From an optimization exercise on the open Yosys and OpenROAD flow, aimed at small area, a short achievable clock period and few clock cycles; shortcuts taken in it are not production practice.
RTL that was checked went through simulation tests only; none was proved equivalent to the original.
Some runs may be left out. An edit can pass the tests and still lose a function that they never use.
No functional check of the RTL was part of runs 2 to 4.

==> run_1/m1.png <==
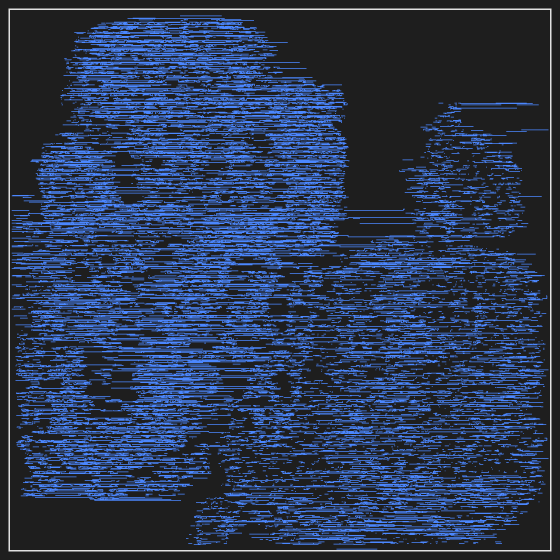
==> run_1/m2.png <==
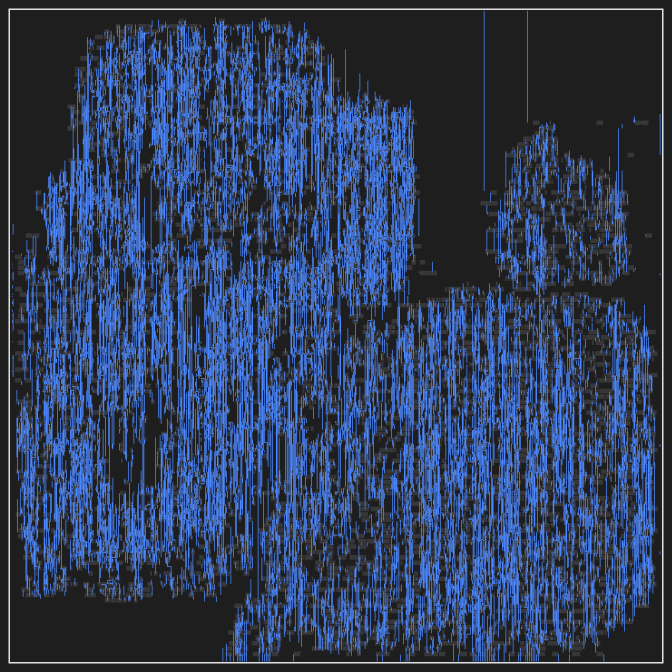
==> run_1/m3.png <==
The bar under the picture is 100 um long.
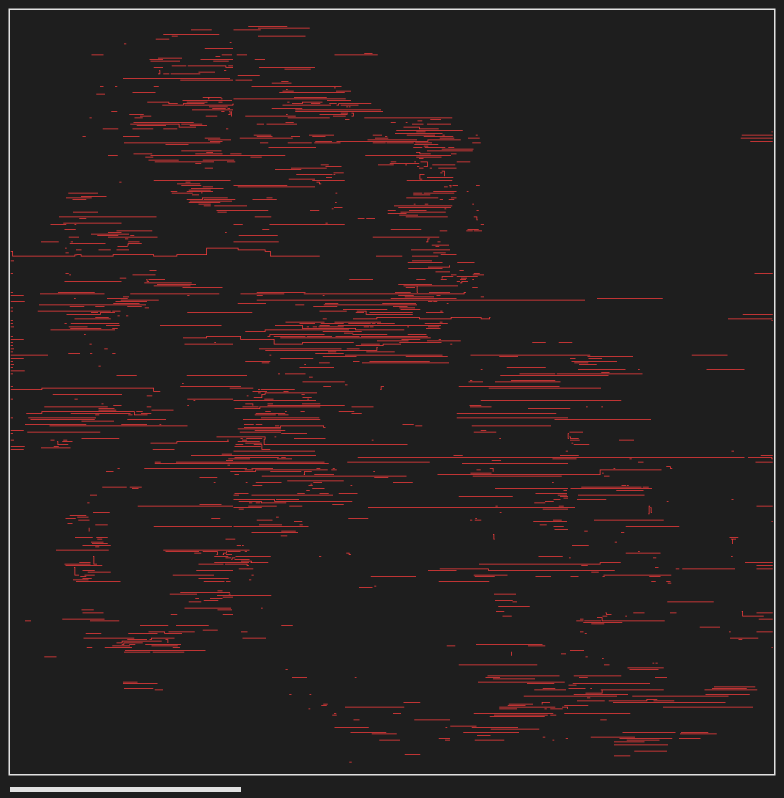
==> design/flow/design.v <==
module floating_Mult(
    input               clk, 
    input               rst,
    input       [31:0]  OperandA,
    input       [31:0]  OperandB,
    input               in_valid,
    output              zero_exponent,  
    output              Exception,  
    output              NaN,  
    output reg          out_valid,
    output reg  [31:0]  out
);
    reg sign_out;
    reg normalize;  
    reg [7:0] Exponent_out;
    reg [22:0] Mantissa_out;
    reg [23:0] OperandA_reg, OperandB_reg;  
    reg [47:0] Mantissa_product;
    localparam BIAS = 127;
    always @(*) begin
        out = 32'b0;
        out_valid = 1'b0;
        sign_out = 1'b0;
        normalize = 1'b0;
        Exponent_out = 8'b0;
        Mantissa_out = 23'b0;
        OperandA_reg = 24'b0;
        OperandB_reg = 24'b0;
        Mantissa_product = 48'b0;
        if(~rst) begin
            out = 32'b0;
            out_valid = 1'b0;
        end
        else if(in_valid) begin 
            sign_out = OperandA[31] ^ OperandB[31];
       		OperandA_reg = (|OperandA[30:23]) ? {1'b1, OperandA[22:0]} : {1'b0, OperandA[22:0]};
            OperandB_reg = (|OperandB[30:23]) ? {1'b1, OperandB[22:0]} : {1'b0, OperandB[22:0]};
            Mantissa_product = OperandA_reg * OperandB_reg;
            normalize = Mantissa_product[47];  
            if(~normalize && ~zero_exponent) begin
      			Mantissa_product = Mantissa_product << 1 ;
      			Mantissa_out = Mantissa_product[46:24] + Mantissa_product[23] ;  
      			normalize = Mantissa_product[47];
      			Exponent_out = (OperandA[30:23] + OperandB[30:23] - BIAS);
    		end
  			else begin
  				Mantissa_out = Mantissa_product [46:24];  
  				Exponent_out = (OperandA[30:23] + OperandB[30:23] - BIAS) + normalize;
  			end
            if (zero_exponent) begin
                out = 32'b0;
                out_valid = 1'b1;
            end
            else if(NaN) begin
                out = {sign_out,8'b1111_1111, 23'b111_1111_1111_1111_1111_1111};
                out_valid = 1'b1;
            end
            else if(Exception) begin
                out = {sign_out,8'b1111_1111,23'b0};
                out_valid = 1'b1;
            end
            else if (normalize) begin
                out = {sign_out, Exponent_out, Mantissa_out};
                out_valid = 1'b1;
            end
        end
        else begin  
            out = 32'b0;
            out_valid = 1'b0;
        end
    end
    assign Exception = ( ( (&OperandA[30:23]) && (OperandA[22:0] == 0) )   || ( (&OperandB[30:23]) && (OperandB[22:0] == 0) ) ) ? 1'b1 : 1'b0;
    assign zero_exponent = ((OperandA[30:23] == 0) | (OperandB[30:23] == 0)) ? 1'b1 : 1'b0;
    assign NaN =( ( (OperandA[30:23] == 8'b1111_1111) && (OperandA [22:0] != 23'b0) ) || ( (OperandB[30:23] == 8'b1111_1111) && (OperandB [22:0] != 23'b0) ) ) ? 1 : 0; 
endmodule
module Adder(
    input               clk,
    input               rst,
    input       [31:0]  OperandA,
    input       [31:0]  OperandB,
    input               in_valid,
    output              Exception,  
    output              zero_exponent,
    output              NaN,
    output reg out_valid,
output reg [31:0] out
    );
reg signA;
reg [23:0] mantissaA;
reg [7:0] expA;
reg signB;
reg [23:0] mantissaB;
reg [7:0] expB, expB_new;
reg [24:0] mantissa_sum;
reg [23:0] mantissaB_shift;
reg sign_out;
reg [7:0] exp_out;
reg [22:0] mantissa_out;
reg [8:0] Diff_exponent;  
integer norm_i;
always @(*) begin
    out = 32'b0;
    out_valid = 1'b0;
    expB_new = 8'b0;
    mantissa_sum = 25'b0;
    mantissaB_shift = 24'b0;
    sign_out = 1'b0;
    exp_out = 8'b0;
    mantissa_out = 23'b0;
    Diff_exponent = 9'b0;
    signA = OperandA [31];
    expA = OperandA [30:23];
    mantissaA = (|OperandA[30:23]) ? {1'b1, OperandA[22:0]} : {1'b0, OperandA[22:0]};
    signB = OperandB [31];
    expB = OperandB [30:23];
    mantissaB = (|OperandB[30:23]) ? {1'b1, OperandB[22:0]} : {1'b0, OperandB[22:0]};
    if (~rst) begin
        out = 32'b0;
        out_valid = 1'b0;
    end
    else if(in_valid) begin
       if (expA < expB) begin
            {signA, expA, mantissaA, signB, expB, mantissaB} = {signB, expB, mantissaB, signA, expA, mantissaA};
        end
        Diff_exponent = expA - expB ;
        expB_new = expB + Diff_exponent ;
        mantissaB_shift = (Diff_exponent > 0) ? mantissaB >> Diff_exponent : mantissaB ;
        exp_out = expA;
        if(signA == signB) begin
            mantissa_sum = mantissaA + mantissaB_shift;
            sign_out = signA;
        end
        else begin
        if(mantissaA >= mantissaB_shift) begin
            mantissa_sum = mantissaA - mantissaB_shift;
            sign_out = signA;
        end
        else begin
            mantissa_sum = mantissaB_shift - mantissaA;
            sign_out = signB ;
        end
        end
        if(mantissa_sum[24]) begin
            mantissa_sum = mantissa_sum >> 1;  
            exp_out = exp_out + 1 ;
        end 
        for (norm_i = 0; norm_i < 24; norm_i = norm_i + 1)
            if (~ mantissa_sum[23] & (|mantissa_sum) )
            begin
            mantissa_sum = mantissa_sum << 1;
            exp_out = exp_out - 1;
            end
        mantissa_out = mantissa_sum[22:0];
         if(NaN) begin
            out = {sign_out,8'b1111_1111, 23'b111_1111_1111_1111_1111_1111};
            out_valid = 1'b1;
        end
        else if(Exception) begin
            out = {sign_out,8'b1111_1111,23'b0};
            out_valid = 1'b1;
        end
        else begin
            out = {sign_out, exp_out, mantissa_out};
            out_valid = 1'b1;
        end
    end
    else begin
        out_valid = 1'b0;
    end
end
assign NaN =( ( (OperandA[30:23] == 8'b1111_1111) && (OperandA [22:0] != 23'b0) ) || ( (OperandB[30:23] == 8'b1111_1111) && (OperandB [22:0] != 23'b0) ) ) ? 1 : 0;
assign Exception = ( ( (&OperandA[30:23]) && (OperandA[22:0] == 0) )   || ( (&OperandB[30:23]) && (OperandB[22:0] == 0) ) ) ? 1'b1 : 1'b0;
endmodule 
module Accumulator(
    input               clk, 
    input               rst,
    input    [31:0]     IN1,
    input               in_valid,
    input [7:0]         kernel_size,
    output reg [31:0]   Accumulator,
    output reg              output_valid
    );
wire [31:0] out;
wire [15:0] counter_tmp;
reg  [15:0] counter ;
assign counter_tmp = kernel_size*kernel_size;
always @(posedge clk or negedge rst) begin
    if(~rst) begin
        Accumulator <= 0;
        output_valid <= 0;
        counter <= 0;
    end
    else if (in_valid) begin
      counter <= counter + 1 ;
        if (counter == counter_tmp-1)
          begin
            counter <= 0;
            output_valid <= 1;
            Accumulator <= (counter == 0) ? IN1 : out;  
          end
        else if (counter == 0)begin
          Accumulator <= IN1;  
          output_valid <= 0;
        end
       else
         begin
        Accumulator <= out;
        output_valid <= 0;
         end
    end
    else begin
      Accumulator <= Accumulator;  
      output_valid <= 0;
      end
end
        Adder add_inst(
            .clk(clk),
            .rst(rst),
            .OperandA(IN1),
            .OperandB(Accumulator),
            .in_valid(in_valid),
            .Exception(),
            .zero_exponent(),
            .NaN(),
            .out_valid(),
            .out(out)
        );
endmodule 
module conv_mac (
    input         clk,
    input         rst,           
    input         in_valid,
    input  [31:0] OperandA,      
    input  [31:0] OperandB,      
    input  [7:0]  kernel_size,
    output        out_valid,
    output [31:0] result
);
wire        acc_en;
wire [31:0] mult_result;
floating_Mult multiplier(
    .clk(clk),
    .rst(rst),
    .OperandA(OperandA),
    .OperandB(OperandB),
    .in_valid(in_valid),
    .zero_exponent(),
    .Exception(),
    .NaN(),
    .out_valid(acc_en),
    .out(mult_result)
);
Accumulator accumulator(
    .clk(clk),
    .rst(rst),
    .IN1(mult_result),
    .in_valid(acc_en),
    .Accumulator(result),
    .output_valid(out_valid),
    .kernel_size(kernel_size)
);
endmodule
==> design/flow/run.sh <==
#!/bin/bash
# synth_recipe.tcl (not shown) runs the flow's synth.tcl, then flattens the netlist and writes it again
# the make line also repeats each setting of config.mk as NAME=value (left out here)
make -C /OpenROAD-flow-scripts/flow DESIGN_CONFIG=/design/flow/config.mk WORK_HOME=/design/flow/orfs CLKGATE_MAP_FILE= SYNTH_SCRIPT=/design/flow/synth_recipe.tcl finish
==> design/flow/config.mk <==
export PLATFORM = sky130hd
export DESIGN_NAME = conv_mac
export DESIGN_NICKNAME = conv_mac
export VERILOG_FILES = /design/flow/design.v
export SDC_FILE = /design/flow/constraint.sdc
export NUM_CORES = 4
export LEC_CHECK = 0
export CAP_MARGIN = 20
export CORE_MARGIN = 2
export CORE_UTILIZATION = 40
export SLEW_MARGIN = 20
==> design/flow/constraint.sdc <==
create_clock -name core_clock -period 44.0 [get_ports {clk}]
set_input_delay 8.8000 -clock core_clock [delete_from_list [all_inputs] [get_ports {clk}]]
set_output_delay 8.8000 -clock core_clock [all_outputs]
set_load 0.01 [all_outputs]
==> results by group, run 1 <==
Critical path
  – CP Class: in2reg
  – CP max stage cell: clkdlybuf4s50_1
  – Kind of cell adding the most delay to the critical path: compound AO/OA/AOI/OAI gates
  – Crit. End Element: flop
  – RR Endpoint: accumulator.Accumulator[29]$_DFFE_PN0P_
  – Reg2reg start: accumulator.Accumulator[24]$_DFFE_PN0P_

Logic synthesis
  – Most frequent cell after synthesis: nand2_1
  – Yosys reg bits: 49
  – EDFF count, synth: 0
  – Post-synth top cells: nand2_1, inv_1, fa_1
  – Yosys cell types: 119
  – Main area contributors after synthesis: fa_1, ha_1, nand2_1, inv_1, and2_1
  – Largest family of logic cells by synthesized area: adder cells
  – Syn nets: 6729
  – Post-Synth Simple-Gate Area: 0.2482
  – Sequential fraction of the synthesis area: 0.02875
  – Syn_area_per_cell: 7.342 sq um
  – Area leader, netlist: fa_1
  – Synth Area in XOR/XNOR: 0.05621
  – Post-synthesis mux area share: 0.04301
  – Commonest register cell after synthesis: dfrtp_1

Run status
  – Outcome: timing/DRC/antenna clean

STA
  – RSZ-0062 raised after global routing: false
  – Clock Skew: 0.01211 ns
  – Final Hold Viols: 0
  – Tmin final: 42.14 ns
  – Fin Setup TNS: 0 ns
  – Setup violations, final: 0

Finish
  – Nets@finish: 6659
  – Reg area: 1226 sq um
  – Clock-cell share of area: 0.003500
  – Reg with most FFs: accumulator.Accumulator
  – Fillers: 10910
  – Multi-input gate share of the layout cell area: 0.8248
  – Post-route insts no fill: 7131
  – Fin area: 45410 sq um
  – Most common cell after layout, fill and taps aside: nand2_1
  – Area delta synth->final: 6.463%
  – Buffer share of cell area: 0.04547
  – Sequential cell count: 49
  – Finished Core Util: 0.4301
  – CLK BUF: 5
  – Share of cells above drive strength 1: 0.05575

Route
  – Post-DRT Antenna Nets: 0

CTS
  – Clock-pin slew on the worst setup and hold paths: 0.09 ns
  – Clock latency on the worst-skew pair: 0.33 ns
  – Maximum clock path buffer count: 2
  – Number of H-tree levels: 2
  – CTS tree: built

Global route
  – Vias in the first global route: 42090
  – Grt ovf: 0
  – First-pass GRT wire length: 243800 um
  – Largest net degree at the start of global routing: 46

Hold path
  – Hold endpoint: accumulator.counter[0]$_DFFE_PN0P_
  – Hold_sp: accumulator.counter[0]$_DFFE_PN0P_

Job
  – Max_cap viols: 0

Floorplanning
  – Die W: 330.5 um
  – Initial Utilization: 0.4040
  – Die area: 109300 sq um
  – Core area: 105600 sq um

Placement
  – Port-buffer cells: 107
  – Post-DP Area: 45220 sq um
  – Post-place setup slack: 1.480 ns
Testbench counts for the RTL of run 1, summed over its fixed seeds: cycles 56,404.
Back to the opening pictures, m1.png:
nets with wire on the layer = 6173
main direction = horizontal
wire length on this layer = 64.4 mm
DRT Wirelength: 156400 um
M1 GR Usage: 0.3703
DR vias: 42610

Back to the opening pictures, m2.png:
longest straight run = 111 um
share of all routed wire = 47%
wire length on this layer = 73.0 mm
main direction = vertical
grt met2 use: 0.4789

Back to the opening pictures, m3.png:
wire length on this layer = 11900 um
longest straight run = 167 um
nets with wire on the layer = 685
share of all routed wire = 7.6%
met3 usage: 0.03665

==> run_1/placed.png <==
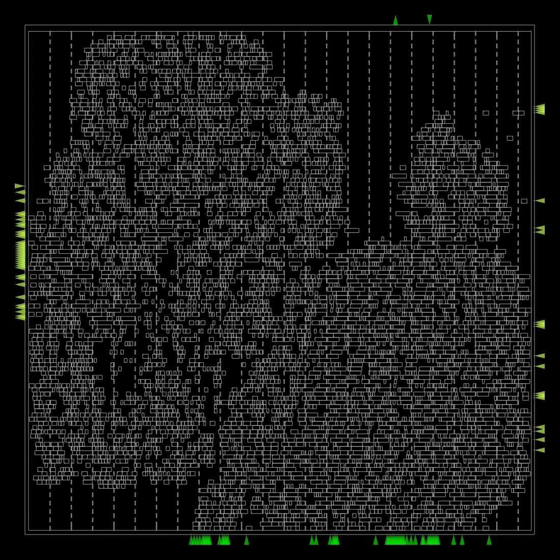

--- run 2 (changed files replaced; the others as in run 1) ---
==> design/flow/design.v <==
module floating_Mult(
    input  [31:0] OperandA,
    input  [31:0] OperandB,
    input         sign_in,       
    output [31:0] out
);
    wire [7:0]  eA = OperandA[30:23];
    wire [7:0]  eB = OperandB[30:23];
    wire        zero_exponent = ~|eA | ~|eB;
    wire        NaN = (&eA & |OperandA[22:0]) | (&eB & |OperandB[22:0]);
    wire        Exception = (&eA & ~|OperandA[22:0]) | (&eB & ~|OperandB[22:0]);
    wire [47:0] P = {1'b1, OperandA[22:0]} * {1'b1, OperandB[22:0]};
    wire [7:0]  e_base = eA + eB + 8'd129;           
    wire [22:0] frac_rnd = P[45:23] + {22'b0, P[22]};
    wire [7:0]  e_out = P[47] ? e_base + 8'd1 : e_base;
    wire [22:0] f_out = P[47] ? P[46:24] : frac_rnd;
    assign out = zero_exponent ? 32'b0 :
                 NaN           ? {sign_in, 8'hFF, 23'h7FFFFF} :
                 Exception     ? {sign_in, 8'hFF, 23'h0} :
                                 {sign_in, e_out, f_out};
endmodule
module Adder(
    input  [31:0] OperandA,
    input  [31:0] OperandB,
    output [31:0] out
);
    wire [7:0]  eX = OperandA[30:23];
    wire [7:0]  eY = OperandB[30:23];
    wire [23:0] mX = {|eX, OperandA[22:0]};
    wire [23:0] mY = {|eY, OperandB[22:0]};
    wire        swap = eX < eY;
    wire        sA = swap ? OperandB[31] : OperandA[31];
    wire        sB = swap ? OperandA[31] : OperandB[31];
    wire [7:0]  eA = swap ? eY : eX;
    wire [7:0]  eB = swap ? eX : eY;
    wire [23:0] mA = swap ? mY : mX;
    wire [23:0] mB = swap ? mX : mY;
    wire [7:0]  diff = eA - eB;
    wire [23:0] mBs = mB >> diff;
    wire        same = sA == sB;
    wire        ge = mA >= mBs;
    wire [24:0] sum = same ? {1'b0, mA} + {1'b0, mBs} :
                      ge   ? {1'b0, mA} - {1'b0, mBs} :
                             {1'b0, mBs} - {1'b0, mA};
    wire        sign_out = (same | ge) ? sA : sB;
    wire [23:0] n0 = sum[23:0];
    wire        z16 = ~|n0[23:8];
    wire [23:0] n1 = z16 ? {n0[7:0], 16'b0} : n0;
    wire        z8 = ~|n1[23:16];
    wire [23:0] n2 = z8 ? {n1[15:0], 8'b0} : n1;
    wire        z4 = ~|n2[23:20];
    wire [23:0] n3 = z4 ? {n2[19:0], 4'b0} : n2;
    wire        z2 = ~|n3[23:22];
    wire [23:0] n4 = z2 ? {n3[21:0], 2'b0} : n3;
    wire        z1 = ~n4[23];
    wire [23:0] n5 = z1 ? {n4[22:0], 1'b0} : n4;
    wire [4:0]  lz = {z16, z8, z4, z2, z1};
    wire        is_zero = ~|sum;
    wire [7:0]  exp_out = sum[24] ? eA + 8'd1 :
                          is_zero ? eA : eA - {3'b0, lz};
    wire [22:0] mant_out = sum[24] ? sum[23:1] : n5[22:0];
    wire NaN = (&eX & |OperandA[22:0]) | (&eY & |OperandB[22:0]);
    wire Exception = (&eX & ~|OperandA[22:0]) | (&eY & ~|OperandB[22:0]);
    assign out = NaN       ? {sign_out, 8'hFF, 23'h7FFFFF} :
                 Exception ? {sign_out, 8'hFF, 23'h0} :
                             {sign_out, exp_out, mant_out};
endmodule
module Accumulator(
    input             clk,
    input             rst,
    input      [31:0] IN1,
    input             in_valid,
    input      [7:0]  kernel_size,
    output reg [31:0] Accumulator,
    output reg        output_valid
);
    reg  [7:0] cnt_j, cnt_i;
    wire [7:0] j1 = cnt_j + 8'd1;
    wire [7:0] i1 = cnt_i + 8'd1;
    wire       j_wrap = j1 == kernel_size;
    wire       i_wrap = i1 == kernel_size;
    wire       first = ~|cnt_j & ~|cnt_i;
    wire       last = j_wrap & i_wrap & |kernel_size;
    wire [31:0] out;
    always @(posedge clk or negedge rst) begin
        if (~rst) begin
            cnt_j <= 8'd0;
            cnt_i <= 8'd0;
            output_valid <= 1'b0;
        end else begin
            output_valid <= in_valid & last;
            if (in_valid) begin
                cnt_j <= j_wrap ? 8'd0 : j1;
                if (j_wrap) cnt_i <= i_wrap ? 8'd0 : i1;
            end
        end
    end
    always @(posedge clk)
        if (in_valid) Accumulator <= first ? IN1 : out;
    Adder add_inst(
        .OperandA(IN1),
        .OperandB(Accumulator),
        .out(out)
    );
endmodule
module conv_mac (
    input         clk,
    input         rst,           
    input         in_valid,
    input  [31:0] OperandA,      
    input  [31:0] OperandB,      
    input  [7:0]  kernel_size,
    output        out_valid,
    output [31:0] result
);
reg         v_in;
reg  [30:0] a_in, b_in;
reg         s_in;
reg         v_prod;
reg  [31:0] prod;
wire [31:0] mult_result;
always @(posedge clk or negedge rst) begin
    if (~rst) begin
        v_in <= 1'b0;
        v_prod <= 1'b0;
    end else begin
        v_in <= in_valid;
        v_prod <= v_in;
    end
end
always @(posedge clk) begin
    a_in <= OperandA[30:0];
    b_in <= OperandB[30:0];
    s_in <= OperandA[31] ^ OperandB[31];
    prod <= mult_result;
end
floating_Mult multiplier(
    .OperandA({1'b0, a_in}),
    .OperandB({1'b0, b_in}),
    .sign_in(s_in),
    .out(mult_result)
);
Accumulator accumulator(
    .clk(clk),
    .rst(rst),
    .IN1(prod),
    .in_valid(v_prod),
    .kernel_size(kernel_size),
    .Accumulator(result),
    .output_valid(out_valid)
);
endmodule
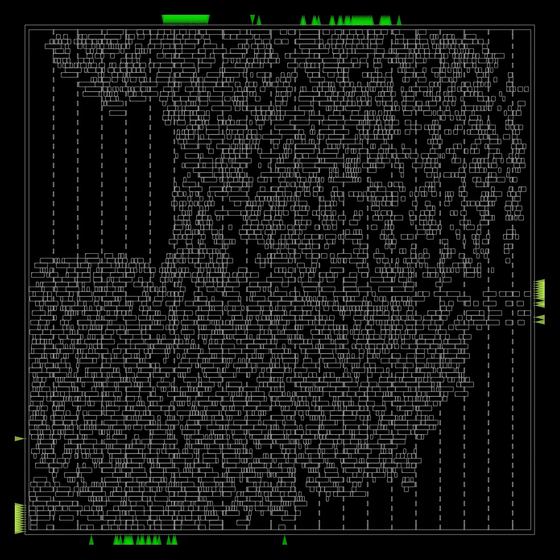
(run_2/placed.png)
Finished Core Util: 0.4359
Tap Cells: 1070
row count: 105
core area: 81850 sq um

==> run 2 against run 1 <==
Effect of this change: still clean; count of clock-buffer cells in the layout increased by 12; setup slack improved by 28 ns; register-to-register slack better by 11 ns.
==> results by group, run 2 <==
Route
  – Routed wl met2: 51800 um
  – Post-DRT Antenna Nets: 0 (unchanged)
  – Routed wire length per instance: 22.36 um
  – DR pass1 iterations: 6
  – Top Layer Used: met4

CTS
  – CTS tree: built
  – Maximum clock path buffer count: 2 (unchanged)
  – Number of H-tree levels: 4 (+2)
  – # resized after CTS: 0
  – Hold buffer count at CTS: 0
  – Clock-pin slew on the worst setup and hold paths: 0.07 ns (-0.02 ns)
  – Clock latency on the worst-skew pair: 0.50 ns (+0.17 ns)

STA
  – Final worst setup slack: 29.72 ns
  – Final Max Tran Viols: 0
  – Fin Setup TNS: 0 ns (unchanged)
  – Max Freq: 70.03 MHz
  – Setup violations, final: 0 (unchanged)
  – Hold WS: 0.3486 ns
  – Final period utilization: 0.3245
  – Tmin final: 14.28 ns (-27.86 ns)
  – Clock Skew: 0.02023 ns (+0.008112 ns)
  – RSZ-0062 raised after global routing: false
  – Relative slew slack: 0.2607
  – Final Hold Viols: 0 (unchanged)

Finish
  – Area delta synth->final: 8.286%
  – Max reg flops: 32
  – Fin area: 35680 sq um (-21%)
  – Share of cells above drive strength 1: 0.05319 (-0.002555)
  – Nets@finish: 4753 (-29%)
  – CLK BUF: 17 (+12)
  – Reg area: 3342 sq um (+170%)
  – Top cell category: multi-input gates
  – Post-route insts no fill: 4999 (-30%)
  – Fillers: 8152 (-25%)
  – Reg with most FFs: prod
  – Most common cell after layout, fill and taps aside: inv_1
  – Multi-input gate share of the layout cell area: 0.7415 (-0.08329)
  – Clock-cell share of area: 0.01666 (+0.01316)
  – Signal buffers: 172
  – Sequential cell count: 146 (+200%)
  – Buffer share of cell area: 0.04369 (-0.001772)

Logic synthesis
  – Yosys reg bits: 146 (+200%)
  – Adder-cell share of the synthesized area: 0.4001
  – Largest family of logic cells by synthesized area: adder cells
  – Area leader, netlist: fa_1
  – Post-Synth Simple-Gate Area: 0.1896 (-0.05852)
  – Synth Area in Compound Gates: 0.1392
  – Synth Area in XOR/XNOR: 0.03239 (-0.02382)
  – Synthesized area: 32950 sq um
  – Yosys cell types: 103 (-13%)
  – Main area contributors after synthesis: fa_1, ha_1, inv_1, nand2_1, dfxtp_1
  – Syn_area_per_cell: 8.390 sq um (+14%)
  – Most frequent cell after synthesis: inv_1
  – Syn nets: 4764 (-29%)
  – Sequential fraction of the synthesis area: 0.1013 (+0.07256)
  – Commonest register cell after synthesis: dfxtp_1
  – Post-synth top cells: inv_1, nand2_1, fa_1
  – Asr flop ratio synth: 0.1301
  – Post-synthesis mux area share: 0.04025 (-0.002755)
  – EDFF count, synth: 32 (+32)

Global route
  – Most Crowded Layer GR: met2
  – Vias in the first global route: 28880 (-31%)
  – Initial antenna violation count: 0
  – Largest net degree at the start of global routing: 53 (+15%)
  – Met3 usage: 0.04459 (+0.007939)
  – First-pass GRT wire length: 173300 um (-29%)
  – Grt met2 use: 0.4337 (-0.04529)
  – M1 GR Usage: 0.3567 (-0.01366)
  – Grt ovf: 0 (unchanged)

Critical path
  – RR Endpoint: accumulator.Accumulator[29]$_DFFE_PP_
  – CP peak stage delay: 0.87 ns
  – CP max stage cell: nor2_1
  – Arrival @ worst endpoint: 14.47 ns
  – Kind of cell adding the most delay to the critical path: simple AND/OR/NAND/NOR gates
  – Worst Path Buf+Inv: 4
  – Crit. End Element: flop
  – Reg2reg start: accumulator.Accumulator[24]$_DFFE_PP_
  – Worst R2R Setup Slack: 29.72 ns
  – CP Class: reg2reg
  – Startpoint types: flop

Run status
  – Outcome: timing/DRC/antenna clean

Placement
  – Post-DP Area: 35080 sq um (-22%)
  – Post-place setup slack: 30.00 ns (+28.52 ns)
  – Post-DP HPWL: 84440 um
  – Port-buffer cells: 107 (unchanged)
  – Routability cong.: 0.9618

Floorplanning
  – Die area: 84680 sq um (-22%)
  – Die W: 291.0 um (-12%)
  – Initial Utilization: 0.4026 (-0.001445)

Job
  – Max_cap viols: 0 (unchanged)

Hold path
  – Hold endpoint: v_prod$_DFF_PN0_
  – Hold_sp: v_in$_DFF_PN0_
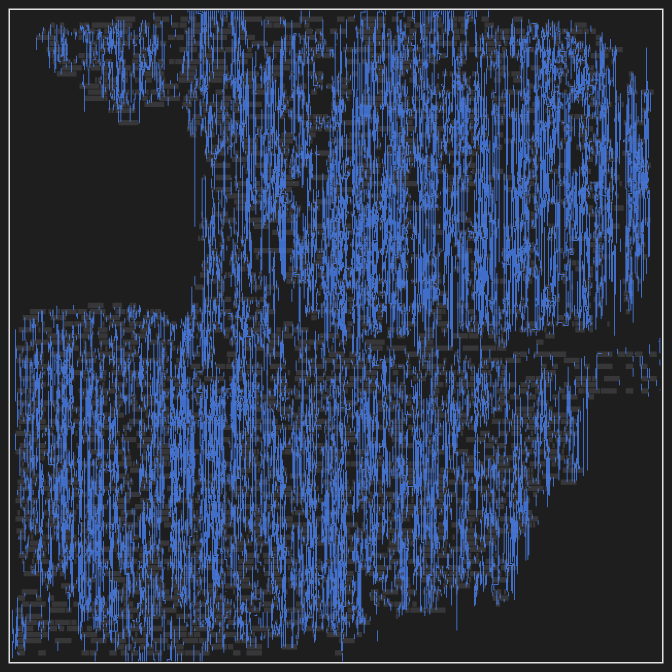
(run_2/m2.png)
share of all routed wire = 46%
nets with wire on the layer = 3924
main direction = vertical
wire length on this layer = 51.8 mm
DR vias: 28420
DRT Wirelength: 111800 um

==> run_2/m1.png <==
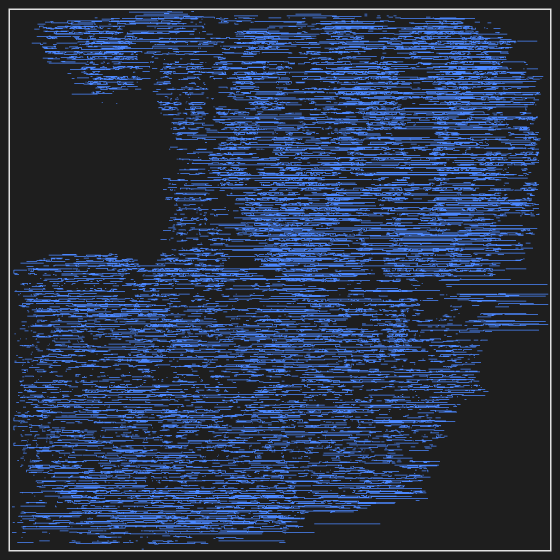

==> run 2 -> run 3 <==
--- a/design/flow/config.mk
+++ b/design/flow/config.mk
@@ -5,7 +5,7 @@
 export SDC_FILE = /design/flow/constraint.sdc
 export NUM_CORES = 4
 export LEC_CHECK = 0
-export CAP_MARGIN = 20
+export CAP_MARGIN = 70
 export CORE_MARGIN = 2
 export CORE_UTILIZATION = 40
-export SLEW_MARGIN = 20
+export SLEW_MARGIN = 70
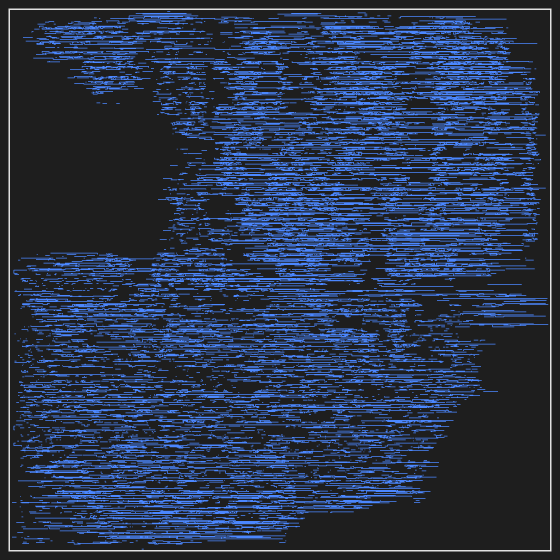
(run_3/m1.png)
main direction = horizontal
nets with wire on the layer = 4400
longest straight run = 72.7 um
DRT Wirelength: 112300 um
M1 GR Usage: 0.3638
DR vias: 28870

==> run 3 against run 2 <==
Effect of this change: largest cell class unchanged; via count rose by 1.6%; count of clock-buffer cells in the layout did not move; area after synthesis did not move; utilization rose by 1.6 points; sequential share of layout area fell by 0.29 points; critical endpoint is now accumulator.Accumulator[30]$_DFFE_PP_; final area rose by 3.6%; global-route usage rose by 0.23 points; critical path depth rose by 3; non-clock buffer count rose by 39; clock skew fell by 0.0074 ns.
==> results by group, run 3 <==
Logic synthesis
  – Largest family of logic cells by synthesized area: adder cells
  – Area leader, netlist: fa_1
  – Most frequent cell after synthesis: inv_1
  – Post-synth top cells: inv_1, nand2_1, fa_1
  – Yosys reg bits: 146 (unchanged)
  – Main area contributors after synthesis: fa_1, ha_1, inv_1, nand2_1, dfxtp_1
  – Syn_area_per_cell: 8.390 sq um (unchanged)
  – Syn nets: 4764 (unchanged)
  – Asr flop ratio synth: 0.1301 (unchanged)
  – Adder-cell share of the synthesized area: 0.4001 (unchanged)
  – Post-Synth Simple-Gate Area: 0.1896 (unchanged)
  – Synthesized area: 32950 sq um (unchanged)
  – EDFF count, synth: 32 (unchanged)
  – Post-synthesis mux area share: 0.04025 (unchanged)
  – Yosys cell types: 103 (unchanged)
  – Sequential fraction of the synthesis area: 0.1013 (unchanged)
  – Synth Area in XOR/XNOR: 0.03239 (unchanged)
  – Synth Area in Compound Gates: 0.1392 (unchanged)
  – Commonest register cell after synthesis: dfxtp_1

Placement
  – Port-buffer cells: 107 (unchanged)
  – Post-DP Area: 35990 sq um (+2.6%)
  – Post-place setup slack: 31.86 ns (+1.866 ns)
  – Post-DP HPWL: 85680 um (+1.5%)
  – Routability cong.: 0.9618 (unchanged)
  – Cells after DPL: 4998

Critical path
  – CP peak stage delay: 0.64 ns (-0.23 ns)
  – CP Class: reg2reg
  – Worst R2R Setup Slack: 31.84 ns (+2.12 ns)
  – Reg2reg start: accumulator.Accumulator[24]$_DFFE_PP_
  – RR Endpoint: accumulator.Accumulator[30]$_DFFE_PP_
  – Startpoint types: flop
  – Worst Path Buf+Inv: 7 (+3)
  – Arrival @ worst endpoint: 12.39 ns (-2.08 ns)
  – Crit. End Element: flop
  – Kind of cell adding the most delay to the critical path: compound AO/OA/AOI/OAI gates
  – CP max stage cell: or4_1

STA
  – Final Hold Viols: 0 (unchanged)
  – Final worst setup slack: 31.84 ns (+2.122 ns)
  – Hold WS: 0.3488 ns (+0.0002230 ns)
  – Tmin final: 12.16 ns (-2.122 ns)
  – Clock Skew: 0.01285 ns (-0.007372 ns)
  – Fin Setup TNS: 0 ns (unchanged)
  – Relative slew slack: 0.6806 (+0.4199)
  – Final period utilization: 0.2763 (-0.04824)
  – Setup violations, final: 0 (unchanged)
  – Final Max Tran Viols: 0 (unchanged)

Finish
  – Finished Core Util: 0.4517 (+0.01576)
  – Sequential cell count: 146 (unchanged)
  – Post-route insts no fill: 5038 (+0.78%)
  – Signal buffers: 211 (+23%)
  – Buffer share of cell area: 0.05520 (+0.01151)
  – Multi-input gate share of the layout cell area: 0.7366 (-0.004891)
  – Nets@finish: 4792 (+0.82%)
  – Share of cells above drive strength 1: 0.09350 (+0.04030)
  – Fillers: 8024 (-1.6%)
  – Most common cell after layout, fill and taps aside: inv_1
  – Clock-cell share of area: 0.01655 (-0.0001074)
  – CLK BUF: 17 (unchanged)
  – Area delta synth->final: 12.20%
  – Max reg flops: 32 (unchanged)
  – Reg area: 3354 sq um (+0.37%)
  – Fin area: 36970 sq um (+3.6%)
  – Reg with most FFs: prod

Floorplanning
  – Core area: 81850 sq um (unchanged)
  – Tap Cells: 1070 (unchanged)
  – Initial Utilization: 0.4026 (unchanged)
  – Die Y: 291.0 um
  – Row count: 105 (unchanged)
  – Die area: 84680 sq um (unchanged)

Route
  – Routed wl met2: 51700 um (-0.19%)
  – DR pass1 iterations: 6 (unchanged)
  – Routed wire length per instance: 22.29 um (-0.31%)
  – Post-DRT Antenna Nets: 0 (unchanged)
  – Top Layer Used: met5

CTS
  – Number of H-tree levels: 4 (unchanged)
  – Maximum clock path buffer count: 2 (unchanged)
  – Clock-pin slew on the worst setup and hold paths: 0.07 ns (about the same)
  – # resized after CTS: 0 (unchanged)
  – CTS tree: built
  – Clock latency on the worst-skew pair: 0.50 ns (about the same)

Hold path
  – Hold_sp: v_in$_DFF_PN0_
  – Hold endpoint: v_prod$_DFF_PN0_

Global route
  – Grt met2 use: 0.4338 (about the same)
  – Most Crowded Layer GR: met2
  – Initial antenna violation count: 2 (+2)
  – Grt ovf: 0 (unchanged)
  – Largest net degree at the start of global routing: 50 (-5.7%)
  – Vias in the first global route: 29380 (+1.7%)
  – First-pass GRT wire length: 175200 um (+1.1%)

Job
  – Max_cap viols: 0 (unchanged)

Run status
  – Outcome: timing/DRC/antenna clean
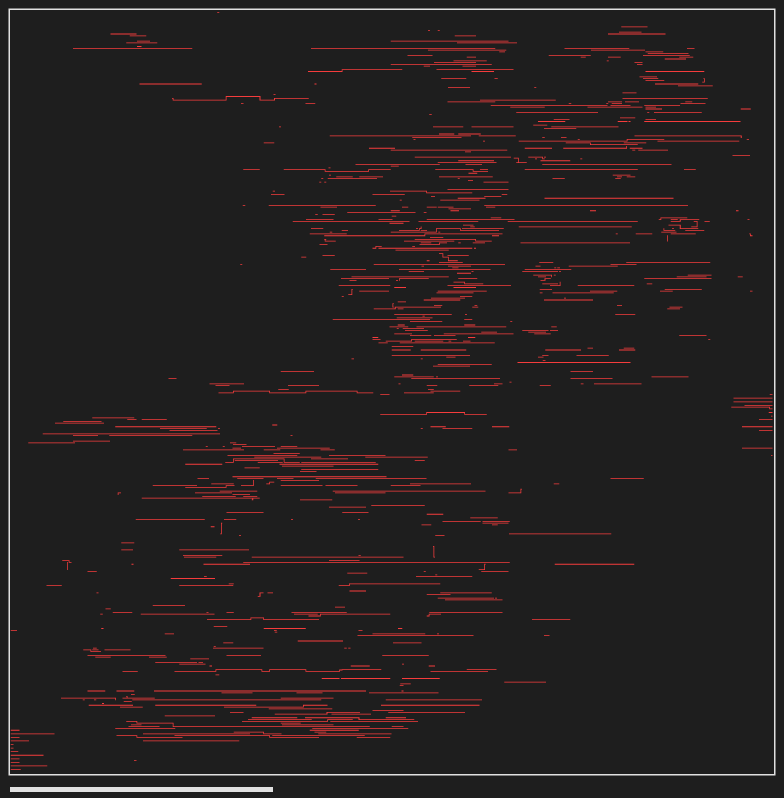
(run_3/m3.png)
The bar under the picture is 100 um long.
nets with wire on the layer = 370
wire length on this layer = 8350 um
share of all routed wire = 7.4%
longest straight run = 101 um
main direction = horizontal
met3 usage: 0.03863

==> run 3 -> run 4 <==
--- a/design/flow/config.mk
+++ b/design/flow/config.mk
@@ -5,7 +5,7 @@
 export SDC_FILE = /design/flow/constraint.sdc
 export NUM_CORES = 4
 export LEC_CHECK = 0
-export CAP_MARGIN = 70
+export CAP_MARGIN = 90
 export CORE_MARGIN = 2
 export CORE_UTILIZATION = 40
-export SLEW_MARGIN = 70
+export SLEW_MARGIN = 90
==> run 4 against run 3 <==
Effect of this change: the run now fails in global routing (5_1_grt); area after synthesis unchanged; synthesized cell count unchanged.
==> results by group, run 4 <==
Logic synthesis
  – Largest family of logic cells by synthesized area: adder cells
  – Syn_area_per_cell: 8.390 sq um (unchanged)
  – Synthesized area: 32950 sq um (unchanged)
  – Syn nets: 4764 (unchanged)
  – Synth Area in Compound Gates: 0.1392 (unchanged)
  – Yosys reg bits: 146 (unchanged)
  – Area leader, netlist: fa_1
  – Most frequent cell after synthesis: inv_1
  – EDFF count, synth: 32 (unchanged)
  – Yosys cell types: 103 (unchanged)
  – Adder-cell share of the synthesized area: 0.4001 (unchanged)
  – Commonest register cell after synthesis: dfxtp_1
  – Asr flop ratio synth: 0.1301 (unchanged)
  – Post-synthesis mux area share: 0.04025 (unchanged)
  – Sequential fraction of the synthesis area: 0.1013 (unchanged)
  – Synth top area share: 0.2953
  – Synth Area in XOR/XNOR: 0.03239 (unchanged)
  – Post-synth top cells: inv_1, nand2_1, fa_1

Global route
  – Grt ovf: 1202
  – M1 GR Usage: 0.7919
  – Largest net degree at the start of global routing: 18
  – First-pass GRT wire length: 484900 um
  – Most Crowded Layer GR: met2
  – Met3 usage: 0.6950

Floorplanning
  – Die Y: 291.0 um (unchanged)
  – Initial Utilization: 0.4026 (unchanged)
  – Row count: 105 (unchanged)

Run status
  – Log Error: [ERROR GRT-0116] Global routing finished with congestion. Check the congestion regions in the DRC Viewer.
  – Halt Stage: global routing (5_1_grt)
  – Outcome: aborted with a tool error

Placement
  – Port-buffer cells: 107 (unchanged)
  – Post-DP Area: 60280 sq um (+67%)
  – Cells after DPL: 6767 (+35%)
  – Post-DP HPWL: 174000 um (+100%)
  – Post-place setup slack: -4.923 ns (-36.79 ns)

CTS
  – Hold buffer count at CTS: 0
  – # resized after CTS: 8 (+8)
  – Clock sink total: 146
  – Number of H-tree levels: 4 (unchanged)
  – Maximum clock path buffer count: 2 (unchanged)
==> run 5: too many edits to list; what changed since run 4 <==
design/flow/design.v: 152 -> 2657 lines; modules unchanged: 0
  floating_Mult: edited, 21 -> 38 lines
  mant_mul: new, 2489 lines
  Adder: edited, 46 -> 43 lines
  Accumulator: edited, 38 -> 38 lines
  conv_mac: edited, 47 -> 49 lines
==> module conv_mac as of run 5 <==
module conv_mac (
    input         clk,
    input         rst,           
    input         in_valid,
    input  [31:0] OperandA,      
    input  [31:0] OperandB,      
    input  [7:0]  kernel_size,
    output        out_valid,
    output [31:0] result
);
reg         v_in;
reg  [30:0] a_in, b_in;
reg         s_in;
reg         v_prod;
reg  [31:0] prod;
reg  [7:0]  ksz;    
wire [31:0] mult_result;
always @(posedge clk or negedge rst) begin
    if (~rst) begin
        v_in <= 1'b0;
        v_prod <= 1'b0;
    end else begin
        v_in <= in_valid;
        v_prod <= v_in;
    end
end
always @(posedge clk) begin
    a_in <= OperandA[30:0];
    b_in <= OperandB[30:0];
    s_in <= OperandA[31] ^ OperandB[31];
    prod <= mult_result;
    ksz <= kernel_size;
end
floating_Mult multiplier(
    .OperandA({1'b0, a_in}),
    .OperandB({1'b0, b_in}),
    .sign_in(s_in),
    .out(mult_result)
);
Accumulator accumulator(
    .clk(clk),
    .rst(rst),
    .IN1(prod),
    .in_valid(v_prod),
    .kernel_size(ksz),
    .Accumulator(result),
    .output_valid(out_valid)
);
endmodule
==> module Adder as of run 5 <==
module Adder(
    input  [31:0] OperandA,
    input  [31:0] OperandB,
    output [31:0] out
);
    wire [7:0]  eX = OperandA[30:23];
    wire [7:0]  eY = OperandB[30:23];
    wire [23:0] mX = {|eX, OperandA[22:0]};
    wire [23:0] mY = {|eY, OperandB[22:0]};
    wire        swap = OperandA[30:0] < OperandB[30:0];
    wire [8:0]  dxy = {1'b0, eX} - {1'b0, eY};
    wire [7:0]  dyx = eY - eX;
    wire [7:0]  diff = dxy[8] ? dyx : dxy[7:0];    
    wire        sA = swap ? OperandB[31] : OperandA[31];
    wire [7:0]  eA = swap ? eY : eX;
    wire [23:0] mA = swap ? mY : mX;
    wire [23:0] mB = swap ? mX : mY;
    wire        sub = OperandA[31] ^ OperandB[31];
    wire [23:0] mBs = (|diff[7:5] | (diff[4] & diff[3])) ? 24'b0 : mB >> diff[4:0];
    wire [24:0] sum_raw = {1'b0, mA} + {1'b0, mBs ^ {24{sub}}} + {24'b0, sub};
    wire [24:0] sum = {sum_raw[24] & ~sub, sum_raw[23:0]};
    wire [23:0] n0 = sum[23:0];
    wire        z16 = ~|n0[23:8];
    wire [23:0] n1 = z16 ? {n0[7:0], 16'b0} : n0;
    wire        z8 = ~|n1[23:16];
    wire [23:0] n2 = z8 ? {n1[15:0], 8'b0} : n1;
    wire        z4 = ~|n2[23:20];
    wire [23:0] n3 = z4 ? {n2[19:0], 4'b0} : n2;
    wire        z2 = ~|n3[23:22];
    wire [23:0] n4 = z2 ? {n3[21:0], 2'b0} : n3;
    wire        z1 = ~n4[23];
    wire [23:0] n5 = z1 ? {n4[22:0], 1'b0} : n4;
    wire [4:0]  lz = {z16, z8, z4, z2, z1};
    wire        is_zero = ~|sum;
    wire [7:0]  exp_out = sum[24] ? eA + 8'd1 :
                          is_zero ? eA : eA - {3'b0, lz};
    wire [22:0] mant_out = sum[24] ? sum[23:1] : n5[22:0];
    wire NaN = (&eX & |OperandA[22:0]) | (&eY & |OperandB[22:0]);
    wire Exception = (&eX & ~|OperandA[22:0]) | (&eY & ~|OperandB[22:0]);
    assign out = NaN       ? {sA, 8'hFF, 23'h7FFFFF} :
                 Exception ? {sA, 8'hFF, 23'h0} :
                             {sA, exp_out, mant_out};
endmodule
==> module Accumulator as of run 5 <==
module Accumulator(
    input             clk,
    input             rst,
    input      [31:0] IN1,
    input             in_valid,
    input      [7:0]  kernel_size,    
    output reg [31:0] Accumulator,
    output reg        output_valid
);
    reg  [7:0] cnt_j, cnt_i;
    wire [7:0] j1 = cnt_j + 8'd1;
    wire [7:0] i1 = cnt_i + 8'd1;
    wire       j_wrap = j1 == kernel_size;
    wire       i_wrap = i1 == kernel_size;
    wire       first = ~|cnt_j & ~|cnt_i;
    wire       last = j_wrap & i_wrap & |kernel_size;
    wire [31:0] out;
    always @(posedge clk or negedge rst) begin
        if (~rst) begin
            cnt_j <= 8'd0;
            cnt_i <= 8'd0;
            output_valid <= 1'b0;
        end else begin
            output_valid <= in_valid & last;
            if (in_valid) begin
                cnt_j <= j_wrap ? 8'd0 : j1;
                if (j_wrap) cnt_i <= i_wrap ? 8'd0 : i1;
            end
        end
    end
    always @(posedge clk)
        if (in_valid) Accumulator <= first ? IN1 : out;
    Adder add_inst(
        .OperandA(IN1),
        .OperandB(Accumulator),
        .out(out)
    );
endmodule
==> module floating_Mult as of run 5 <==
module floating_Mult(
    input  [31:0] OperandA,
    input  [31:0] OperandB,
    input         sign_in,       
    output [31:0] out
);
    wire [7:0]  eA = OperandA[30:23];
    wire [7:0]  eB = OperandB[30:23];
    wire        zero_exponent = ~|eA | ~|eB;
    wire        NaN = (&eA & |OperandA[22:0]) | (&eB & |OperandB[22:0]);
    wire        Exception = (&eA & ~|OperandA[22:0]) | (&eB & ~|OperandB[22:0]);
    wire [25:0] P;               
    mant_mul mm(.a({1'b1, OperandA[22:0]}), .b({1'b1, OperandB[22:0]}), .p(P));
    wire [7:0]  e_base = eA + eB + 8'd129;           
    wire [22:0] x = P[23:1];
    wire [22:0] c [0:5];         
    genvar k, l;
    generate
        for (k = 0; k < 23; k = k + 1) begin : pre
            assign c[0][k] = (k == 0) ? P[0] : x[k-1];
        end
        for (l = 0; l < 5; l = l + 1) begin : lvl
            for (k = 0; k < 23; k = k + 1) begin : node
                if (k >= (1 << l))
                    assign c[l+1][k] = c[l][k] & c[l][k - (1 << l)];
                else
                    assign c[l+1][k] = c[l][k];
            end
        end
    endgenerate
    wire [22:0] frac_rnd = x ^ c[5];
    wire [7:0]  e_out = P[25] ? e_base + 8'd1 : e_base;
    wire [22:0] f_out = P[25] ? P[24:2] : frac_rnd;
    assign out = zero_exponent ? 32'b0 :
                 NaN           ? {sign_in, 8'hFF, 23'h7FFFFF} :
                 Exception     ? {sign_in, 8'hFF, 23'h0} :
                                 {sign_in, e_out, f_out};
endmodule
--- a/design/flow/config.mk
+++ b/design/flow/config.mk
@@ -6,6 +6,7 @@
 export NUM_CORES = 4
 export LEC_CHECK = 0
-export CAP_MARGIN = 90
+export ABC_AREA = 1
+export CAP_MARGIN = 80
 export CORE_MARGIN = 2
 export CORE_UTILIZATION = 40
-export SLEW_MARGIN = 90
+export SLEW_MARGIN = 80
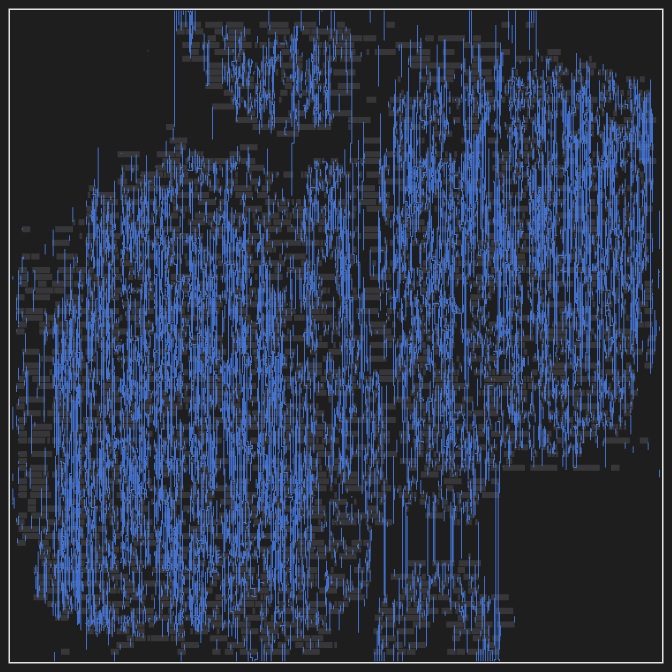
(run_5/m2.png)
main direction = vertical
longest straight run = 86.7 um
grt met2 use: 0.4130
DRT Wirelength: 84430 um

==> run 5 against run 4 <==
Effect of this change: the run now finishes clean; synthesized cell count shrank 10%; area after synthesis fell by 20%.
==> results by group, run 5 <==
Run status
  – Outcome: timing/DRC/antenna clean

Critical path
  – Worst R2R Setup Slack: 33.99 ns
  – Cell count of the worst reg-to-reg path: 60
  – Kind of cell adding the most delay to the critical path: buffers and inverters
  – CP Capture Point: result[7]
  – Crit path depth: 2
  – RR Endpoint: accumulator.Accumulator[29]$_DFFE_PP_
  – CP peak stage delay: 0.58 ns
  – Critical Path Source: accumulator.Accumulator[7]$_DFFE_PP_
  – CP Cell Sequence: clkdlybuf4s18_2 > clkdlybuf4s50_1

Placement
  – Post-DP Area: 29210 sq um (-52%)
  – Port-buffer cells: 107 (unchanged)
  – Post-place setup slack: 33.97 ns (+38.89 ns)
  – Post-DP HPWL: 65760 um (-62%)
  – Cells after DPL: 4390 (-35%)

Finish
  – Largest regs: accumulator.Accumulator x32, prod x32
  – Buffer share of cell area: 0.06918
  – Multi-input gates: 2604
  – Post-route insts no fill: 4428
  – Non-clock inverters: 568
  – Signal buffers: 215
  – Clock-cell share of area: 0.01970
  – Nets@finish: 4069

STA
  – RSZ-0062 raised after global routing: false
  – Setup violations, final: 0
  – Final worst setup slack: 33.42 ns
  – Relative slew slack: 0.7788
  – Final Max Tran Viols: 0
  – Worst Max-Slew Pin Slew: 0.3318 ns
  – Clock Skew: 0.01600 ns

Global route
  – Most Crowded Layer GR: met2
  – First-pass GRT wire length: 133200 um
  – Tot GR Track Use: 0.2525
  – Vias in the first global route: 23840
  – M1 GR Usage: 0.3264
  – Largest net degree at the start of global routing: 44
  – Met3 usage: 0.04678
  – Grt ovf: 0

CTS
  – Clock latency on the worst-skew pair: 0.49 ns
  – Post-CTS Setup Inserts: 0
  – Number of H-tree levels: 4 (unchanged)
  – Hold buffer count at CTS: 0 (unchanged)
  – # resized after CTS: 0 (-8)
  – CTS tree: built
  – Clock sink total: 154 (+5.5%)
  – CTS Root Cell: clkbuf_16
  – Maximum clock path buffer count: 2 (unchanged)

Logic synthesis
  – Asr flop ratio synth: 0.1234 (-0.006760)
  – Synth Area in Compound Gates: 0.1608 (+0.02165)
  – Syn_area_per_cell: 7.444 sq um (-11%)
  – EDFF count, synth: 32 (unchanged)
  – Syn. warnings: 3
  – Sequential fraction of the synthesis area: 0.1333 (+0.03196)
  – Most frequent cell after synthesis: nand2_1
  – Commonest register cell after synthesis: dfxtp_1
  – Post-synth top cells: nand2_1, inv_1, xor2_1
  – Adder-cell share of the synthesized area: 0.2809 (-0.1191)
  – Synth Area in XOR/XNOR: 0.1197 (+0.08735)
  – Largest family of logic cells by synthesized area: adder cells
  – Post-synthesis mux area share: 0.002336 (-0.03792)
  – Area leader, netlist: fa_1
  – Synth top area share: 0.1975 (-0.09775)
  – Main area contributors after synthesis: fa_1, xor2_1, ha_1, dfxtp_1, nand2_1
  – Yosys reg bits: 154 (+5.5%)
  – Syn nets: 4035 (-15%)
  – Synthesized area: 26250 sq um (-20%)
  – Yosys cell types: 63 (-39%)

Floorplanning
  – Initial Utilization: 0.4057 (+0.003152)
  – Row count: 93 (-11%)
  – Die Y: 260.2 um (-11%)
  – # IOs: 108
  – Tap Cells: 855

Route
  – Post-route DRC: 0

Hold path
  – Hold_sp: v_in$_DFF_PN0_
Testbench counts for the RTL of run 5, summed over its fixed seeds: cycles 56,460.
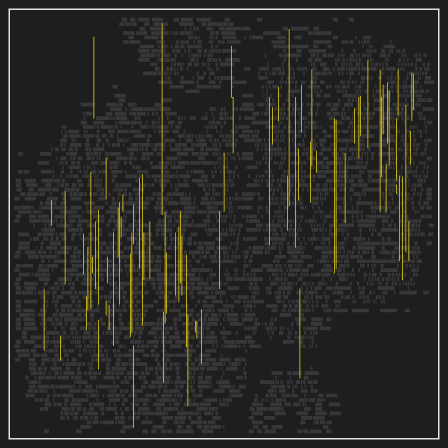
(run_5/m4.png)
main direction = vertical
share of all routed wire = 4.1%
DR vias: 24320

==> run_5/placed.png <==
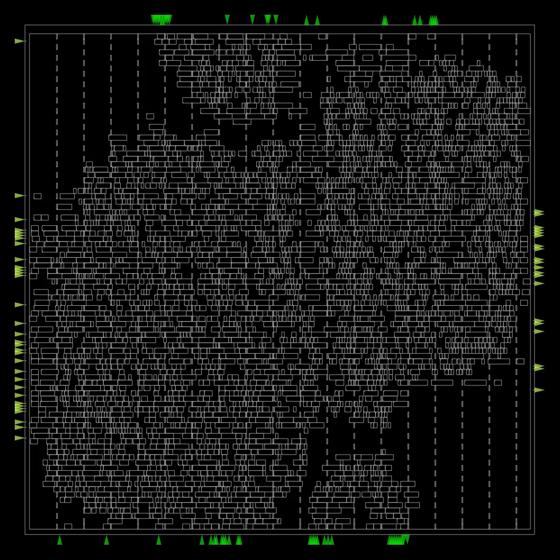

==> run 5 -> run 6 <==
--- a/design/flow/config.mk
+++ b/design/flow/config.mk
@@ -6,7 +6,7 @@
 export NUM_CORES = 4
 export LEC_CHECK = 0
 export ABC_AREA = 1
-export CAP_MARGIN = 80
+export CAP_MARGIN = 60
 export CORE_MARGIN = 2
 export CORE_UTILIZATION = 40
-export SLEW_MARGIN = 80
+export SLEW_MARGIN = 60
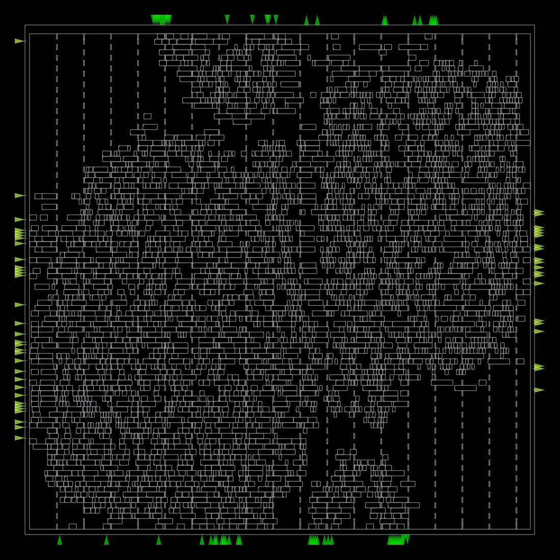
(run_6/placed.png)
Tap Cells: 855
Finished Core Util: 0.4432
Fillers: 6670

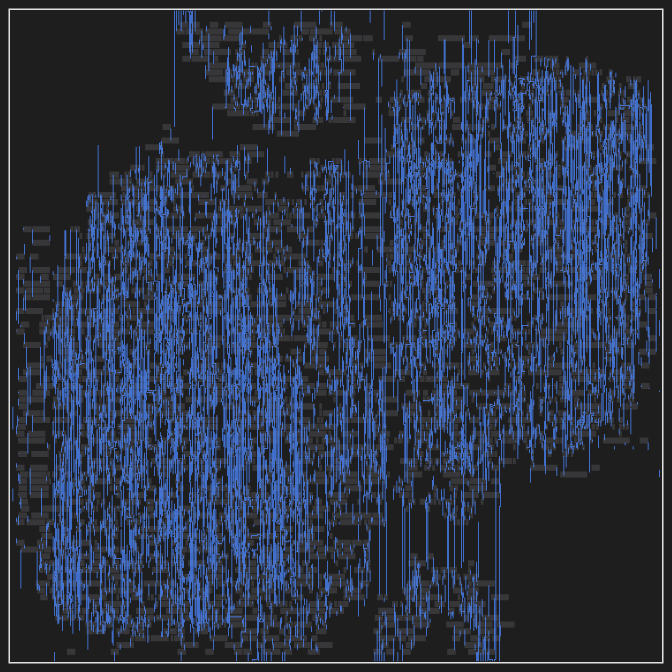
(run_6/m2.png)
main direction = vertical
longest straight run = 83.3 um
wire length on this layer = 38.2 mm
DRT Wirelength: 84190 um
grt met2 use: 0.4088

==> run 6 against run 5 <==
Effect of this change: flip-flop and latch count did not move; first-iteration DRC count rose by 11%; utilization fell by 2.2 points; via count fell by 1.4%; critical path depth fell by 1; non-clock buffer count fell by 55; sequential share of layout area rose by 0.49 points.
==> results by group, run 6 <==
STA
  – Final Max Tran Viols: 0 (unchanged)
  – Relative slew slack: 0.6091 (-0.1698)
  – Final worst setup slack: 33.44 ns (+0.01570 ns)
  – RSZ-0062 raised after global routing: false

Run status
  – Outcome: timing/DRC/antenna clean

Placement
  – Post-DP Area: 28030 sq um (-4.0%)
  – Port-buffer cells: 107 (unchanged)
  – Post-DP HPWL: 64710 um (-1.6%)

Global route
  – Tot GR Track Use: 0.2526 (about the same)
  – Met3 usage: 0.05068 (+0.003899)

Logic synthesis
  – Commonest register cell after synthesis: dfxtp_1
  – EDFF count, synth: 32 (unchanged)
  – Syn_area_per_cell: 7.444 sq um (unchanged)
  – Area leader, netlist: fa_1
  – Synthesized area: 26250 sq um (unchanged)
  – Asr flop ratio synth: 0.1234 (unchanged)
  – Post-synth top cells: nand2_1, inv_1, xor2_1
  – Most frequent cell after synthesis: nand2_1
  – Synth Area in Compound Gates: 0.1608 (unchanged)

CTS
  – CTS Root Cell: clkbuf_16
  – Number of H-tree levels: 4 (unchanged)
  – Post-CTS Setup Inserts: 0 (unchanged)
  – Clock latency on the worst-skew pair: 0.52 ns (+0.03 ns)
  – # resized after CTS: 0 (unchanged)
  – CTS tree: built
  – Hold buffer count at CTS: 0 (unchanged)

Critical path
  – RR Endpoint: accumulator.Accumulator[29]$_DFFE_PP_
  – Worst R2R Setup Slack: 33.82 ns (-0.17 ns)
  – Critical Path Source: accumulator.Accumulator[0]$_DFFE_PP_
  – Crit path depth: 1 (-1)
  – CP Capture Point: result[0]
  – CP Cell Sequence: clkdlybuf4s50_1
  – Kind of cell adding the most delay to the critical path: flip-flops

Route
  – DR vias: 23990 (-1.4%)
  – Post-route DRC: 0 (unchanged)

Floorplanning
  – Die Y: 260.2 um (unchanged)

Finish
  – Non-clock inverters: 568 (unchanged)
  – Buffer share of cell area: 0.05141 (-0.01777)
  – Post-route insts no fill: 4373 (-1.2%)
  – Clock-cell share of area: 0.01981 (+0.0001173)
  – Largest regs: accumulator.Accumulator x32, prod x32
==> run_6/m4.png <==
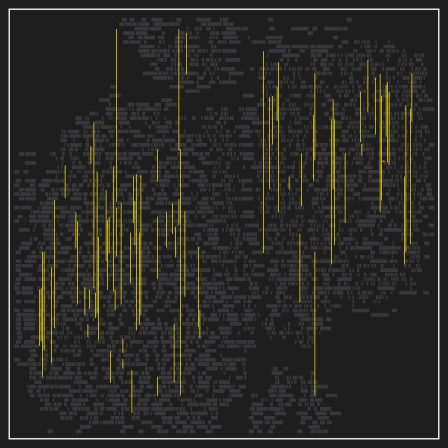

==> run 6 -> run 7 <==
==> design/flow/flow/run.sh (new file) <==
#!/bin/bash
# Standard layout, with faster port buffers and timing repair aimed at a
# tighter setup target than the clock period requires.
export BUFFER_PORTS_ARGS="-buffer_cell sky130_fd_sc_hd__buf_2"
export SETUP_SLACK_MARGIN=34
bash standard.sh > standard.log 2>&1
==> design/flow/standard.sh (new file) <==
#!/bin/bash
# synth_recipe.tcl (not shown) runs the flow's synth.tcl, then flattens the netlist and writes it again
# the make line also repeats each setting of config.mk as NAME=value (left out here)
make -C /OpenROAD-flow-scripts/flow DESIGN_CONFIG=/design/flow/config.mk WORK_HOME=/design/flow/orfs CLKGATE_MAP_FILE= SYNTH_SCRIPT=/design/flow/synth_recipe.tcl "${@:-finish}"
removed: design/flow/run.sh
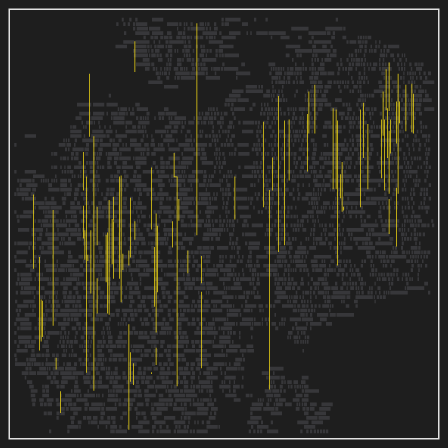
(run_7/m4.png)
longest straight run = 154 um
wire length on this layer = 3180 um
nets with wire on the layer = 65
DR vias: 24320
DRT Wirelength: 85480 um

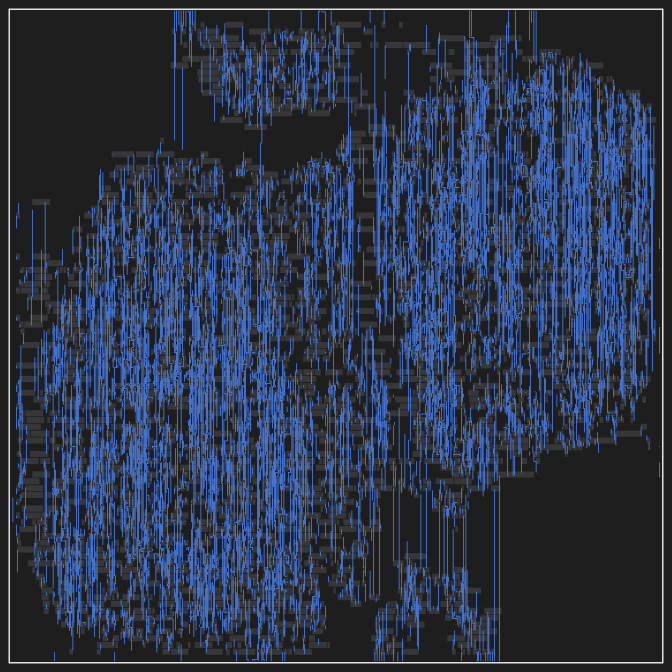
(run_7/m2.png)
wire length on this layer = 38.7 mm
share of all routed wire = 45%
nets with wire on the layer = 3169
main direction = vertical
grt met2 use: 0.4096

==> run 7 against run 6 <==
Effect of this change: final area fell by 0.10%; count of clock-buffer cells in the layout unchanged; final cell count up 1.1%; critical path depth did not move; wire length up 1.5%; non-clock buffer count rose by 44; via count rose by 1.4%; sequential share of layout area is essentially flat; flip-flop and latch count unchanged; critical path type unchanged.
==> results by group, run 7 <==
Global route
  – Vias in the first global route: 23950
  – Met3 usage: 0.04522 (-0.005458)
  – Tot GR Track Use: 0.2547 (+0.002179)
  – First-pass GRT wire length: 134400 um
  – Most Crowded Layer GR: met2
  – Grt ovf: 0

Finish
  – Sequential portion of the cell area: 0.1227
  – Clock-cell share of area: 0.02071 (+0.0008945)
  – ANT cells: 0
  – Post-route insts no fill: 4422 (+1.1%)
  – Nets@finish: 4063
  – Signal buffers: 204
  – Buffer share of cell area: 0.04591 (-0.005494)
  – Share of cells above drive strength 1: 0.1088
  – Fillers: 6709 (+0.58%)
  – Top cell category: multi-input gates
  – Non-clock inverters: 568 (unchanged)
  – Largest regs: accumulator.Accumulator x32, prod x32
  – Multi-input logic area: 19980 sq um
  – Reg area: 3515 sq um
  – Finished Core Util: 0.4427 (-0.0004650)
  – Multi-input gates: 2609

CTS
  – CTS Root Cell: clkbuf_16
  – Hold buffer count at CTS: 0 (unchanged)
  – Clock-pin slew on the worst setup and hold paths: 0.08 ns
  – Clock latency on the worst-skew pair: 0.51 ns (about the same)
  – Number of H-tree levels: 4 (unchanged)
  – Post-CTS Setup Inserts: 24 (+24)
  – CTS tree: built
  – # resized after CTS: 7 (+7)

Logic synthesis
  – Most frequent cell after synthesis: nand2_1
  – Post-Synth Simple-Gate Area: 0.1883
  – Synthesized area: 26250 sq um (unchanged)
  – Commonest register cell after synthesis: dfxtp_1
  – Syn_area_per_cell: 7.444 sq um (unchanged)
  – Area leader, netlist: fa_1
  – Asr flop ratio synth: 0.1234 (unchanged)
  – Post-synth top cells: nand2_1, inv_1, xor2_1
  – Post-Synthesis Cells: 3526
  – EDFF count, synth: 32 (unchanged)
  – Synth Area in Compound Gates: 0.1608 (unchanged)

Floorplanning
  – # IOs: 108
  – Tap Cells: 855 (unchanged)
  – Die Y: 260.2 um (unchanged)

Run status
  – Outcome: timing/DRC/antenna clean

Placement
  – Post-DP HPWL: 64390 um (-0.50%)
  – Port-buffer cells: 107 (unchanged)
  – Post-DP Area: 27520 sq um (-1.8%)

STA
  – Final Max Tran Viols: 0 (unchanged)
  – Clock Skew: 0.02101 ns
  – Relative slew slack: 0.5852 (-0.02389)
  – RSZ-0062 raised after global routing: true
  – Final worst setup slack: 33.94 ns (+0.4980 ns)
  – Tmin final: 10.06 ns
  – Fin Setup TNS: 0 ns
  – Final Hold Viols: 0

Critical path
  – Crit path depth: 1 (unchanged)
  – RR Endpoint: accumulator.Accumulator[29]$_DFFE_PP_
  – CP Cell Sequence: buf_2
  – Kind of cell adding the most delay to the critical path: flip-flops
  – CP Capture Point: result[7]
  – Worst R2R Setup Slack: 34.75 ns (+0.93 ns)
  – Critical Path Source: accumulator.Accumulator[7]$_DFFE_PP_
  – CP max stage cell: edfxtp_1

Route
  – Post-route DRC: 0 (unchanged)
  – Metal-1 WL: 36920 um
==> run_7/m3.png <==
The bar under the picture is 100 um long.
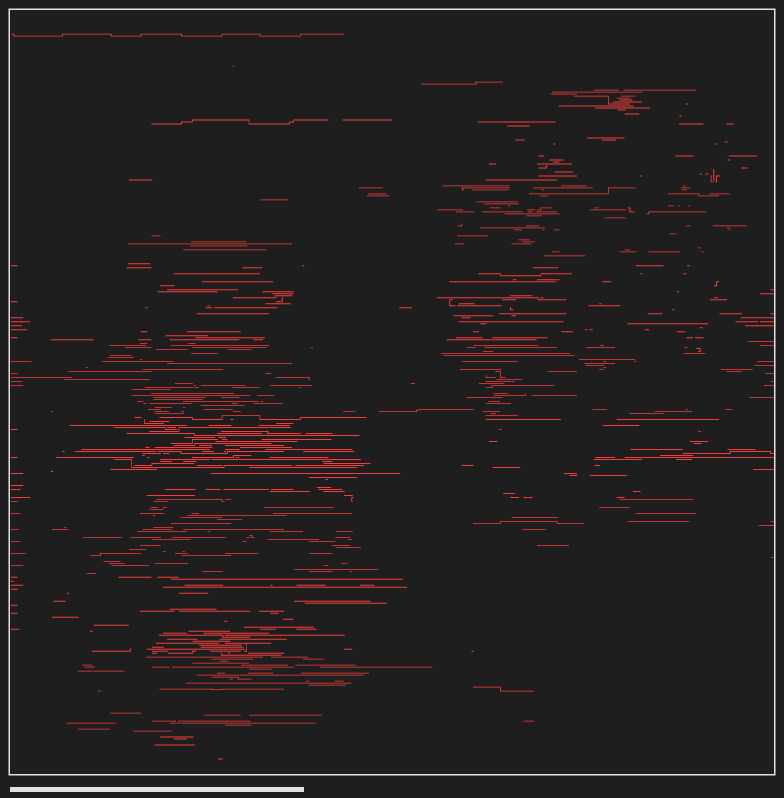

==> run 7 -> run 8 <==
==> design/flow/flow/run.sh (replaced) <==
#!/bin/bash
# Standard layout, with faster port buffers and timing repair aimed at a
# tighter setup target than the clock period requires.
export BUFFER_PORTS_ARGS="-buffer_cell sky130_fd_sc_hd__buf_2"
export SETUP_SLACK_MARGIN=34.5
bash standard.sh > standard.log 2>&1
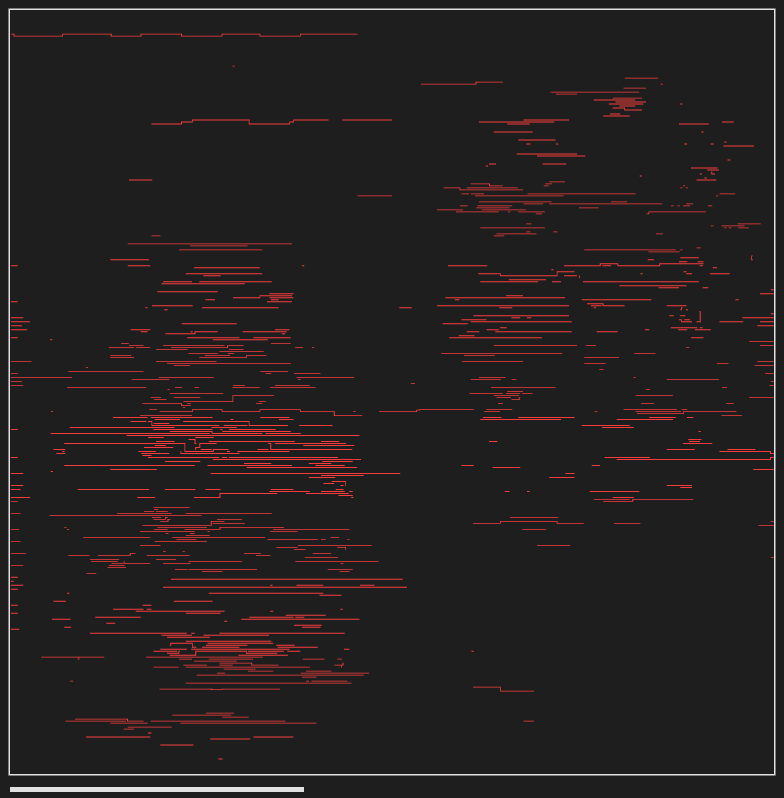
(run_8/m3.png)
The bar under the picture is 100 um long.
nets with wire on the layer = 343
longest straight run = 82.8 um
wire length on this layer = 6940 um
DR vias: 24570
DRT Wirelength: 86440 um
met3 usage: 0.04620

==> run 8 against run 7 <==
Effect of this change: still clean on timing, DRC and antenna; clock skew is essentially flat; sequential share of layout area shrank 0.18 points; highest routed layer unchanged.
==> results by group, run 8 <==
Global route
  – Tot GR Track Use: 0.2557 (+0.001002)
  – Most Crowded Layer GR: met2
  – Vias in the first global route: 24100 (+0.60%)
  – Grt ovf: 0 (unchanged)
  – Initial antenna violation count: 1

Finish
  – Nets@finish: 4097 (+0.84%)
  – Multi-input logic area: 20170 sq um (+0.93%)
  – Signal buffers: 235 (+15%)
  – Share of cells above drive strength 1: 0.1250 (+0.01619)
  – Reg area: 3522 sq um (+0.21%)
  – Sequential portion of the cell area: 0.1209 (-0.001793)
  – Post-route insts no fill: 4456 (+0.77%)
  – Multi-input gates: 2612 (+0.11%)
  – Clock-cell share of area: 0.02036 (-0.0003460)
  – Finished Core Util: 0.4502 (+0.007523)
  – Buffer share of cell area: 0.05503 (+0.009113)
  – ANT cells: 0 (unchanged)
  – Non-clock inverters: 568 (unchanged)
  – Top cell category: multi-input gates

Placement
  – Post-DP Area: 27520 sq um (unchanged)
  – Post-DP HPWL: 64390 um (unchanged)

Logic synthesis
  – Post-synth top cells: nand2_1, inv_1, xor2_1
  – Synth Area in Compound Gates: 0.1608 (unchanged)
  – Most frequent cell after synthesis: nand2_1
  – Area leader, netlist: fa_1
  – Synthesized area: 26250 sq um (unchanged)
  – Syn_area_per_cell: 7.444 sq um (unchanged)
  – Asr flop ratio synth: 0.1234 (unchanged)

Route
  – Metal-1 WL: 36700 um (-0.60%)
  – Post-route DRC: 0 (unchanged)

STA
  – Relative slew slack: 0.5756 (-0.009626)
  – Final Hold Viols: 0 (unchanged)
  – Clock Skew: 0.02123 ns (+0.0002179 ns)
  – Final Max Tran Viols: 0 (unchanged)
  – RSZ-0062 raised after global routing: true
  – Final worst setup slack: 33.94 ns (+0.006000 ns)
  – Fin Setup TNS: 0 ns (unchanged)

CTS
  – CTS tree: built
  – Hold buffer count at CTS: 0 (unchanged)
  – Clock-pin slew on the worst setup and hold paths: 0.07 ns (about the same)
  – Clock latency on the worst-skew pair: 0.51 ns (about the same)
  – # resized after CTS: 19 (+12)
  – Post-CTS Setup Inserts: 39 (+63%)
  – Number of H-tree levels: 4 (unchanged)

Critical path
  – Crit path depth: 1 (unchanged)
  – Critical Path Source: accumulator.Accumulator[7]$_DFFE_PP_
  – CP Cell Sequence: buf_2
  – Kind of cell adding the most delay to the critical path: flip-flops
  – Worst R2R Setup Slack: 34.92 ns (+0.17 ns)
  – CP max stage cell: edfxtp_1

Floorplanning
  – Die Y: 260.2 um (unchanged)
  – Tap Cells: 855 (unchanged)
  – # IOs: 108 (unchanged)

Job
  – Max_cap viols: 0

Hold path
  – Hold Crit Depth: 0

Run status
  – Outcome: timing/DRC/antenna clean
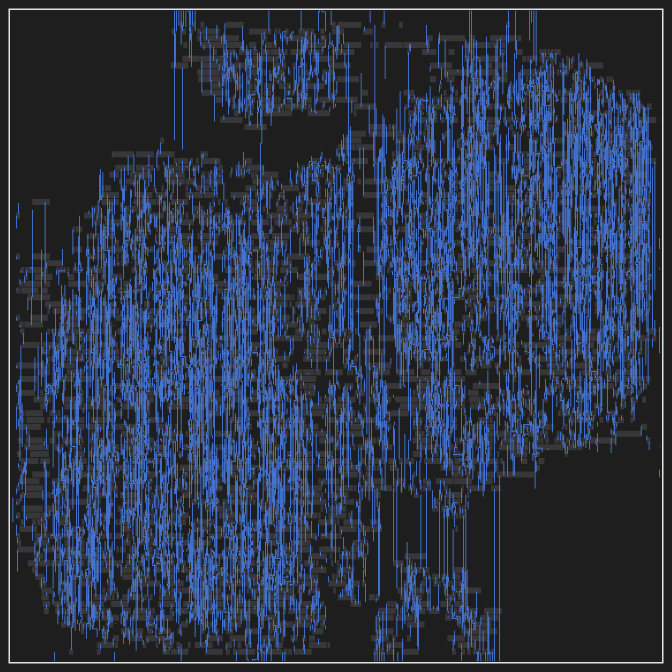
(run_8/m2.png)
wire length on this layer = 39.4 mm
main direction = vertical
nets with wire on the layer = 3205
grt met2 use: 0.4111

==> run_8/placed.png <==
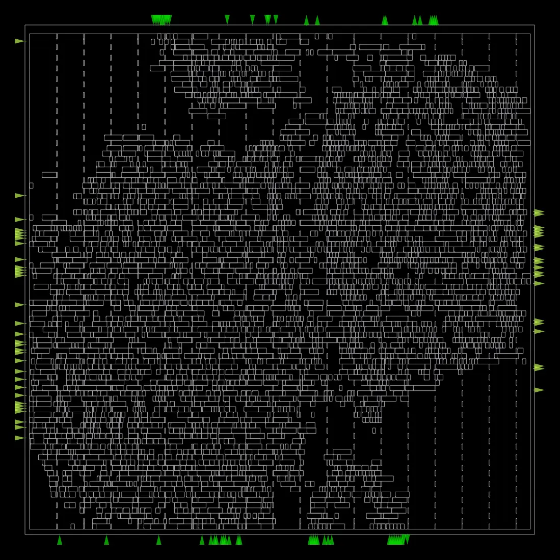

==> run 8 -> run 9 <==
==> design/flow/flow/run.sh (replaced) <==
#!/bin/bash
# Standard layout, with faster port buffers and timing repair aimed at a
# tighter setup target than the clock period requires.
export BUFFER_PORTS_ARGS="-buffer_cell sky130_fd_sc_hd__buf_2"
export SETUP_SLACK_MARGIN=34
bash standard.sh > standard.log 2>&1
--- a/design/flow/config.mk
+++ b/design/flow/config.mk
@@ -8,5 +8,5 @@
 export ABC_AREA = 1
 export CAP_MARGIN = 60
 export CORE_MARGIN = 2
-export CORE_UTILIZATION = 40
+export CORE_UTILIZATION = 55
 export SLEW_MARGIN = 60
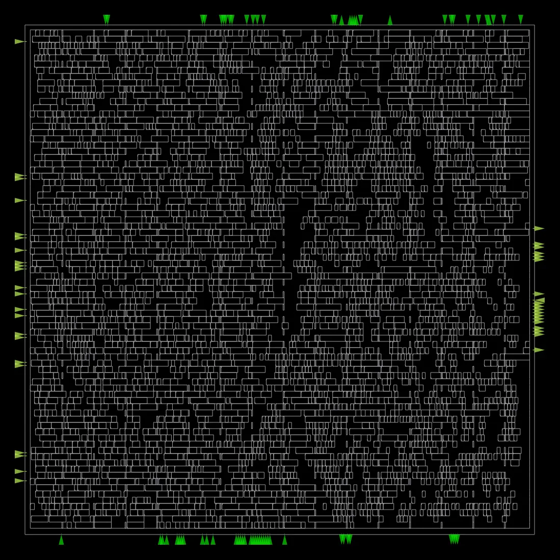
(run_9/placed.png)
Finished Core Util: 0.5949
sequential cell count: 154

==> run 9 against run 8 <==
Effect of this change: area after synthesis unchanged; flip-flop and latch count unchanged; utilization increased by 14 points; fmax increased by 0.24%; die area decreased by 27%; critical endpoint is now result[9].
==> results by group, run 9 <==
Critical path
  – Worst Path Buf+Inv: 1
  – Critical Path Source: accumulator.Accumulator[9]$_DFFE_PP_
  – CP Class: reg2out
  – CP max stage cell: edfxtp_1
  – Kind of cell adding the most delay to the critical path: flip-flops
  – Worst R2R Setup Slack: 34.56 ns (-0.36 ns)
  – Crit path max fanout: 3
  – Crit path depth: 1 (unchanged)
  – Startpoint types: flop

Floorplanning
  – Die Y: 222.5 um (-14%)
  – # IOs: 108 (unchanged)
  – Tap Cells: 615 (-28%)

Route
  – Post-route DRC: 0 (unchanged)
  – Initial DRC count: 2574
  – Wire length on met3: 8344 um
  – Metal-1 WL: 35630 um (-2.9%)

STA
  – Final Max Tran Viols: 0 (unchanged)
  – Final Hold Viols: 0 (unchanged)
  – Clock Skew: 0.01827 ns (-0.002962 ns)
  – Final worst setup slack: 33.97 ns (+0.02390 ns)
  – RSZ-0062 raised after global routing: true
  – Fin Setup TNS: 0 ns (unchanged)
  – Relative slew slack: 0.6028 (+0.02727)

Run status
  – Outcome: timing/DRC/antenna clean

Global route
  – Grt ovf: 0 (unchanged)
  – First-pass GRT wire length: 142700 um
  – Initial antenna violation count: 0 (-1)
  – Most Crowded Layer GR: met2
  – Met3 usage: 0.07472 (+0.02852)
  – Vias in the first global route: 25650 (+6.4%)

Finish
  – Share of cells above drive strength 1: 0.1081 (-0.01690)
  – Reg area: 3511 sq um (-0.32%)
  – Multi-input gates: 2609 (-0.11%)
  – Signal buffers: 181 (-23%)
  – Nets@finish: 4040 (-1.4%)
  – Top cell category: multi-input gates
  – Buffer share of cell area: 0.04065 (-0.01438)
  – Sequential portion of the cell area: 0.1244 (+0.003466)
  – Clock-cell share of area: 0.02132 (+0.0009610)
  – ANT cells: 0 (unchanged)
  – Post-route insts no fill: 4159 (-6.7%)
  – Multi-input logic area: 20000 sq um (-0.81%)
  – Non-clock inverters: 568 (unchanged)

CTS
  – Hold buffer count at CTS: 0 (unchanged)
  – Clock-pin slew on the worst setup and hold paths: 0.08 ns (about the same)
  – # resized after CTS: 9 (-10)
  – CTS tree: built
  – Number of H-tree levels: 4 (unchanged)
  – Post-CTS Setup Inserts: 19 (-51%)
  – Clock latency on the worst-skew pair: 0.51 ns (about the same)
  – CTS buffer count: 17

Logic synthesis
  – Main area contributors after synthesis: fa_1, xor2_1, ha_1, dfxtp_1, nand2_1
  – Syn_area_per_cell: 7.444 sq um (unchanged)
  – EDFF count, synth: 32
  – Most frequent cell after synthesis: nand2_1
  – Synthesized area: 26250 sq um (unchanged)
  – Area leader, netlist: fa_1
  – Synth Area in Compound Gates: 0.1608 (unchanged)
  – Post-synth top cells: nand2_1, inv_1, xor2_1

Hold path
  – Hold Crit Depth: 0 (unchanged)

Placement
  – Post-DP HPWL: 69040 um (+7.2%)
  – Post-DP Area: 27190 sq um (-1.2%)

Job
  – Max_cap viols: 0 (unchanged)
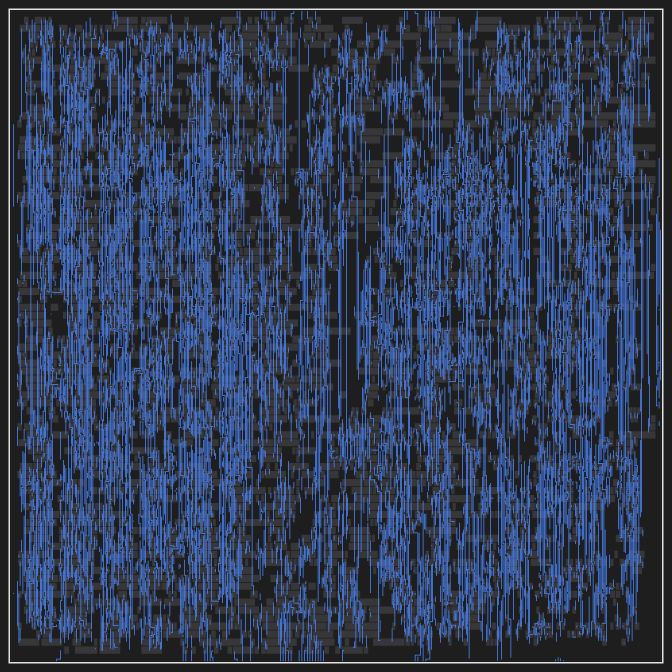
(run_9/m2.png)
share of all routed wire = 46%
main direction = vertical
grt met2 use: 0.6139
DR vias: 25480
DRT Wirelength: 92880 um

==> run_9/m4.png <==
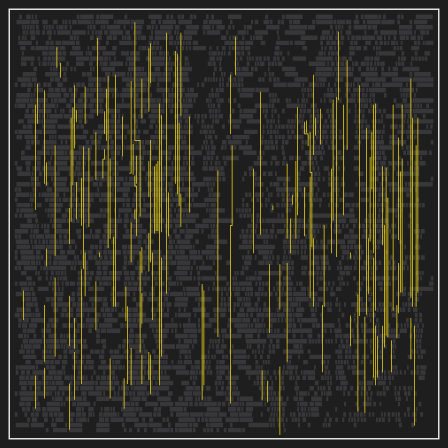

==> run 9 -> run 10 <==
--- a/design/flow/config.mk
+++ b/design/flow/config.mk
@@ -8,5 +8,5 @@
 export ABC_AREA = 1
 export CAP_MARGIN = 60
 export CORE_MARGIN = 2
-export CORE_UTILIZATION = 55
+export CORE_UTILIZATION = 65
 export SLEW_MARGIN = 60
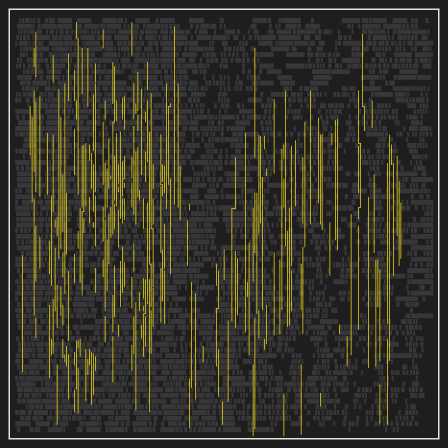
(run_10/m4.png)
nets with wire on the layer = 166
share of all routed wire = 7.6%
wire length on this layer = 6920 um
longest straight run = 108 um
DRT Wirelength: 90450 um
DR vias: 26080

==> run 10 against run 9 <==
Effect of this change: global-route usage up 6.0 points; final cell count down 2.3%; critical path type unchanged; synthesized cell count unchanged; first-iteration DRC count up 22%; utilization up 11 points; flip-flop and latch count unchanged; area after synthesis unchanged; still clean; setup slack better by 0.018 ns.
==> results by group, run 10 <==
Run status
  – Outcome: timing/DRC/antenna clean

Critical path
  – CP max stage cell: edfxtp_1
  – Crit path depth: 1 (unchanged)
  – Worst R2R Setup Slack: 34.58 ns (+0.02 ns)
  – Worst Path Buf+Inv: 1 (unchanged)
  – Critical Path Source: accumulator.Accumulator[11]$_DFFE_PP_
  – Startpoint types: flop
  – Crit path max fanout: 2 (-1)
  – Kind of cell adding the most delay to the critical path: flip-flops
  – CP Class: reg2out

Route
  – Initial DRC count: 3136 (+22%)
  – Metal-1 WL: 32110 um (-9.9%)
  – Post-route DRC: 0 (unchanged)

Finish
  – Nets@finish: 4034 (-0.15%)
  – Sequential cell count: 154 (unchanged)
  – Reg area: 3520 sq um (+0.25%)
  – Non-clock inverters: 568 (unchanged)
  – Share of cells above drive strength 1: 0.1077 (-0.0003820)
  – Buffer share of cell area: 0.03809 (-0.002560)
  – Signal buffers: 174 (-3.9%)
  – Multi-input logic area: 20020 sq um (+0.11%)
  – Post-route insts no fill: 4063 (-2.3%)
  – Finished Core Util: 0.7044 (+0.1095)
  – Top cell category: multi-input gates
  – ANT cells: 0 (unchanged)

Hold path
  – Hold Crit Depth: 0 (unchanged)

STA
  – Final worst setup slack: 33.98 ns (+0.01790 ns)
  – RSZ-0062 raised after global routing: true
  – Relative slew slack: 0.5955 (-0.007354)
  – Final Max Tran Viols: 0 (unchanged)

Global route
  – Initial antenna violation count: 0 (unchanged)
  – Grt met2 use: 0.7105 (+0.09663)
  – Most Crowded Layer GR: met2
  – First-pass GRT wire length: 140300 um (-1.7%)
  – Grt ovf: 0 (unchanged)

Logic synthesis
  – EDFF count, synth: 32 (unchanged)
  – Most frequent cell after synthesis: nand2_1
  – Synth Area in Compound Gates: 0.1608 (unchanged)
  – Syn_area_per_cell: 7.444 sq um (unchanged)
  – Synthesized area: 26250 sq um (unchanged)

Placement
  – Post-DP HPWL: 65880 um (-4.6%)
  – Post-DP Area: 27000 sq um (-0.69%)

CTS
  – CTS tree: built
  – # resized after CTS: 6 (-3)
  – Clock latency on the worst-skew pair: 0.50 ns (about the same)
  – CTS buffer count: 17 (unchanged)

Floorplanning
  – Die Y: 205.0 um (-7.9%)
  – # IOs: 108 (unchanged)

Job
  – Max_cap viols: 0 (unchanged)
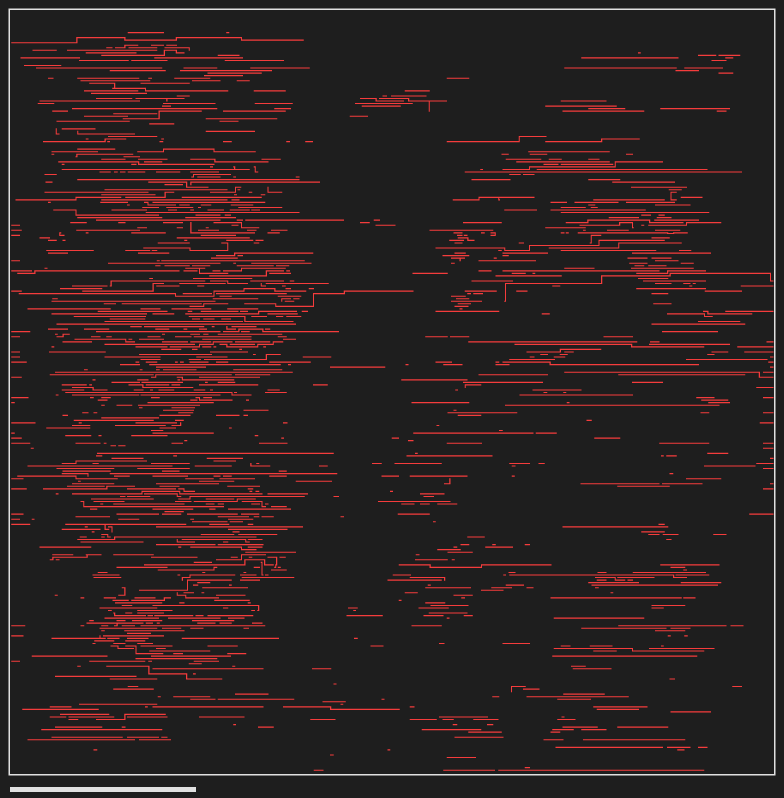
(run_10/m3.png)
The bar under the picture is 50 um long.
main direction = horizontal
share of all routed wire = 11%
wire length on this layer = 10200 um
met3 usage: 0.1157

==> run_10/m1.png <==
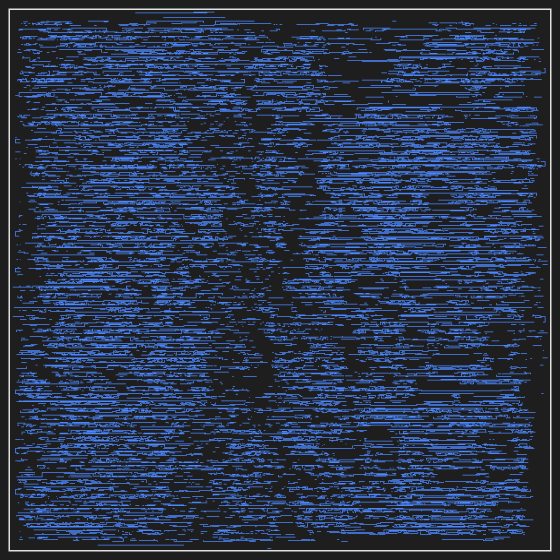

==> run 10 -> run 11 <==
--- a/design/flow/design.v
+++ b/design/flow/design.v
@@ -2621,7 +2621,6 @@
 reg         s_in;
 reg         v_prod;
 reg  [31:0] prod;
-reg  [7:0]  ksz;    
 wire [31:0] mult_result;
 always @(posedge clk or negedge rst) begin
     if (~rst) begin
@@ -2637,7 +2636,6 @@
     b_in <= OperandB[30:0];
     s_in <= OperandA[31] ^ OperandB[31];
     prod <= mult_result;
-    ksz <= kernel_size;
 end
 floating_Mult multiplier(
     .OperandA({1'b0, a_in}),
@@ -2650,7 +2648,7 @@
     .rst(rst),
     .IN1(prod),
     .in_valid(v_prod),
-    .kernel_size(ksz),
+    .kernel_size(kernel_size),
     .Accumulator(result),
     .output_valid(out_valid)
 );
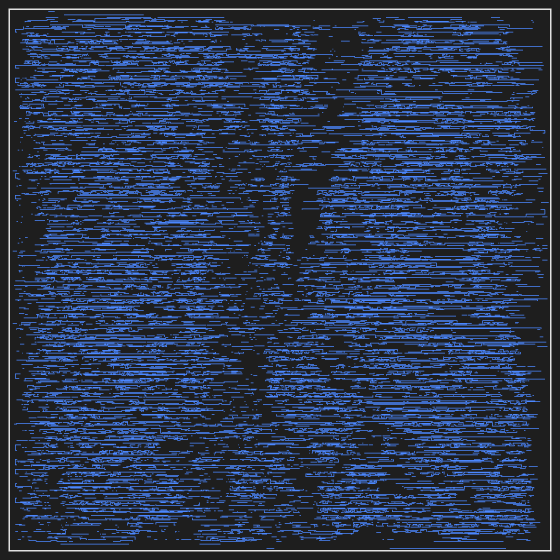
(run_11/m1.png)
nets with wire on the layer = 3779
wire length on this layer = 31.9 mm
main direction = horizontal
longest straight run = 52.4 um
M1 GR Usage: 0.4953
DRT Wirelength: 88600 um
DR vias: 26000

==> run 11 against run 10 <==
Effect of this change: still clean on timing, DRC and antenna; fmax rose by 0.28%; setup slack improved by 0.027 ns; global-route usage fell by 1.1 points; final area fell by 0.70%; synthesized cell count fell by 0.79%; via count fell by 0.31%; area after synthesis fell by 1.3%; register-to-register slack improved by 0.03 ns; clock skew rose by 0.0063 ns; non-clock buffer count rose by 11; sequential share of layout area fell by 0.49 points; critical path type unchanged; critical endpoint is now result[20]; largest cell class unchanged; highest routed layer unchanged.
==> results by group, run 11 <==
Logic synthesis
  – Post-synthesis mux area share: 0.001159
  – Yosys reg bits: 146
  – Commonest register cell after synthesis: dfxtp_1
  – EDFF count, synth: 32 (unchanged)
  – Syn_area_per_cell: 7.407 sq um (-0.50%)
  – Area leader, netlist: fa_1
  – Post-Synthesis Cells: 3498
  – Yosys cell types: 63
  – Synth Area in Compound Gates: 0.1651 (+0.004270)
  – Most frequent cell after synthesis: nand2_1
  – Synthesized area: 25910 sq um (-1.3%)
  – Post-Synth Simple-Gate Area: 0.1834
  – Main area contributors after synthesis: fa_1, xor2_1, ha_1, nand2_1, inv_1

Finish
  – Area delta synth->final: 7.514%
  – Largest regs: accumulator.Accumulator x32, prod x32
  – Non-clock inverters: 557 (-1.9%)
  – Reg area: 3358 sq um (-4.6%)
  – Nets@finish: 4016 (-0.45%)
  – Buffer share of cell area: 0.04168 (+0.003591)
  – Top cell category: multi-input gates
  – Finished Core Util: 0.7044 (about the same)
  – Share of cells above drive strength 1: 0.09915 (-0.008540)
  – Fin area: 27860 sq um
  – CLK BUF: 18
  – Sequential cell count: 146 (-5.2%)
  – Sequential portion of the cell area: 0.1205
  – Signal buffers: 185 (+6.3%)
  – Fillers: 3263
  – Clock-cell share of area: 0.02187
  – ANT cells: 0 (unchanged)
  – Multi-input logic area: 19940 sq um (-0.41%)
  – Post-route insts no fill: 4045 (-0.44%)

Critical path
  – Crit path max fanout: 3 (+1)
  – Kind of cell adding the most delay to the critical path: flip-flops
  – Arrival @ worst endpoint: 1.19 ns
  – CP max stage cell: edfxtp_1
  – CP Class: reg2out
  – Worst Path Buf+Inv: 1 (unchanged)
  – Crit. End Element: output pin
  – Crit path depth: 1 (unchanged)
  – RR Endpoint: accumulator.Accumulator[29]$_DFFE_PP_
  – Reg2reg start: prod[23]$_SDFF_PP0_
  – Cell count of the worst reg-to-reg path: 53
  – Critical Path Source: accumulator.Accumulator[20]$_DFFE_PP_
  – CP Cell Sequence: buf_2
  – Worst R2R Setup Slack: 34.61 ns (+0.03 ns)
  – Startpoint types: flop

Global route
  – Grt ovf: 0 (unchanged)
  – Most Crowded Layer GR: met2
  – Met3 usage: 0.1002 (-0.01546)
  – First-pass GRT wire length: 137300 um (-2.2%)
  – Initial antenna violation count: 0 (unchanged)

STA
  – Final worst setup slack: 34.01 ns (+0.02750 ns)
  – Fin Setup TNS: 0 ns
  – Relative slew slack: 0.5492 (-0.04630)
  – Tmin final: 9.989 ns
  – RSZ-0062 raised after global routing: true
  – Final period utilization: 0.2270
  – Worst Max-Slew Pin Slew: 0.6746 ns
  – Setup violations, final: 0
  – Final Max Tran Viols: 0 (unchanged)
  – Final Hold Viols: 0

Floorplanning
  – Row count: 73
  – # IOs: 108 (unchanged)
  – Tap Cells: 525
  – Die Y: 203.7 um (-0.63%)
  – Initial Utilization: 0.6552
  – Core area: 39550 sq um
  – Die area: 41480 sq um

CTS
  – Maximum clock path buffer count: 2
  – Clock-pin slew on the worst setup and hold paths: 0.07 ns
  – CTS tree: built
  – Clock latency on the worst-skew pair: 0.49 ns (about the same)
  – Clock sink total: 146
  – CTS Root Cell: clkbuf_16
  – # resized after CTS: 0 (-6)
  – CTS buffer count: 17 (unchanged)

Route
  – Routed wl met2: 41310 um
  – Top Layer Used: met4
  – Initial DRC count: 3432 (+9.4%)
  – Routed wire length per instance: 21.90 um
  – Metal-1 WL: 31920 um (-0.59%)
  – Post-route DRC: 0 (unchanged)

Hold path
  – Hold Crit Depth: 0 (unchanged)
  – Hold endpoint: v_prod$_DFF_PN0_
  – Hold crit path type: reg2reg

Run status
  – Outcome: timing/DRC/antenna clean

Job
  – Max_cap viols: 0 (unchanged)

Placement
  – Port-buffer cells: 107
  – Routability cong.: 0.9867
  – Post-DP HPWL: 65020 um (-1.3%)
  – Post-DP Area: 26790 sq um (-0.80%)
Testbench counts for the RTL of run 11, summed over its fixed seeds: cycles 56,460.
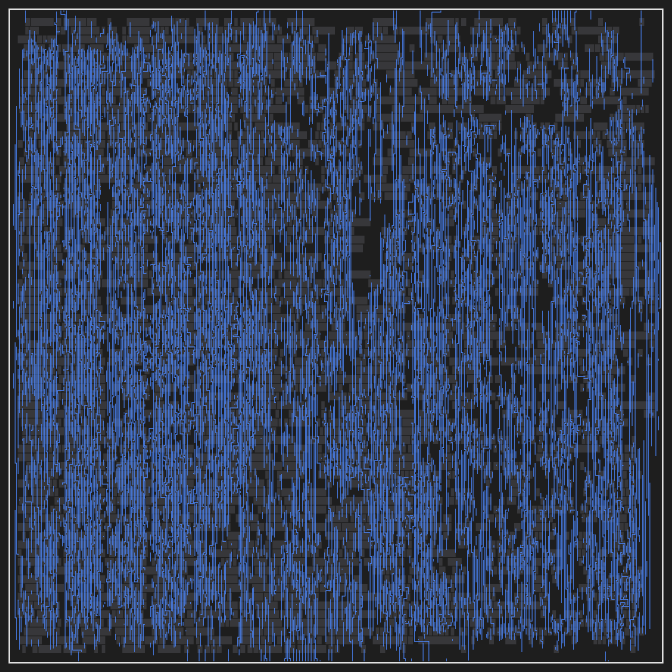
(run_11/m2.png)
longest straight run = 91.1 um
nets with wire on the layer = 3402
main direction = vertical
share of all routed wire = 47%
grt met2 use: 0.7026

==> run 11 -> run 12 <==
--- a/design/flow/config.mk
+++ b/design/flow/config.mk
@@ -9,4 +9,6 @@
 export CAP_MARGIN = 60
 export CORE_MARGIN = 2
 export CORE_UTILIZATION = 65
+export CTS_CLUSTER_DIAMETER = 100
+export CTS_CLUSTER_SIZE = 40
 export SLEW_MARGIN = 60
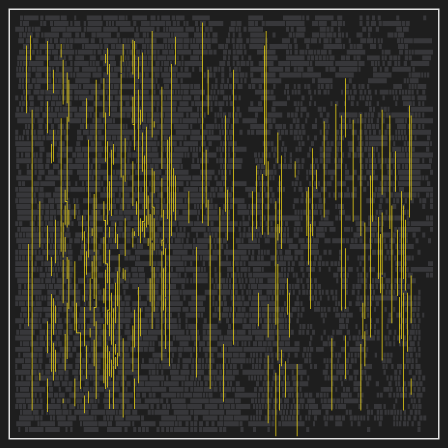
(run_12/m4.png)
main direction = vertical
wire length on this layer = 5980 um
nets with wire on the layer = 155
share of all routed wire = 6.8%
longest straight run = 143 um

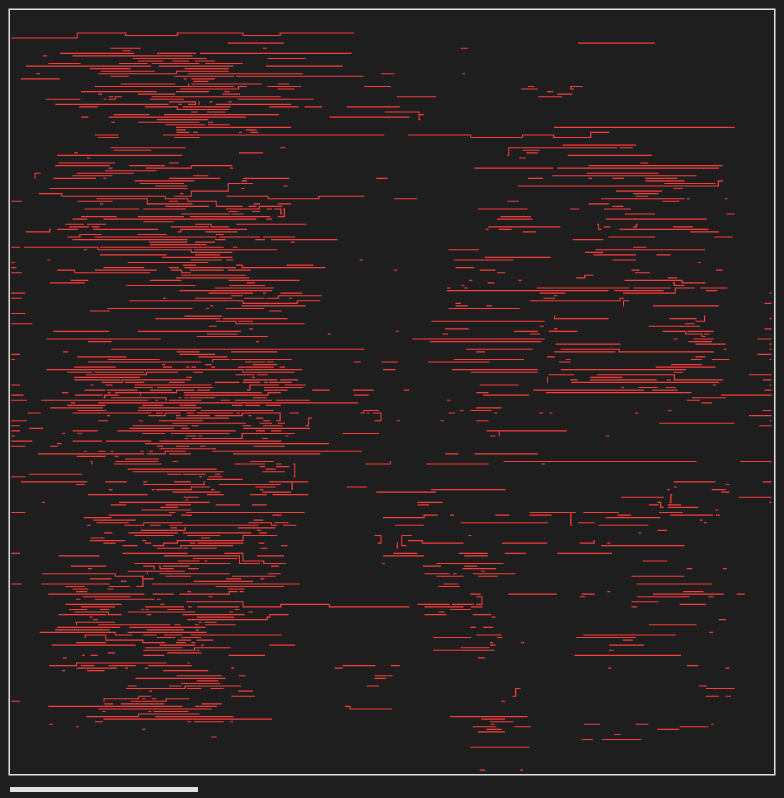
(run_12/m3.png)
The bar under the picture is 50 um long.
main direction = horizontal
longest straight run = 69.0 um
met3 usage: 0.1002

==> run 12 against run 11 <==
Effect of this change: synthesized cell count did not move; global-route usage unchanged; wire length stayed put; critical path depth did not move; setup slack did not move; hold slack stayed put; final area is the same; highest routed layer unchanged.
==> results by group, run 12 <==
Global route
  – Grt met2 use: 0.7026 (unchanged)
  – First-pass GRT wire length: 137300 um (unchanged)
  – Most Crowded Layer GR: met2
  – Grt ovf: 0 (unchanged)
  – M1 GR Usage: 0.4953 (unchanged)
  – Initial antenna violation count: 0 (unchanged)

Finish
  – Sequential cell count: 146 (unchanged)
  – Largest regs: accumulator.Accumulator x32, prod x32
  – Clock-cell share of area: 0.02187 (unchanged)
  – Signal buffers: 185 (unchanged)
  – Reg area: 3358 sq um (unchanged)
  – CLK BUF: 18 (unchanged)
  – Fillers: 3263 (unchanged)
  – Sequential portion of the cell area: 0.1205 (unchanged)
  – Non-clock inverters: 557 (unchanged)
  – Share of cells above drive strength 1: 0.09915 (unchanged)
  – Finished Core Util: 0.7044 (unchanged)
  – Area delta synth->final: 7.514% (unchanged)
  – Post-route insts no fill: 4045 (unchanged)
  – Top cell category: multi-input gates
  – Nets@finish: 4016 (unchanged)
  – Buffer share of cell area: 0.04168 (unchanged)

Route
  – DR vias: 26000 (unchanged)
  – Initial DRC count: 3432 (unchanged)
  – Routed wl met2: 41310 um (unchanged)
  – DRT Wirelength: 88600 um (unchanged)
  – Post-route DRC: 0 (unchanged)
  – Metal-1 WL: 31920 um (unchanged)

Placement
  – Post-DP HPWL: 65020 um (unchanged)
  – Port-buffer cells: 107 (unchanged)
  – Routability cong.: 0.9867 (unchanged)

Logic synthesis
  – Most frequent cell after synthesis: nand2_1
  – Post-synthesis mux area share: 0.001159 (unchanged)
  – Syn_area_per_cell: 7.407 sq um (unchanged)
  – Main area contributors after synthesis: fa_1, xor2_1, ha_1, nand2_1, inv_1
  – Post-Synthesis Cells: 3498 (unchanged)
  – Yosys cell types: 63 (unchanged)
  – Post-Synth Simple-Gate Area: 0.1834 (unchanged)
  – Area leader, netlist: fa_1
  – Commonest register cell after synthesis: dfxtp_1

STA
  – Setup violations, final: 0 (unchanged)
  – Relative slew slack: 0.5492 (unchanged)
  – Final Hold Viols: 0 (unchanged)
  – Tmin final: 9.989 ns (unchanged)
  – RSZ-0062 raised after global routing: true
  – Final Max Tran Viols: 0 (unchanged)
  – Final worst setup slack: 34.01 ns (unchanged)
  – Final period utilization: 0.2270 (unchanged)
  – Fin Setup TNS: 0 ns (unchanged)

Critical path
  – Worst R2R Setup Slack: 34.61 ns (about the same)
  – RR Endpoint: accumulator.Accumulator[29]$_DFFE_PP_
  – Reg2reg start: prod[23]$_SDFF_PP0_
  – CP Cell Sequence: buf_2
  – CP max stage cell: edfxtp_1
  – Kind of cell adding the most delay to the critical path: flip-flops
  – Worst Path Buf+Inv: 1 (unchanged)
  – CP Class: reg2out
  – Arrival @ worst endpoint: 1.19 ns (about the same)
  – Critical Path Source: accumulator.Accumulator[20]$_DFFE_PP_
  – Crit. End Element: output pin

Floorplanning
  – Tap Cells: 525 (unchanged)
  – Die area: 41480 sq um (unchanged)
  – Core area: 39550 sq um (unchanged)
  – Initial Utilization: 0.6552 (unchanged)
  – Row count: 73 (unchanged)

CTS
  – Clock sink total: 146 (unchanged)
  – Maximum clock path buffer count: 2 (unchanged)
  – CTS tree: built
  – Clock latency on the worst-skew pair: 0.49 ns (about the same)
  – # resized after CTS: 0 (unchanged)

Job
  – Max_cap viols: 0 (unchanged)

Run status
  – Outcome: timing/DRC/antenna clean

Hold path
  – Hold crit path type: reg2reg
==> run_12/placed.png <==
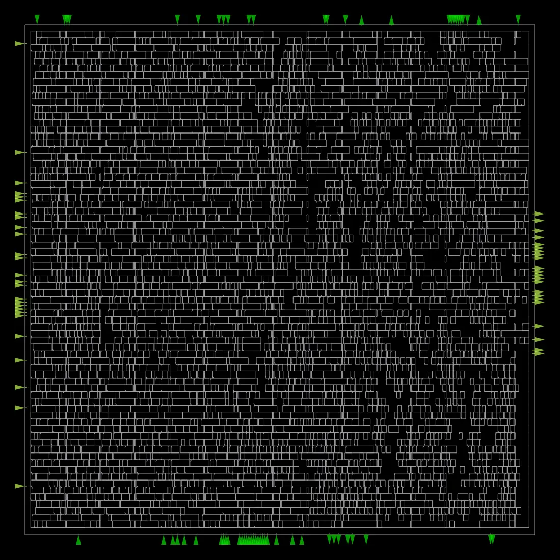

==> run 12 -> run 13 <==
==> design/flow/flow/run.sh (replaced) <==
#!/bin/bash
# The standard layout (standard.sh) with three changes:
#  - after the standard synthesis, flow/fa_polarity.py re-chooses the
#    polarity of each full-adder cell to drop inverters between adders
#    (combinational only; registers and their names are untouched);
#  - the port buffers are sky130_fd_sc_hd__buf_2 cells;
#  - timing repair aims at 34 ns of setup slack at the design's period.
set -euo pipefail
export BUFFER_PORTS_ARGS="-buffer_cell sky130_fd_sc_hd__buf_2"
export SETUP_SLACK_MARGIN=34
bash standard.sh synth > synth.log 2>&1
R=orfs/results/sky130hd/conv_mac/base
cp $R/1_2_yosys.v 1_2_yosys_standard.v
python3 flow/fa_polarity.py 1_2_yosys_standard.v $R/1_2_yosys.v > fa_polarity.log 2>&1
rm -f $R/1_synth.odb
bash standard.sh > standard.log 2>&1
==> design/flow/flow/fa_polarity.py (new file) <==
#!/usr/bin/env python3
"""Remove inverters around the full-adder cells of a flat gate-level netlist.

A full adder is self-dual: FA(~a, ~b, ~c) = (~cout, ~sum).  Yosys' adder
extraction picks each full adder's polarity on its own, which leaves
inverters between adders.  This pass chooses a polarity for every full adder
(by local search) so that as few signals as possible are needed in both
polarities, then rebuilds the inverters: every signal that some load needs
complemented gets one inverter.  The logic function is unchanged.

Usage: fa_polarity.py IN.v OUT.v"""
import re, sys, random, collections

FA = 'sky130_fd_sc_hd__fa_'
INVS = ('sky130_fd_sc_hd__inv_', 'sky130_fd_sc_hd__clkinv_')
OUTPINS = {'X', 'Y', 'Q', 'Q_N', 'SUM', 'COUT', 'HI', 'LO'}

src = open(sys.argv[1]).read()
m = re.search(r'(module\s+\w+\s*\(.*?\);)(.*)(endmodule)', src, re.S)
head, body, tail = src[:m.start(2)], m.group(2), src[m.end(2):]
pin_re = re.compile(r'\.(\w+)\(\s*(.*?)\s*\)\s*(?:,|$)', re.S)

items, cells, pos = [], [], 0
for mm in re.finditer(r'(?ms)^\s*(sky130_fd_sc_hd__\w+)\s+(\S+)\s*\((.*?)\);\s*$', body):
    items.append(('text', body[pos:mm.start()]))
    pins = collections.OrderedDict(pin_re.findall(mm.group(3).strip()))
    c = {'type': mm.group(1), 'name': mm.group(2), 'pins': pins, 'alive': True}
    cells.append(c)
    items.append(('cell', c))
    pos = mm.end()
items.append(('text', body[pos:]))

ident_re = re.compile(r'\\\S+|[A-Za-z_][\w$]*(?:\s*\[\d+\])?')
protected = set()
for t in re.findall(r'assign\s+(.*?);', body, re.S):
    protected.update(i.replace(' ', '') for i in ident_re.findall(t))
for t in re.findall(r'(?m)^\s*(?:input|output|inout)\s+(?:\[[^\]]*\]\s*)?(.*?);', src):
    protected.update(n.strip() for n in t.split(','))

def is_inv(c):
    return c['type'].startswith(INVS)

driver = {}
for c in cells:
    for p, n in c['pins'].items():
        if p in OUTPINS:
            driver[n] = (c, p)

# an inverter is "free" when its output is an internal net: it can be rebuilt
def free_inv(c):
    return is_inv(c) and c['pins']['Y'] not in protected

def root(n):
    """(root net, parity) following free inverters back"""
    par = 0
    seen = 0
    while n in driver and free_inv(driver[n][0]) and seen < 50:
        n = driver[n][0]['pins']['A']
        par ^= 1
        seen += 1
    return n, par

fas = [c for c in cells if c['type'].startswith(FA)]
fa_index = {id(c): i for i, c in enumerate(fas)}
# loads: every input pin of a cell that is not a free inverter
loads = []      # (cell, pin, root, parity)
for c in cells:
    if free_inv(c):
        continue
    for p, n in c['pins'].items():
        if p in OUTPINS:
            continue
        r, par = root(n)
        loads.append((c, p, r, par))
# a root net's polarity follows its driver's flip when the driver is a full adder
def root_flipper(r):
    d = driver.get(r)
    if d and d[0]['type'].startswith(FA) and r not in protected:
        return fa_index[id(d[0])]
    return None
by_root = collections.defaultdict(list)
for i, (c, p, r, par) in enumerate(loads):
    by_root[r].append(i)
roots = list(by_root)
rflip = {r: root_flipper(r) for r in roots}
load_fa = [fa_index.get(id(c)) if c['type'].startswith(FA) else None for c, _, _, _ in loads]
fa_roots = collections.defaultdict(set)    # roots touched by a full adder
for r in roots:
    if rflip[r] is not None:
        fa_roots[rflip[r]].add(r)
for i, (c, p, r, par) in enumerate(loads):
    if load_fa[i] is not None:
        fa_roots[load_fa[i]].add(r)

x = [0] * len(fas)
pinned = [any(c['pins'][p] in protected for p in ('SUM', 'COUT')) for c in fas]
def need_inv(r):
    xd = x[rflip[r]] if rflip[r] is not None else 0
    for i in by_root[r]:
        xl = x[load_fa[i]] if load_fa[i] is not None else 0
        if loads[i][3] ^ xl ^ xd:
            return 1
    return 0
def cost_of(rs):
    return sum(need_inv(r) for r in rs)

before = sum(1 for c in cells if is_inv(c))
start_cost = cost_of(roots)
random.seed(1)
best = start_cost
cur = start_cost
best_x = x[:]
order = list(range(len(fas)))
T = 0.6
for it in range(60):
    random.shuffle(order)
    for f in order:
        rs = fa_roots[f]
        if pinned[f]:
            continue
        c0 = cost_of(rs)
        x[f] ^= 1
        c1 = cost_of(rs)
        d = c1 - c0
        if d <= 0 or random.random() < pow(2.718, -d / T):
            cur += d
            if cur < best:
                best, best_x = cur, x[:]
        else:
            x[f] ^= 1
    T *= 0.9
x = best_x

# rebuild: drop the free inverters, then one inverter per root needing it
for c in cells:
    if free_inv(c):
        c['alive'] = False
newid = [0]
extra = []
inv_net = {}
def complement(r):
    if r not in inv_net:
        newid[0] += 1
        y = f'_fapol_n{newid[0]}_'
        extra.append(y)
        c = {'type': 'sky130_fd_sc_hd__inv_1', 'name': f'_fapol_i{newid[0]}_',
             'pins': collections.OrderedDict([('A', r), ('Y', y)]), 'alive': True}
        cells.append(c)
        items.append(('cell', c))
        inv_net[r] = y
    return inv_net[r]
# full adder outputs carry the complement after a flip: rename them so the
# old net names never hold a changed value
renamed = {}
for f, c in enumerate(fas):
    if x[f]:
        for p in ('SUM', 'COUT'):
            n = c['pins'][p]
            newid[0] += 1
            nn = f'_fapol_f{newid[0]}_'
            extra.append(nn)
            renamed[n] = nn
            c['pins'][p] = nn
for i, (c, p, r, par) in enumerate(loads):
    xl = x[load_fa[i]] if load_fa[i] is not None else 0
    xd = x[rflip[r]] if rflip[r] is not None else 0
    net = renamed.get(r, r)
    if par ^ xl ^ xd:
        net = complement(net)
    c['pins'][p] = net
after = sum(1 for c in cells if c['alive'] and is_inv(c))

out = [head]
for w in extra:
    out.append(f'\n  wire {w};')
for kind, it in items:
    if kind == 'text':
        out.append(it)
    elif it['alive']:
        pins = ',\n'.join(f'    .{p}({n}{" " if n.startswith(chr(92)) else ""})' for p, n in it['pins'].items())
        out.append(f"\n  {it['type']} {it['name']} (\n{pins}\n  );")
out.append(tail)
open(sys.argv[2], 'w').write(''.join(out))
print(f'fa_polarity: {len(fas)} full adders, {sum(x)} flipped; inverters {before} -> {after}'
      f' (cost {start_cost} -> {best})', file=sys.stderr)
--- a/design/flow/config.mk
+++ b/design/flow/config.mk
@@ -9,6 +9,4 @@
 export CAP_MARGIN = 60
 export CORE_MARGIN = 2
 export CORE_UTILIZATION = 65
-export CTS_CLUSTER_DIAMETER = 100
-export CTS_CLUSTER_SIZE = 40
 export SLEW_MARGIN = 60
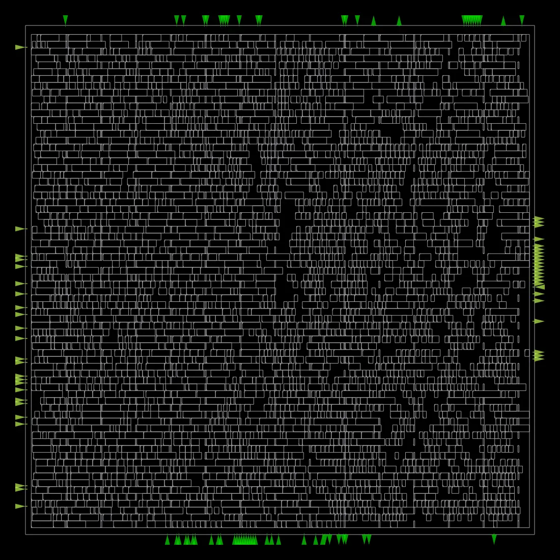
(run_13/placed.png)
core area: 38740 sq um
Fillers: 3233

==> run 13 against run 12 <==
Effect of this change: sequential share of layout area grew 0.25 points; non-clock buffer count shrank 10; die area shrank 1.5%; synthesized cell count shrank 3.0%; area after synthesis shrank 1.5%; utilization is essentially flat; global-route usage shrank 0.51 points; via count shrank 2.0%; register-to-register slack lost 0.09 ns; final area shrank 2.1%.
==> results by group, run 13 <==
Floorplanning
  – Tap Cells: 518 (-1.3%)
  – Die W: 202.1 um
  – Initial Utilization: 0.6586 (+0.003463)
  – Row count: 72 (-1.4%)

Global route
  – Met3 usage: 0.09287 (-0.007318)
  – Largest net degree at the start of global routing: 89
  – Initial antenna violation count: 0 (unchanged)
  – Most Crowded Layer GR: met2
  – Grt met2 use: 0.6958 (-0.006870)
  – First-pass GRT wire length: 134100 um (-2.3%)

Finish
  – Buffer share of cell area: 0.03951 (-0.002173)
  – Post-route insts no fill: 3922 (-3.0%)
  – Reg area: 3354 sq um (-0.11%)
  – Clock-cell share of area: 0.02079 (-0.001087)
  – Area delta synth->final: 6.881%
  – Sequential portion of the cell area: 0.1230 (+0.002468)
  – CLK BUF: 18 (unchanged)
  – Sequential cell count: 146 (unchanged)
  – Top cell category: multi-input gates
  – Nets@finish: 3900 (-2.9%)
  – Non-clock inverters: 452 (-19%)
  – Share of cells above drive strength 1: 0.09871 (-0.0004403)

STA
  – RSZ-0062 raised after global routing: true
  – Final Hold Viols: 0 (unchanged)
  – Tmin final: 10.01 ns (+0.01920 ns)
  – Relative slew slack: 0.5861 (+0.03694)
  – Final worst setup slack: 33.99 ns (-0.01920 ns)
  – Final Max Tran Viols: 0 (unchanged)
  – Final period utilization: 0.2274 (+0.0004364)
  – Fin Setup TNS: 0 ns (unchanged)
  – Setup violations, final: 0 (unchanged)

CTS
  – CTS tree: built
  – Maximum clock path buffer count: 2 (unchanged)
  – Clock sink total: 146 (unchanged)
  – Clock latency on the worst-skew pair: 0.48 ns (about the same)
  – # resized after CTS: 2 (+2)

Logic synthesis
  – Post-Synthesis Cells: 3392 (-3.0%)
  – Syn_area_per_cell: 7.522 sq um (+1.5%)

Run status
  – Outcome: timing/DRC/antenna clean

Route
  – Initial DRC count: 3058 (-11%)
  – Metal-1 WL: 30070 um (-5.8%)
  – Routed wl met2: 39820 um (-3.6%)
  – Post-route DRC: 0 (unchanged)

Critical path
  – Kind of cell adding the most delay to the critical path: flip-flops
  – Worst R2R Setup Slack: 34.52 ns (-0.09 ns)
  – Worst Path Buf+Inv: 1 (unchanged)
  – CP Class: reg2out
  – Reg2reg start: b_in[9]$_DFF_P_
  – Crit. End Element: output pin
  – RR Endpoint: prod[30]$_SDFF_PP0_
  – Arrival @ worst endpoint: 1.21 ns (+0.02 ns)
  – CP max stage cell: edfxtp_1
  – CP Cell Sequence: buf_2

Job
  – Max_cap viols: 0 (unchanged)

Placement
  – Port-buffer cells: 107 (unchanged)
  – Post-DP HPWL: 64150 um (-1.3%)
  – Routability cong.: 1.054 (+6.8%)
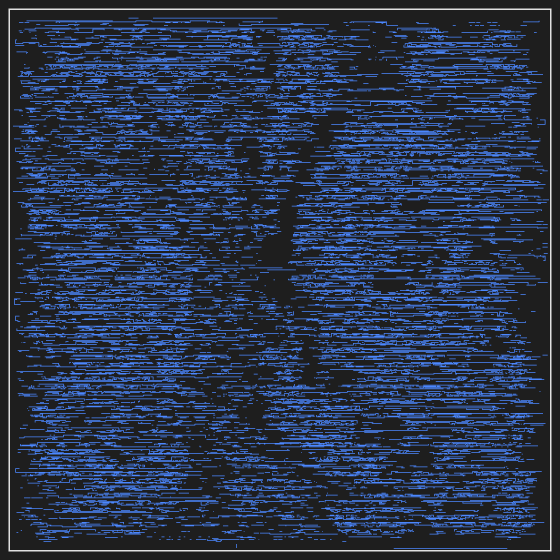
(run_13/m1.png)
longest straight run = 57.0 um
share of all routed wire = 35%
main direction = horizontal
DRT Wirelength: 85630 um
DR vias: 25490
M1 GR Usage: 0.4936


==> layout pictures side by side <==
Met1 routing.
panel A
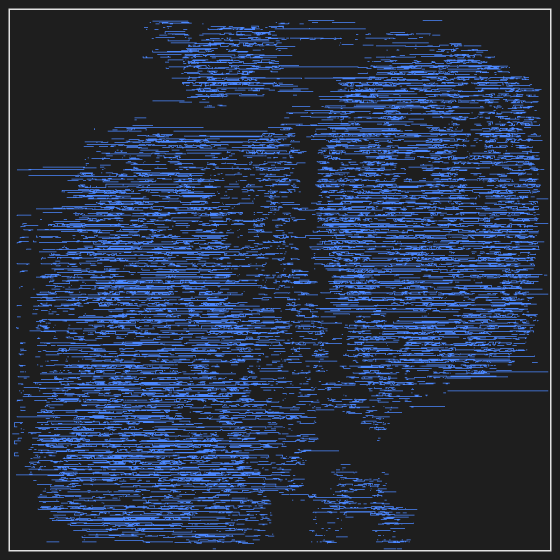
panel B
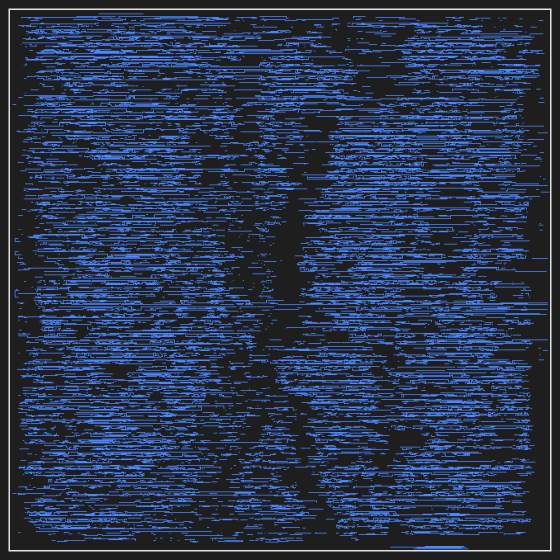
- panel A = run 8
- panel B = run 9

Key to panel A:
share of all routed wire = 42%
main direction = horizontal
wire length on this layer = 36.7 mm
longest straight run = 60.3 um
nets with wire on the layer = 3840


## Gallery

Placed standard cells.
shot_01.png
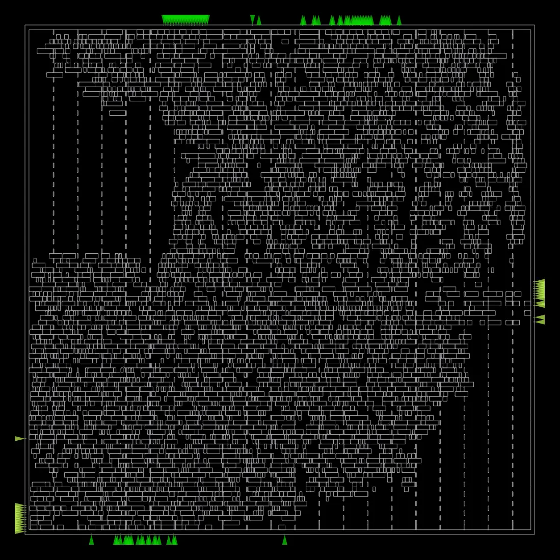
shot_02.png
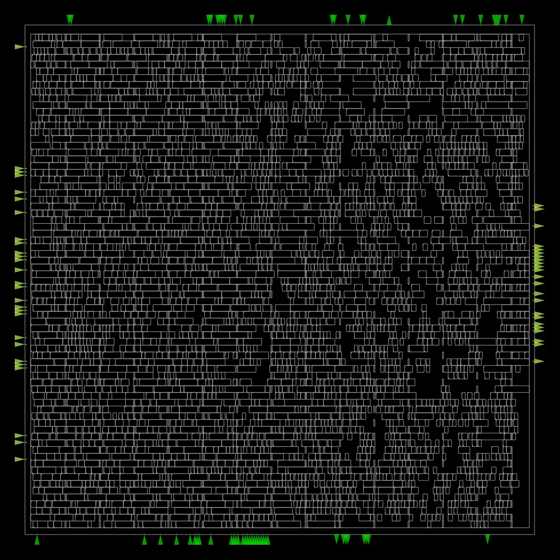
shot_03.png
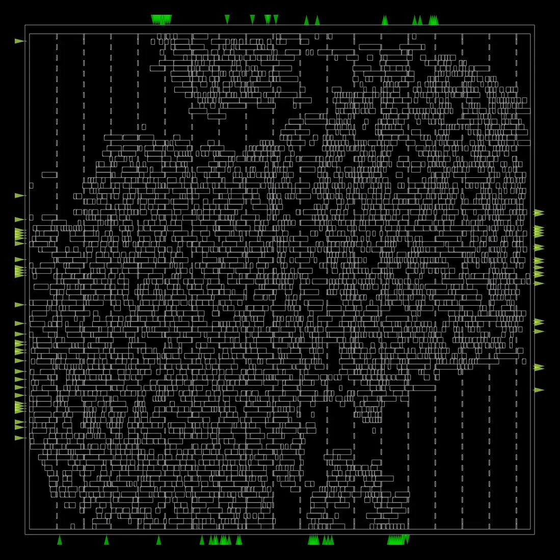
The one with the highest utilization is shot_02.png.
shot_03.png comes from run 7.
shot_01.png comes from run 3.
shot_02.png comes from run 10.

afterwards: timing with drivers on the ports:
No port has a modelled driver above. Below, the same layouts with a new extraction and two added sets of constraints. Step 1: set_driving_cell puts a clkbuf_16 on clk and a buf_2 on each other input, an assumption about the parent block. Step 2, shift: input delay + t, output delay - t, t = (earliest + latest rising clock arrival at the registers) / 2. This alone moves slack from input paths to output paths. Slacks: ideal / step 1 / step 2; pairs: ideal / step 1.
run	shift t [ns]	slack for setup (ns)	clock arrival spread, ns	worst register clock-pin slew, ns
run 1	0.382	1.855 / 1.888 / 1.506	0.012 / 0.012	0.09 / 0.09
run 2	0.545	29.720 / 29.720 / 29.720	0.022 / 0.022	0.09 / 0.09
run 3	0.547	31.842 / 31.842 / 31.842	0.014 / 0.014	0.08 / 0.08
run 5	0.546	33.423 / 33.360 / 33.906	0.018 / 0.018	0.08 / 0.08
run 6	0.573	33.438 / 33.375 / 33.825	0.020 / 0.021	0.08 / 0.08
run 7	0.559	33.936 / 33.876 / 34.435	0.022 / 0.022	0.08 / 0.08
run 8	0.560	33.942 / 33.881 / 34.441	0.023 / 0.022	0.09 / 0.09
run 9	0.567	33.966 / 33.903 / 34.471	0.018 / 0.018	0.09 / 0.09
run 10	0.552	33.984 / 33.925 / 34.476	0.015 / 0.015	0.08 / 0.08
run 11	0.540	34.012 / 33.952 / 33.632	0.021 / 0.021	0.09 / 0.09
run 12	0.540	34.012 / 33.952 / 33.632	0.021 / 0.021	0.09 / 0.09
run 13	0.527	33.992 / 33.936 / 33.625	0.020 / 0.020	0.08 / 0.08
After both steps setup and hold are still met in every run listed.
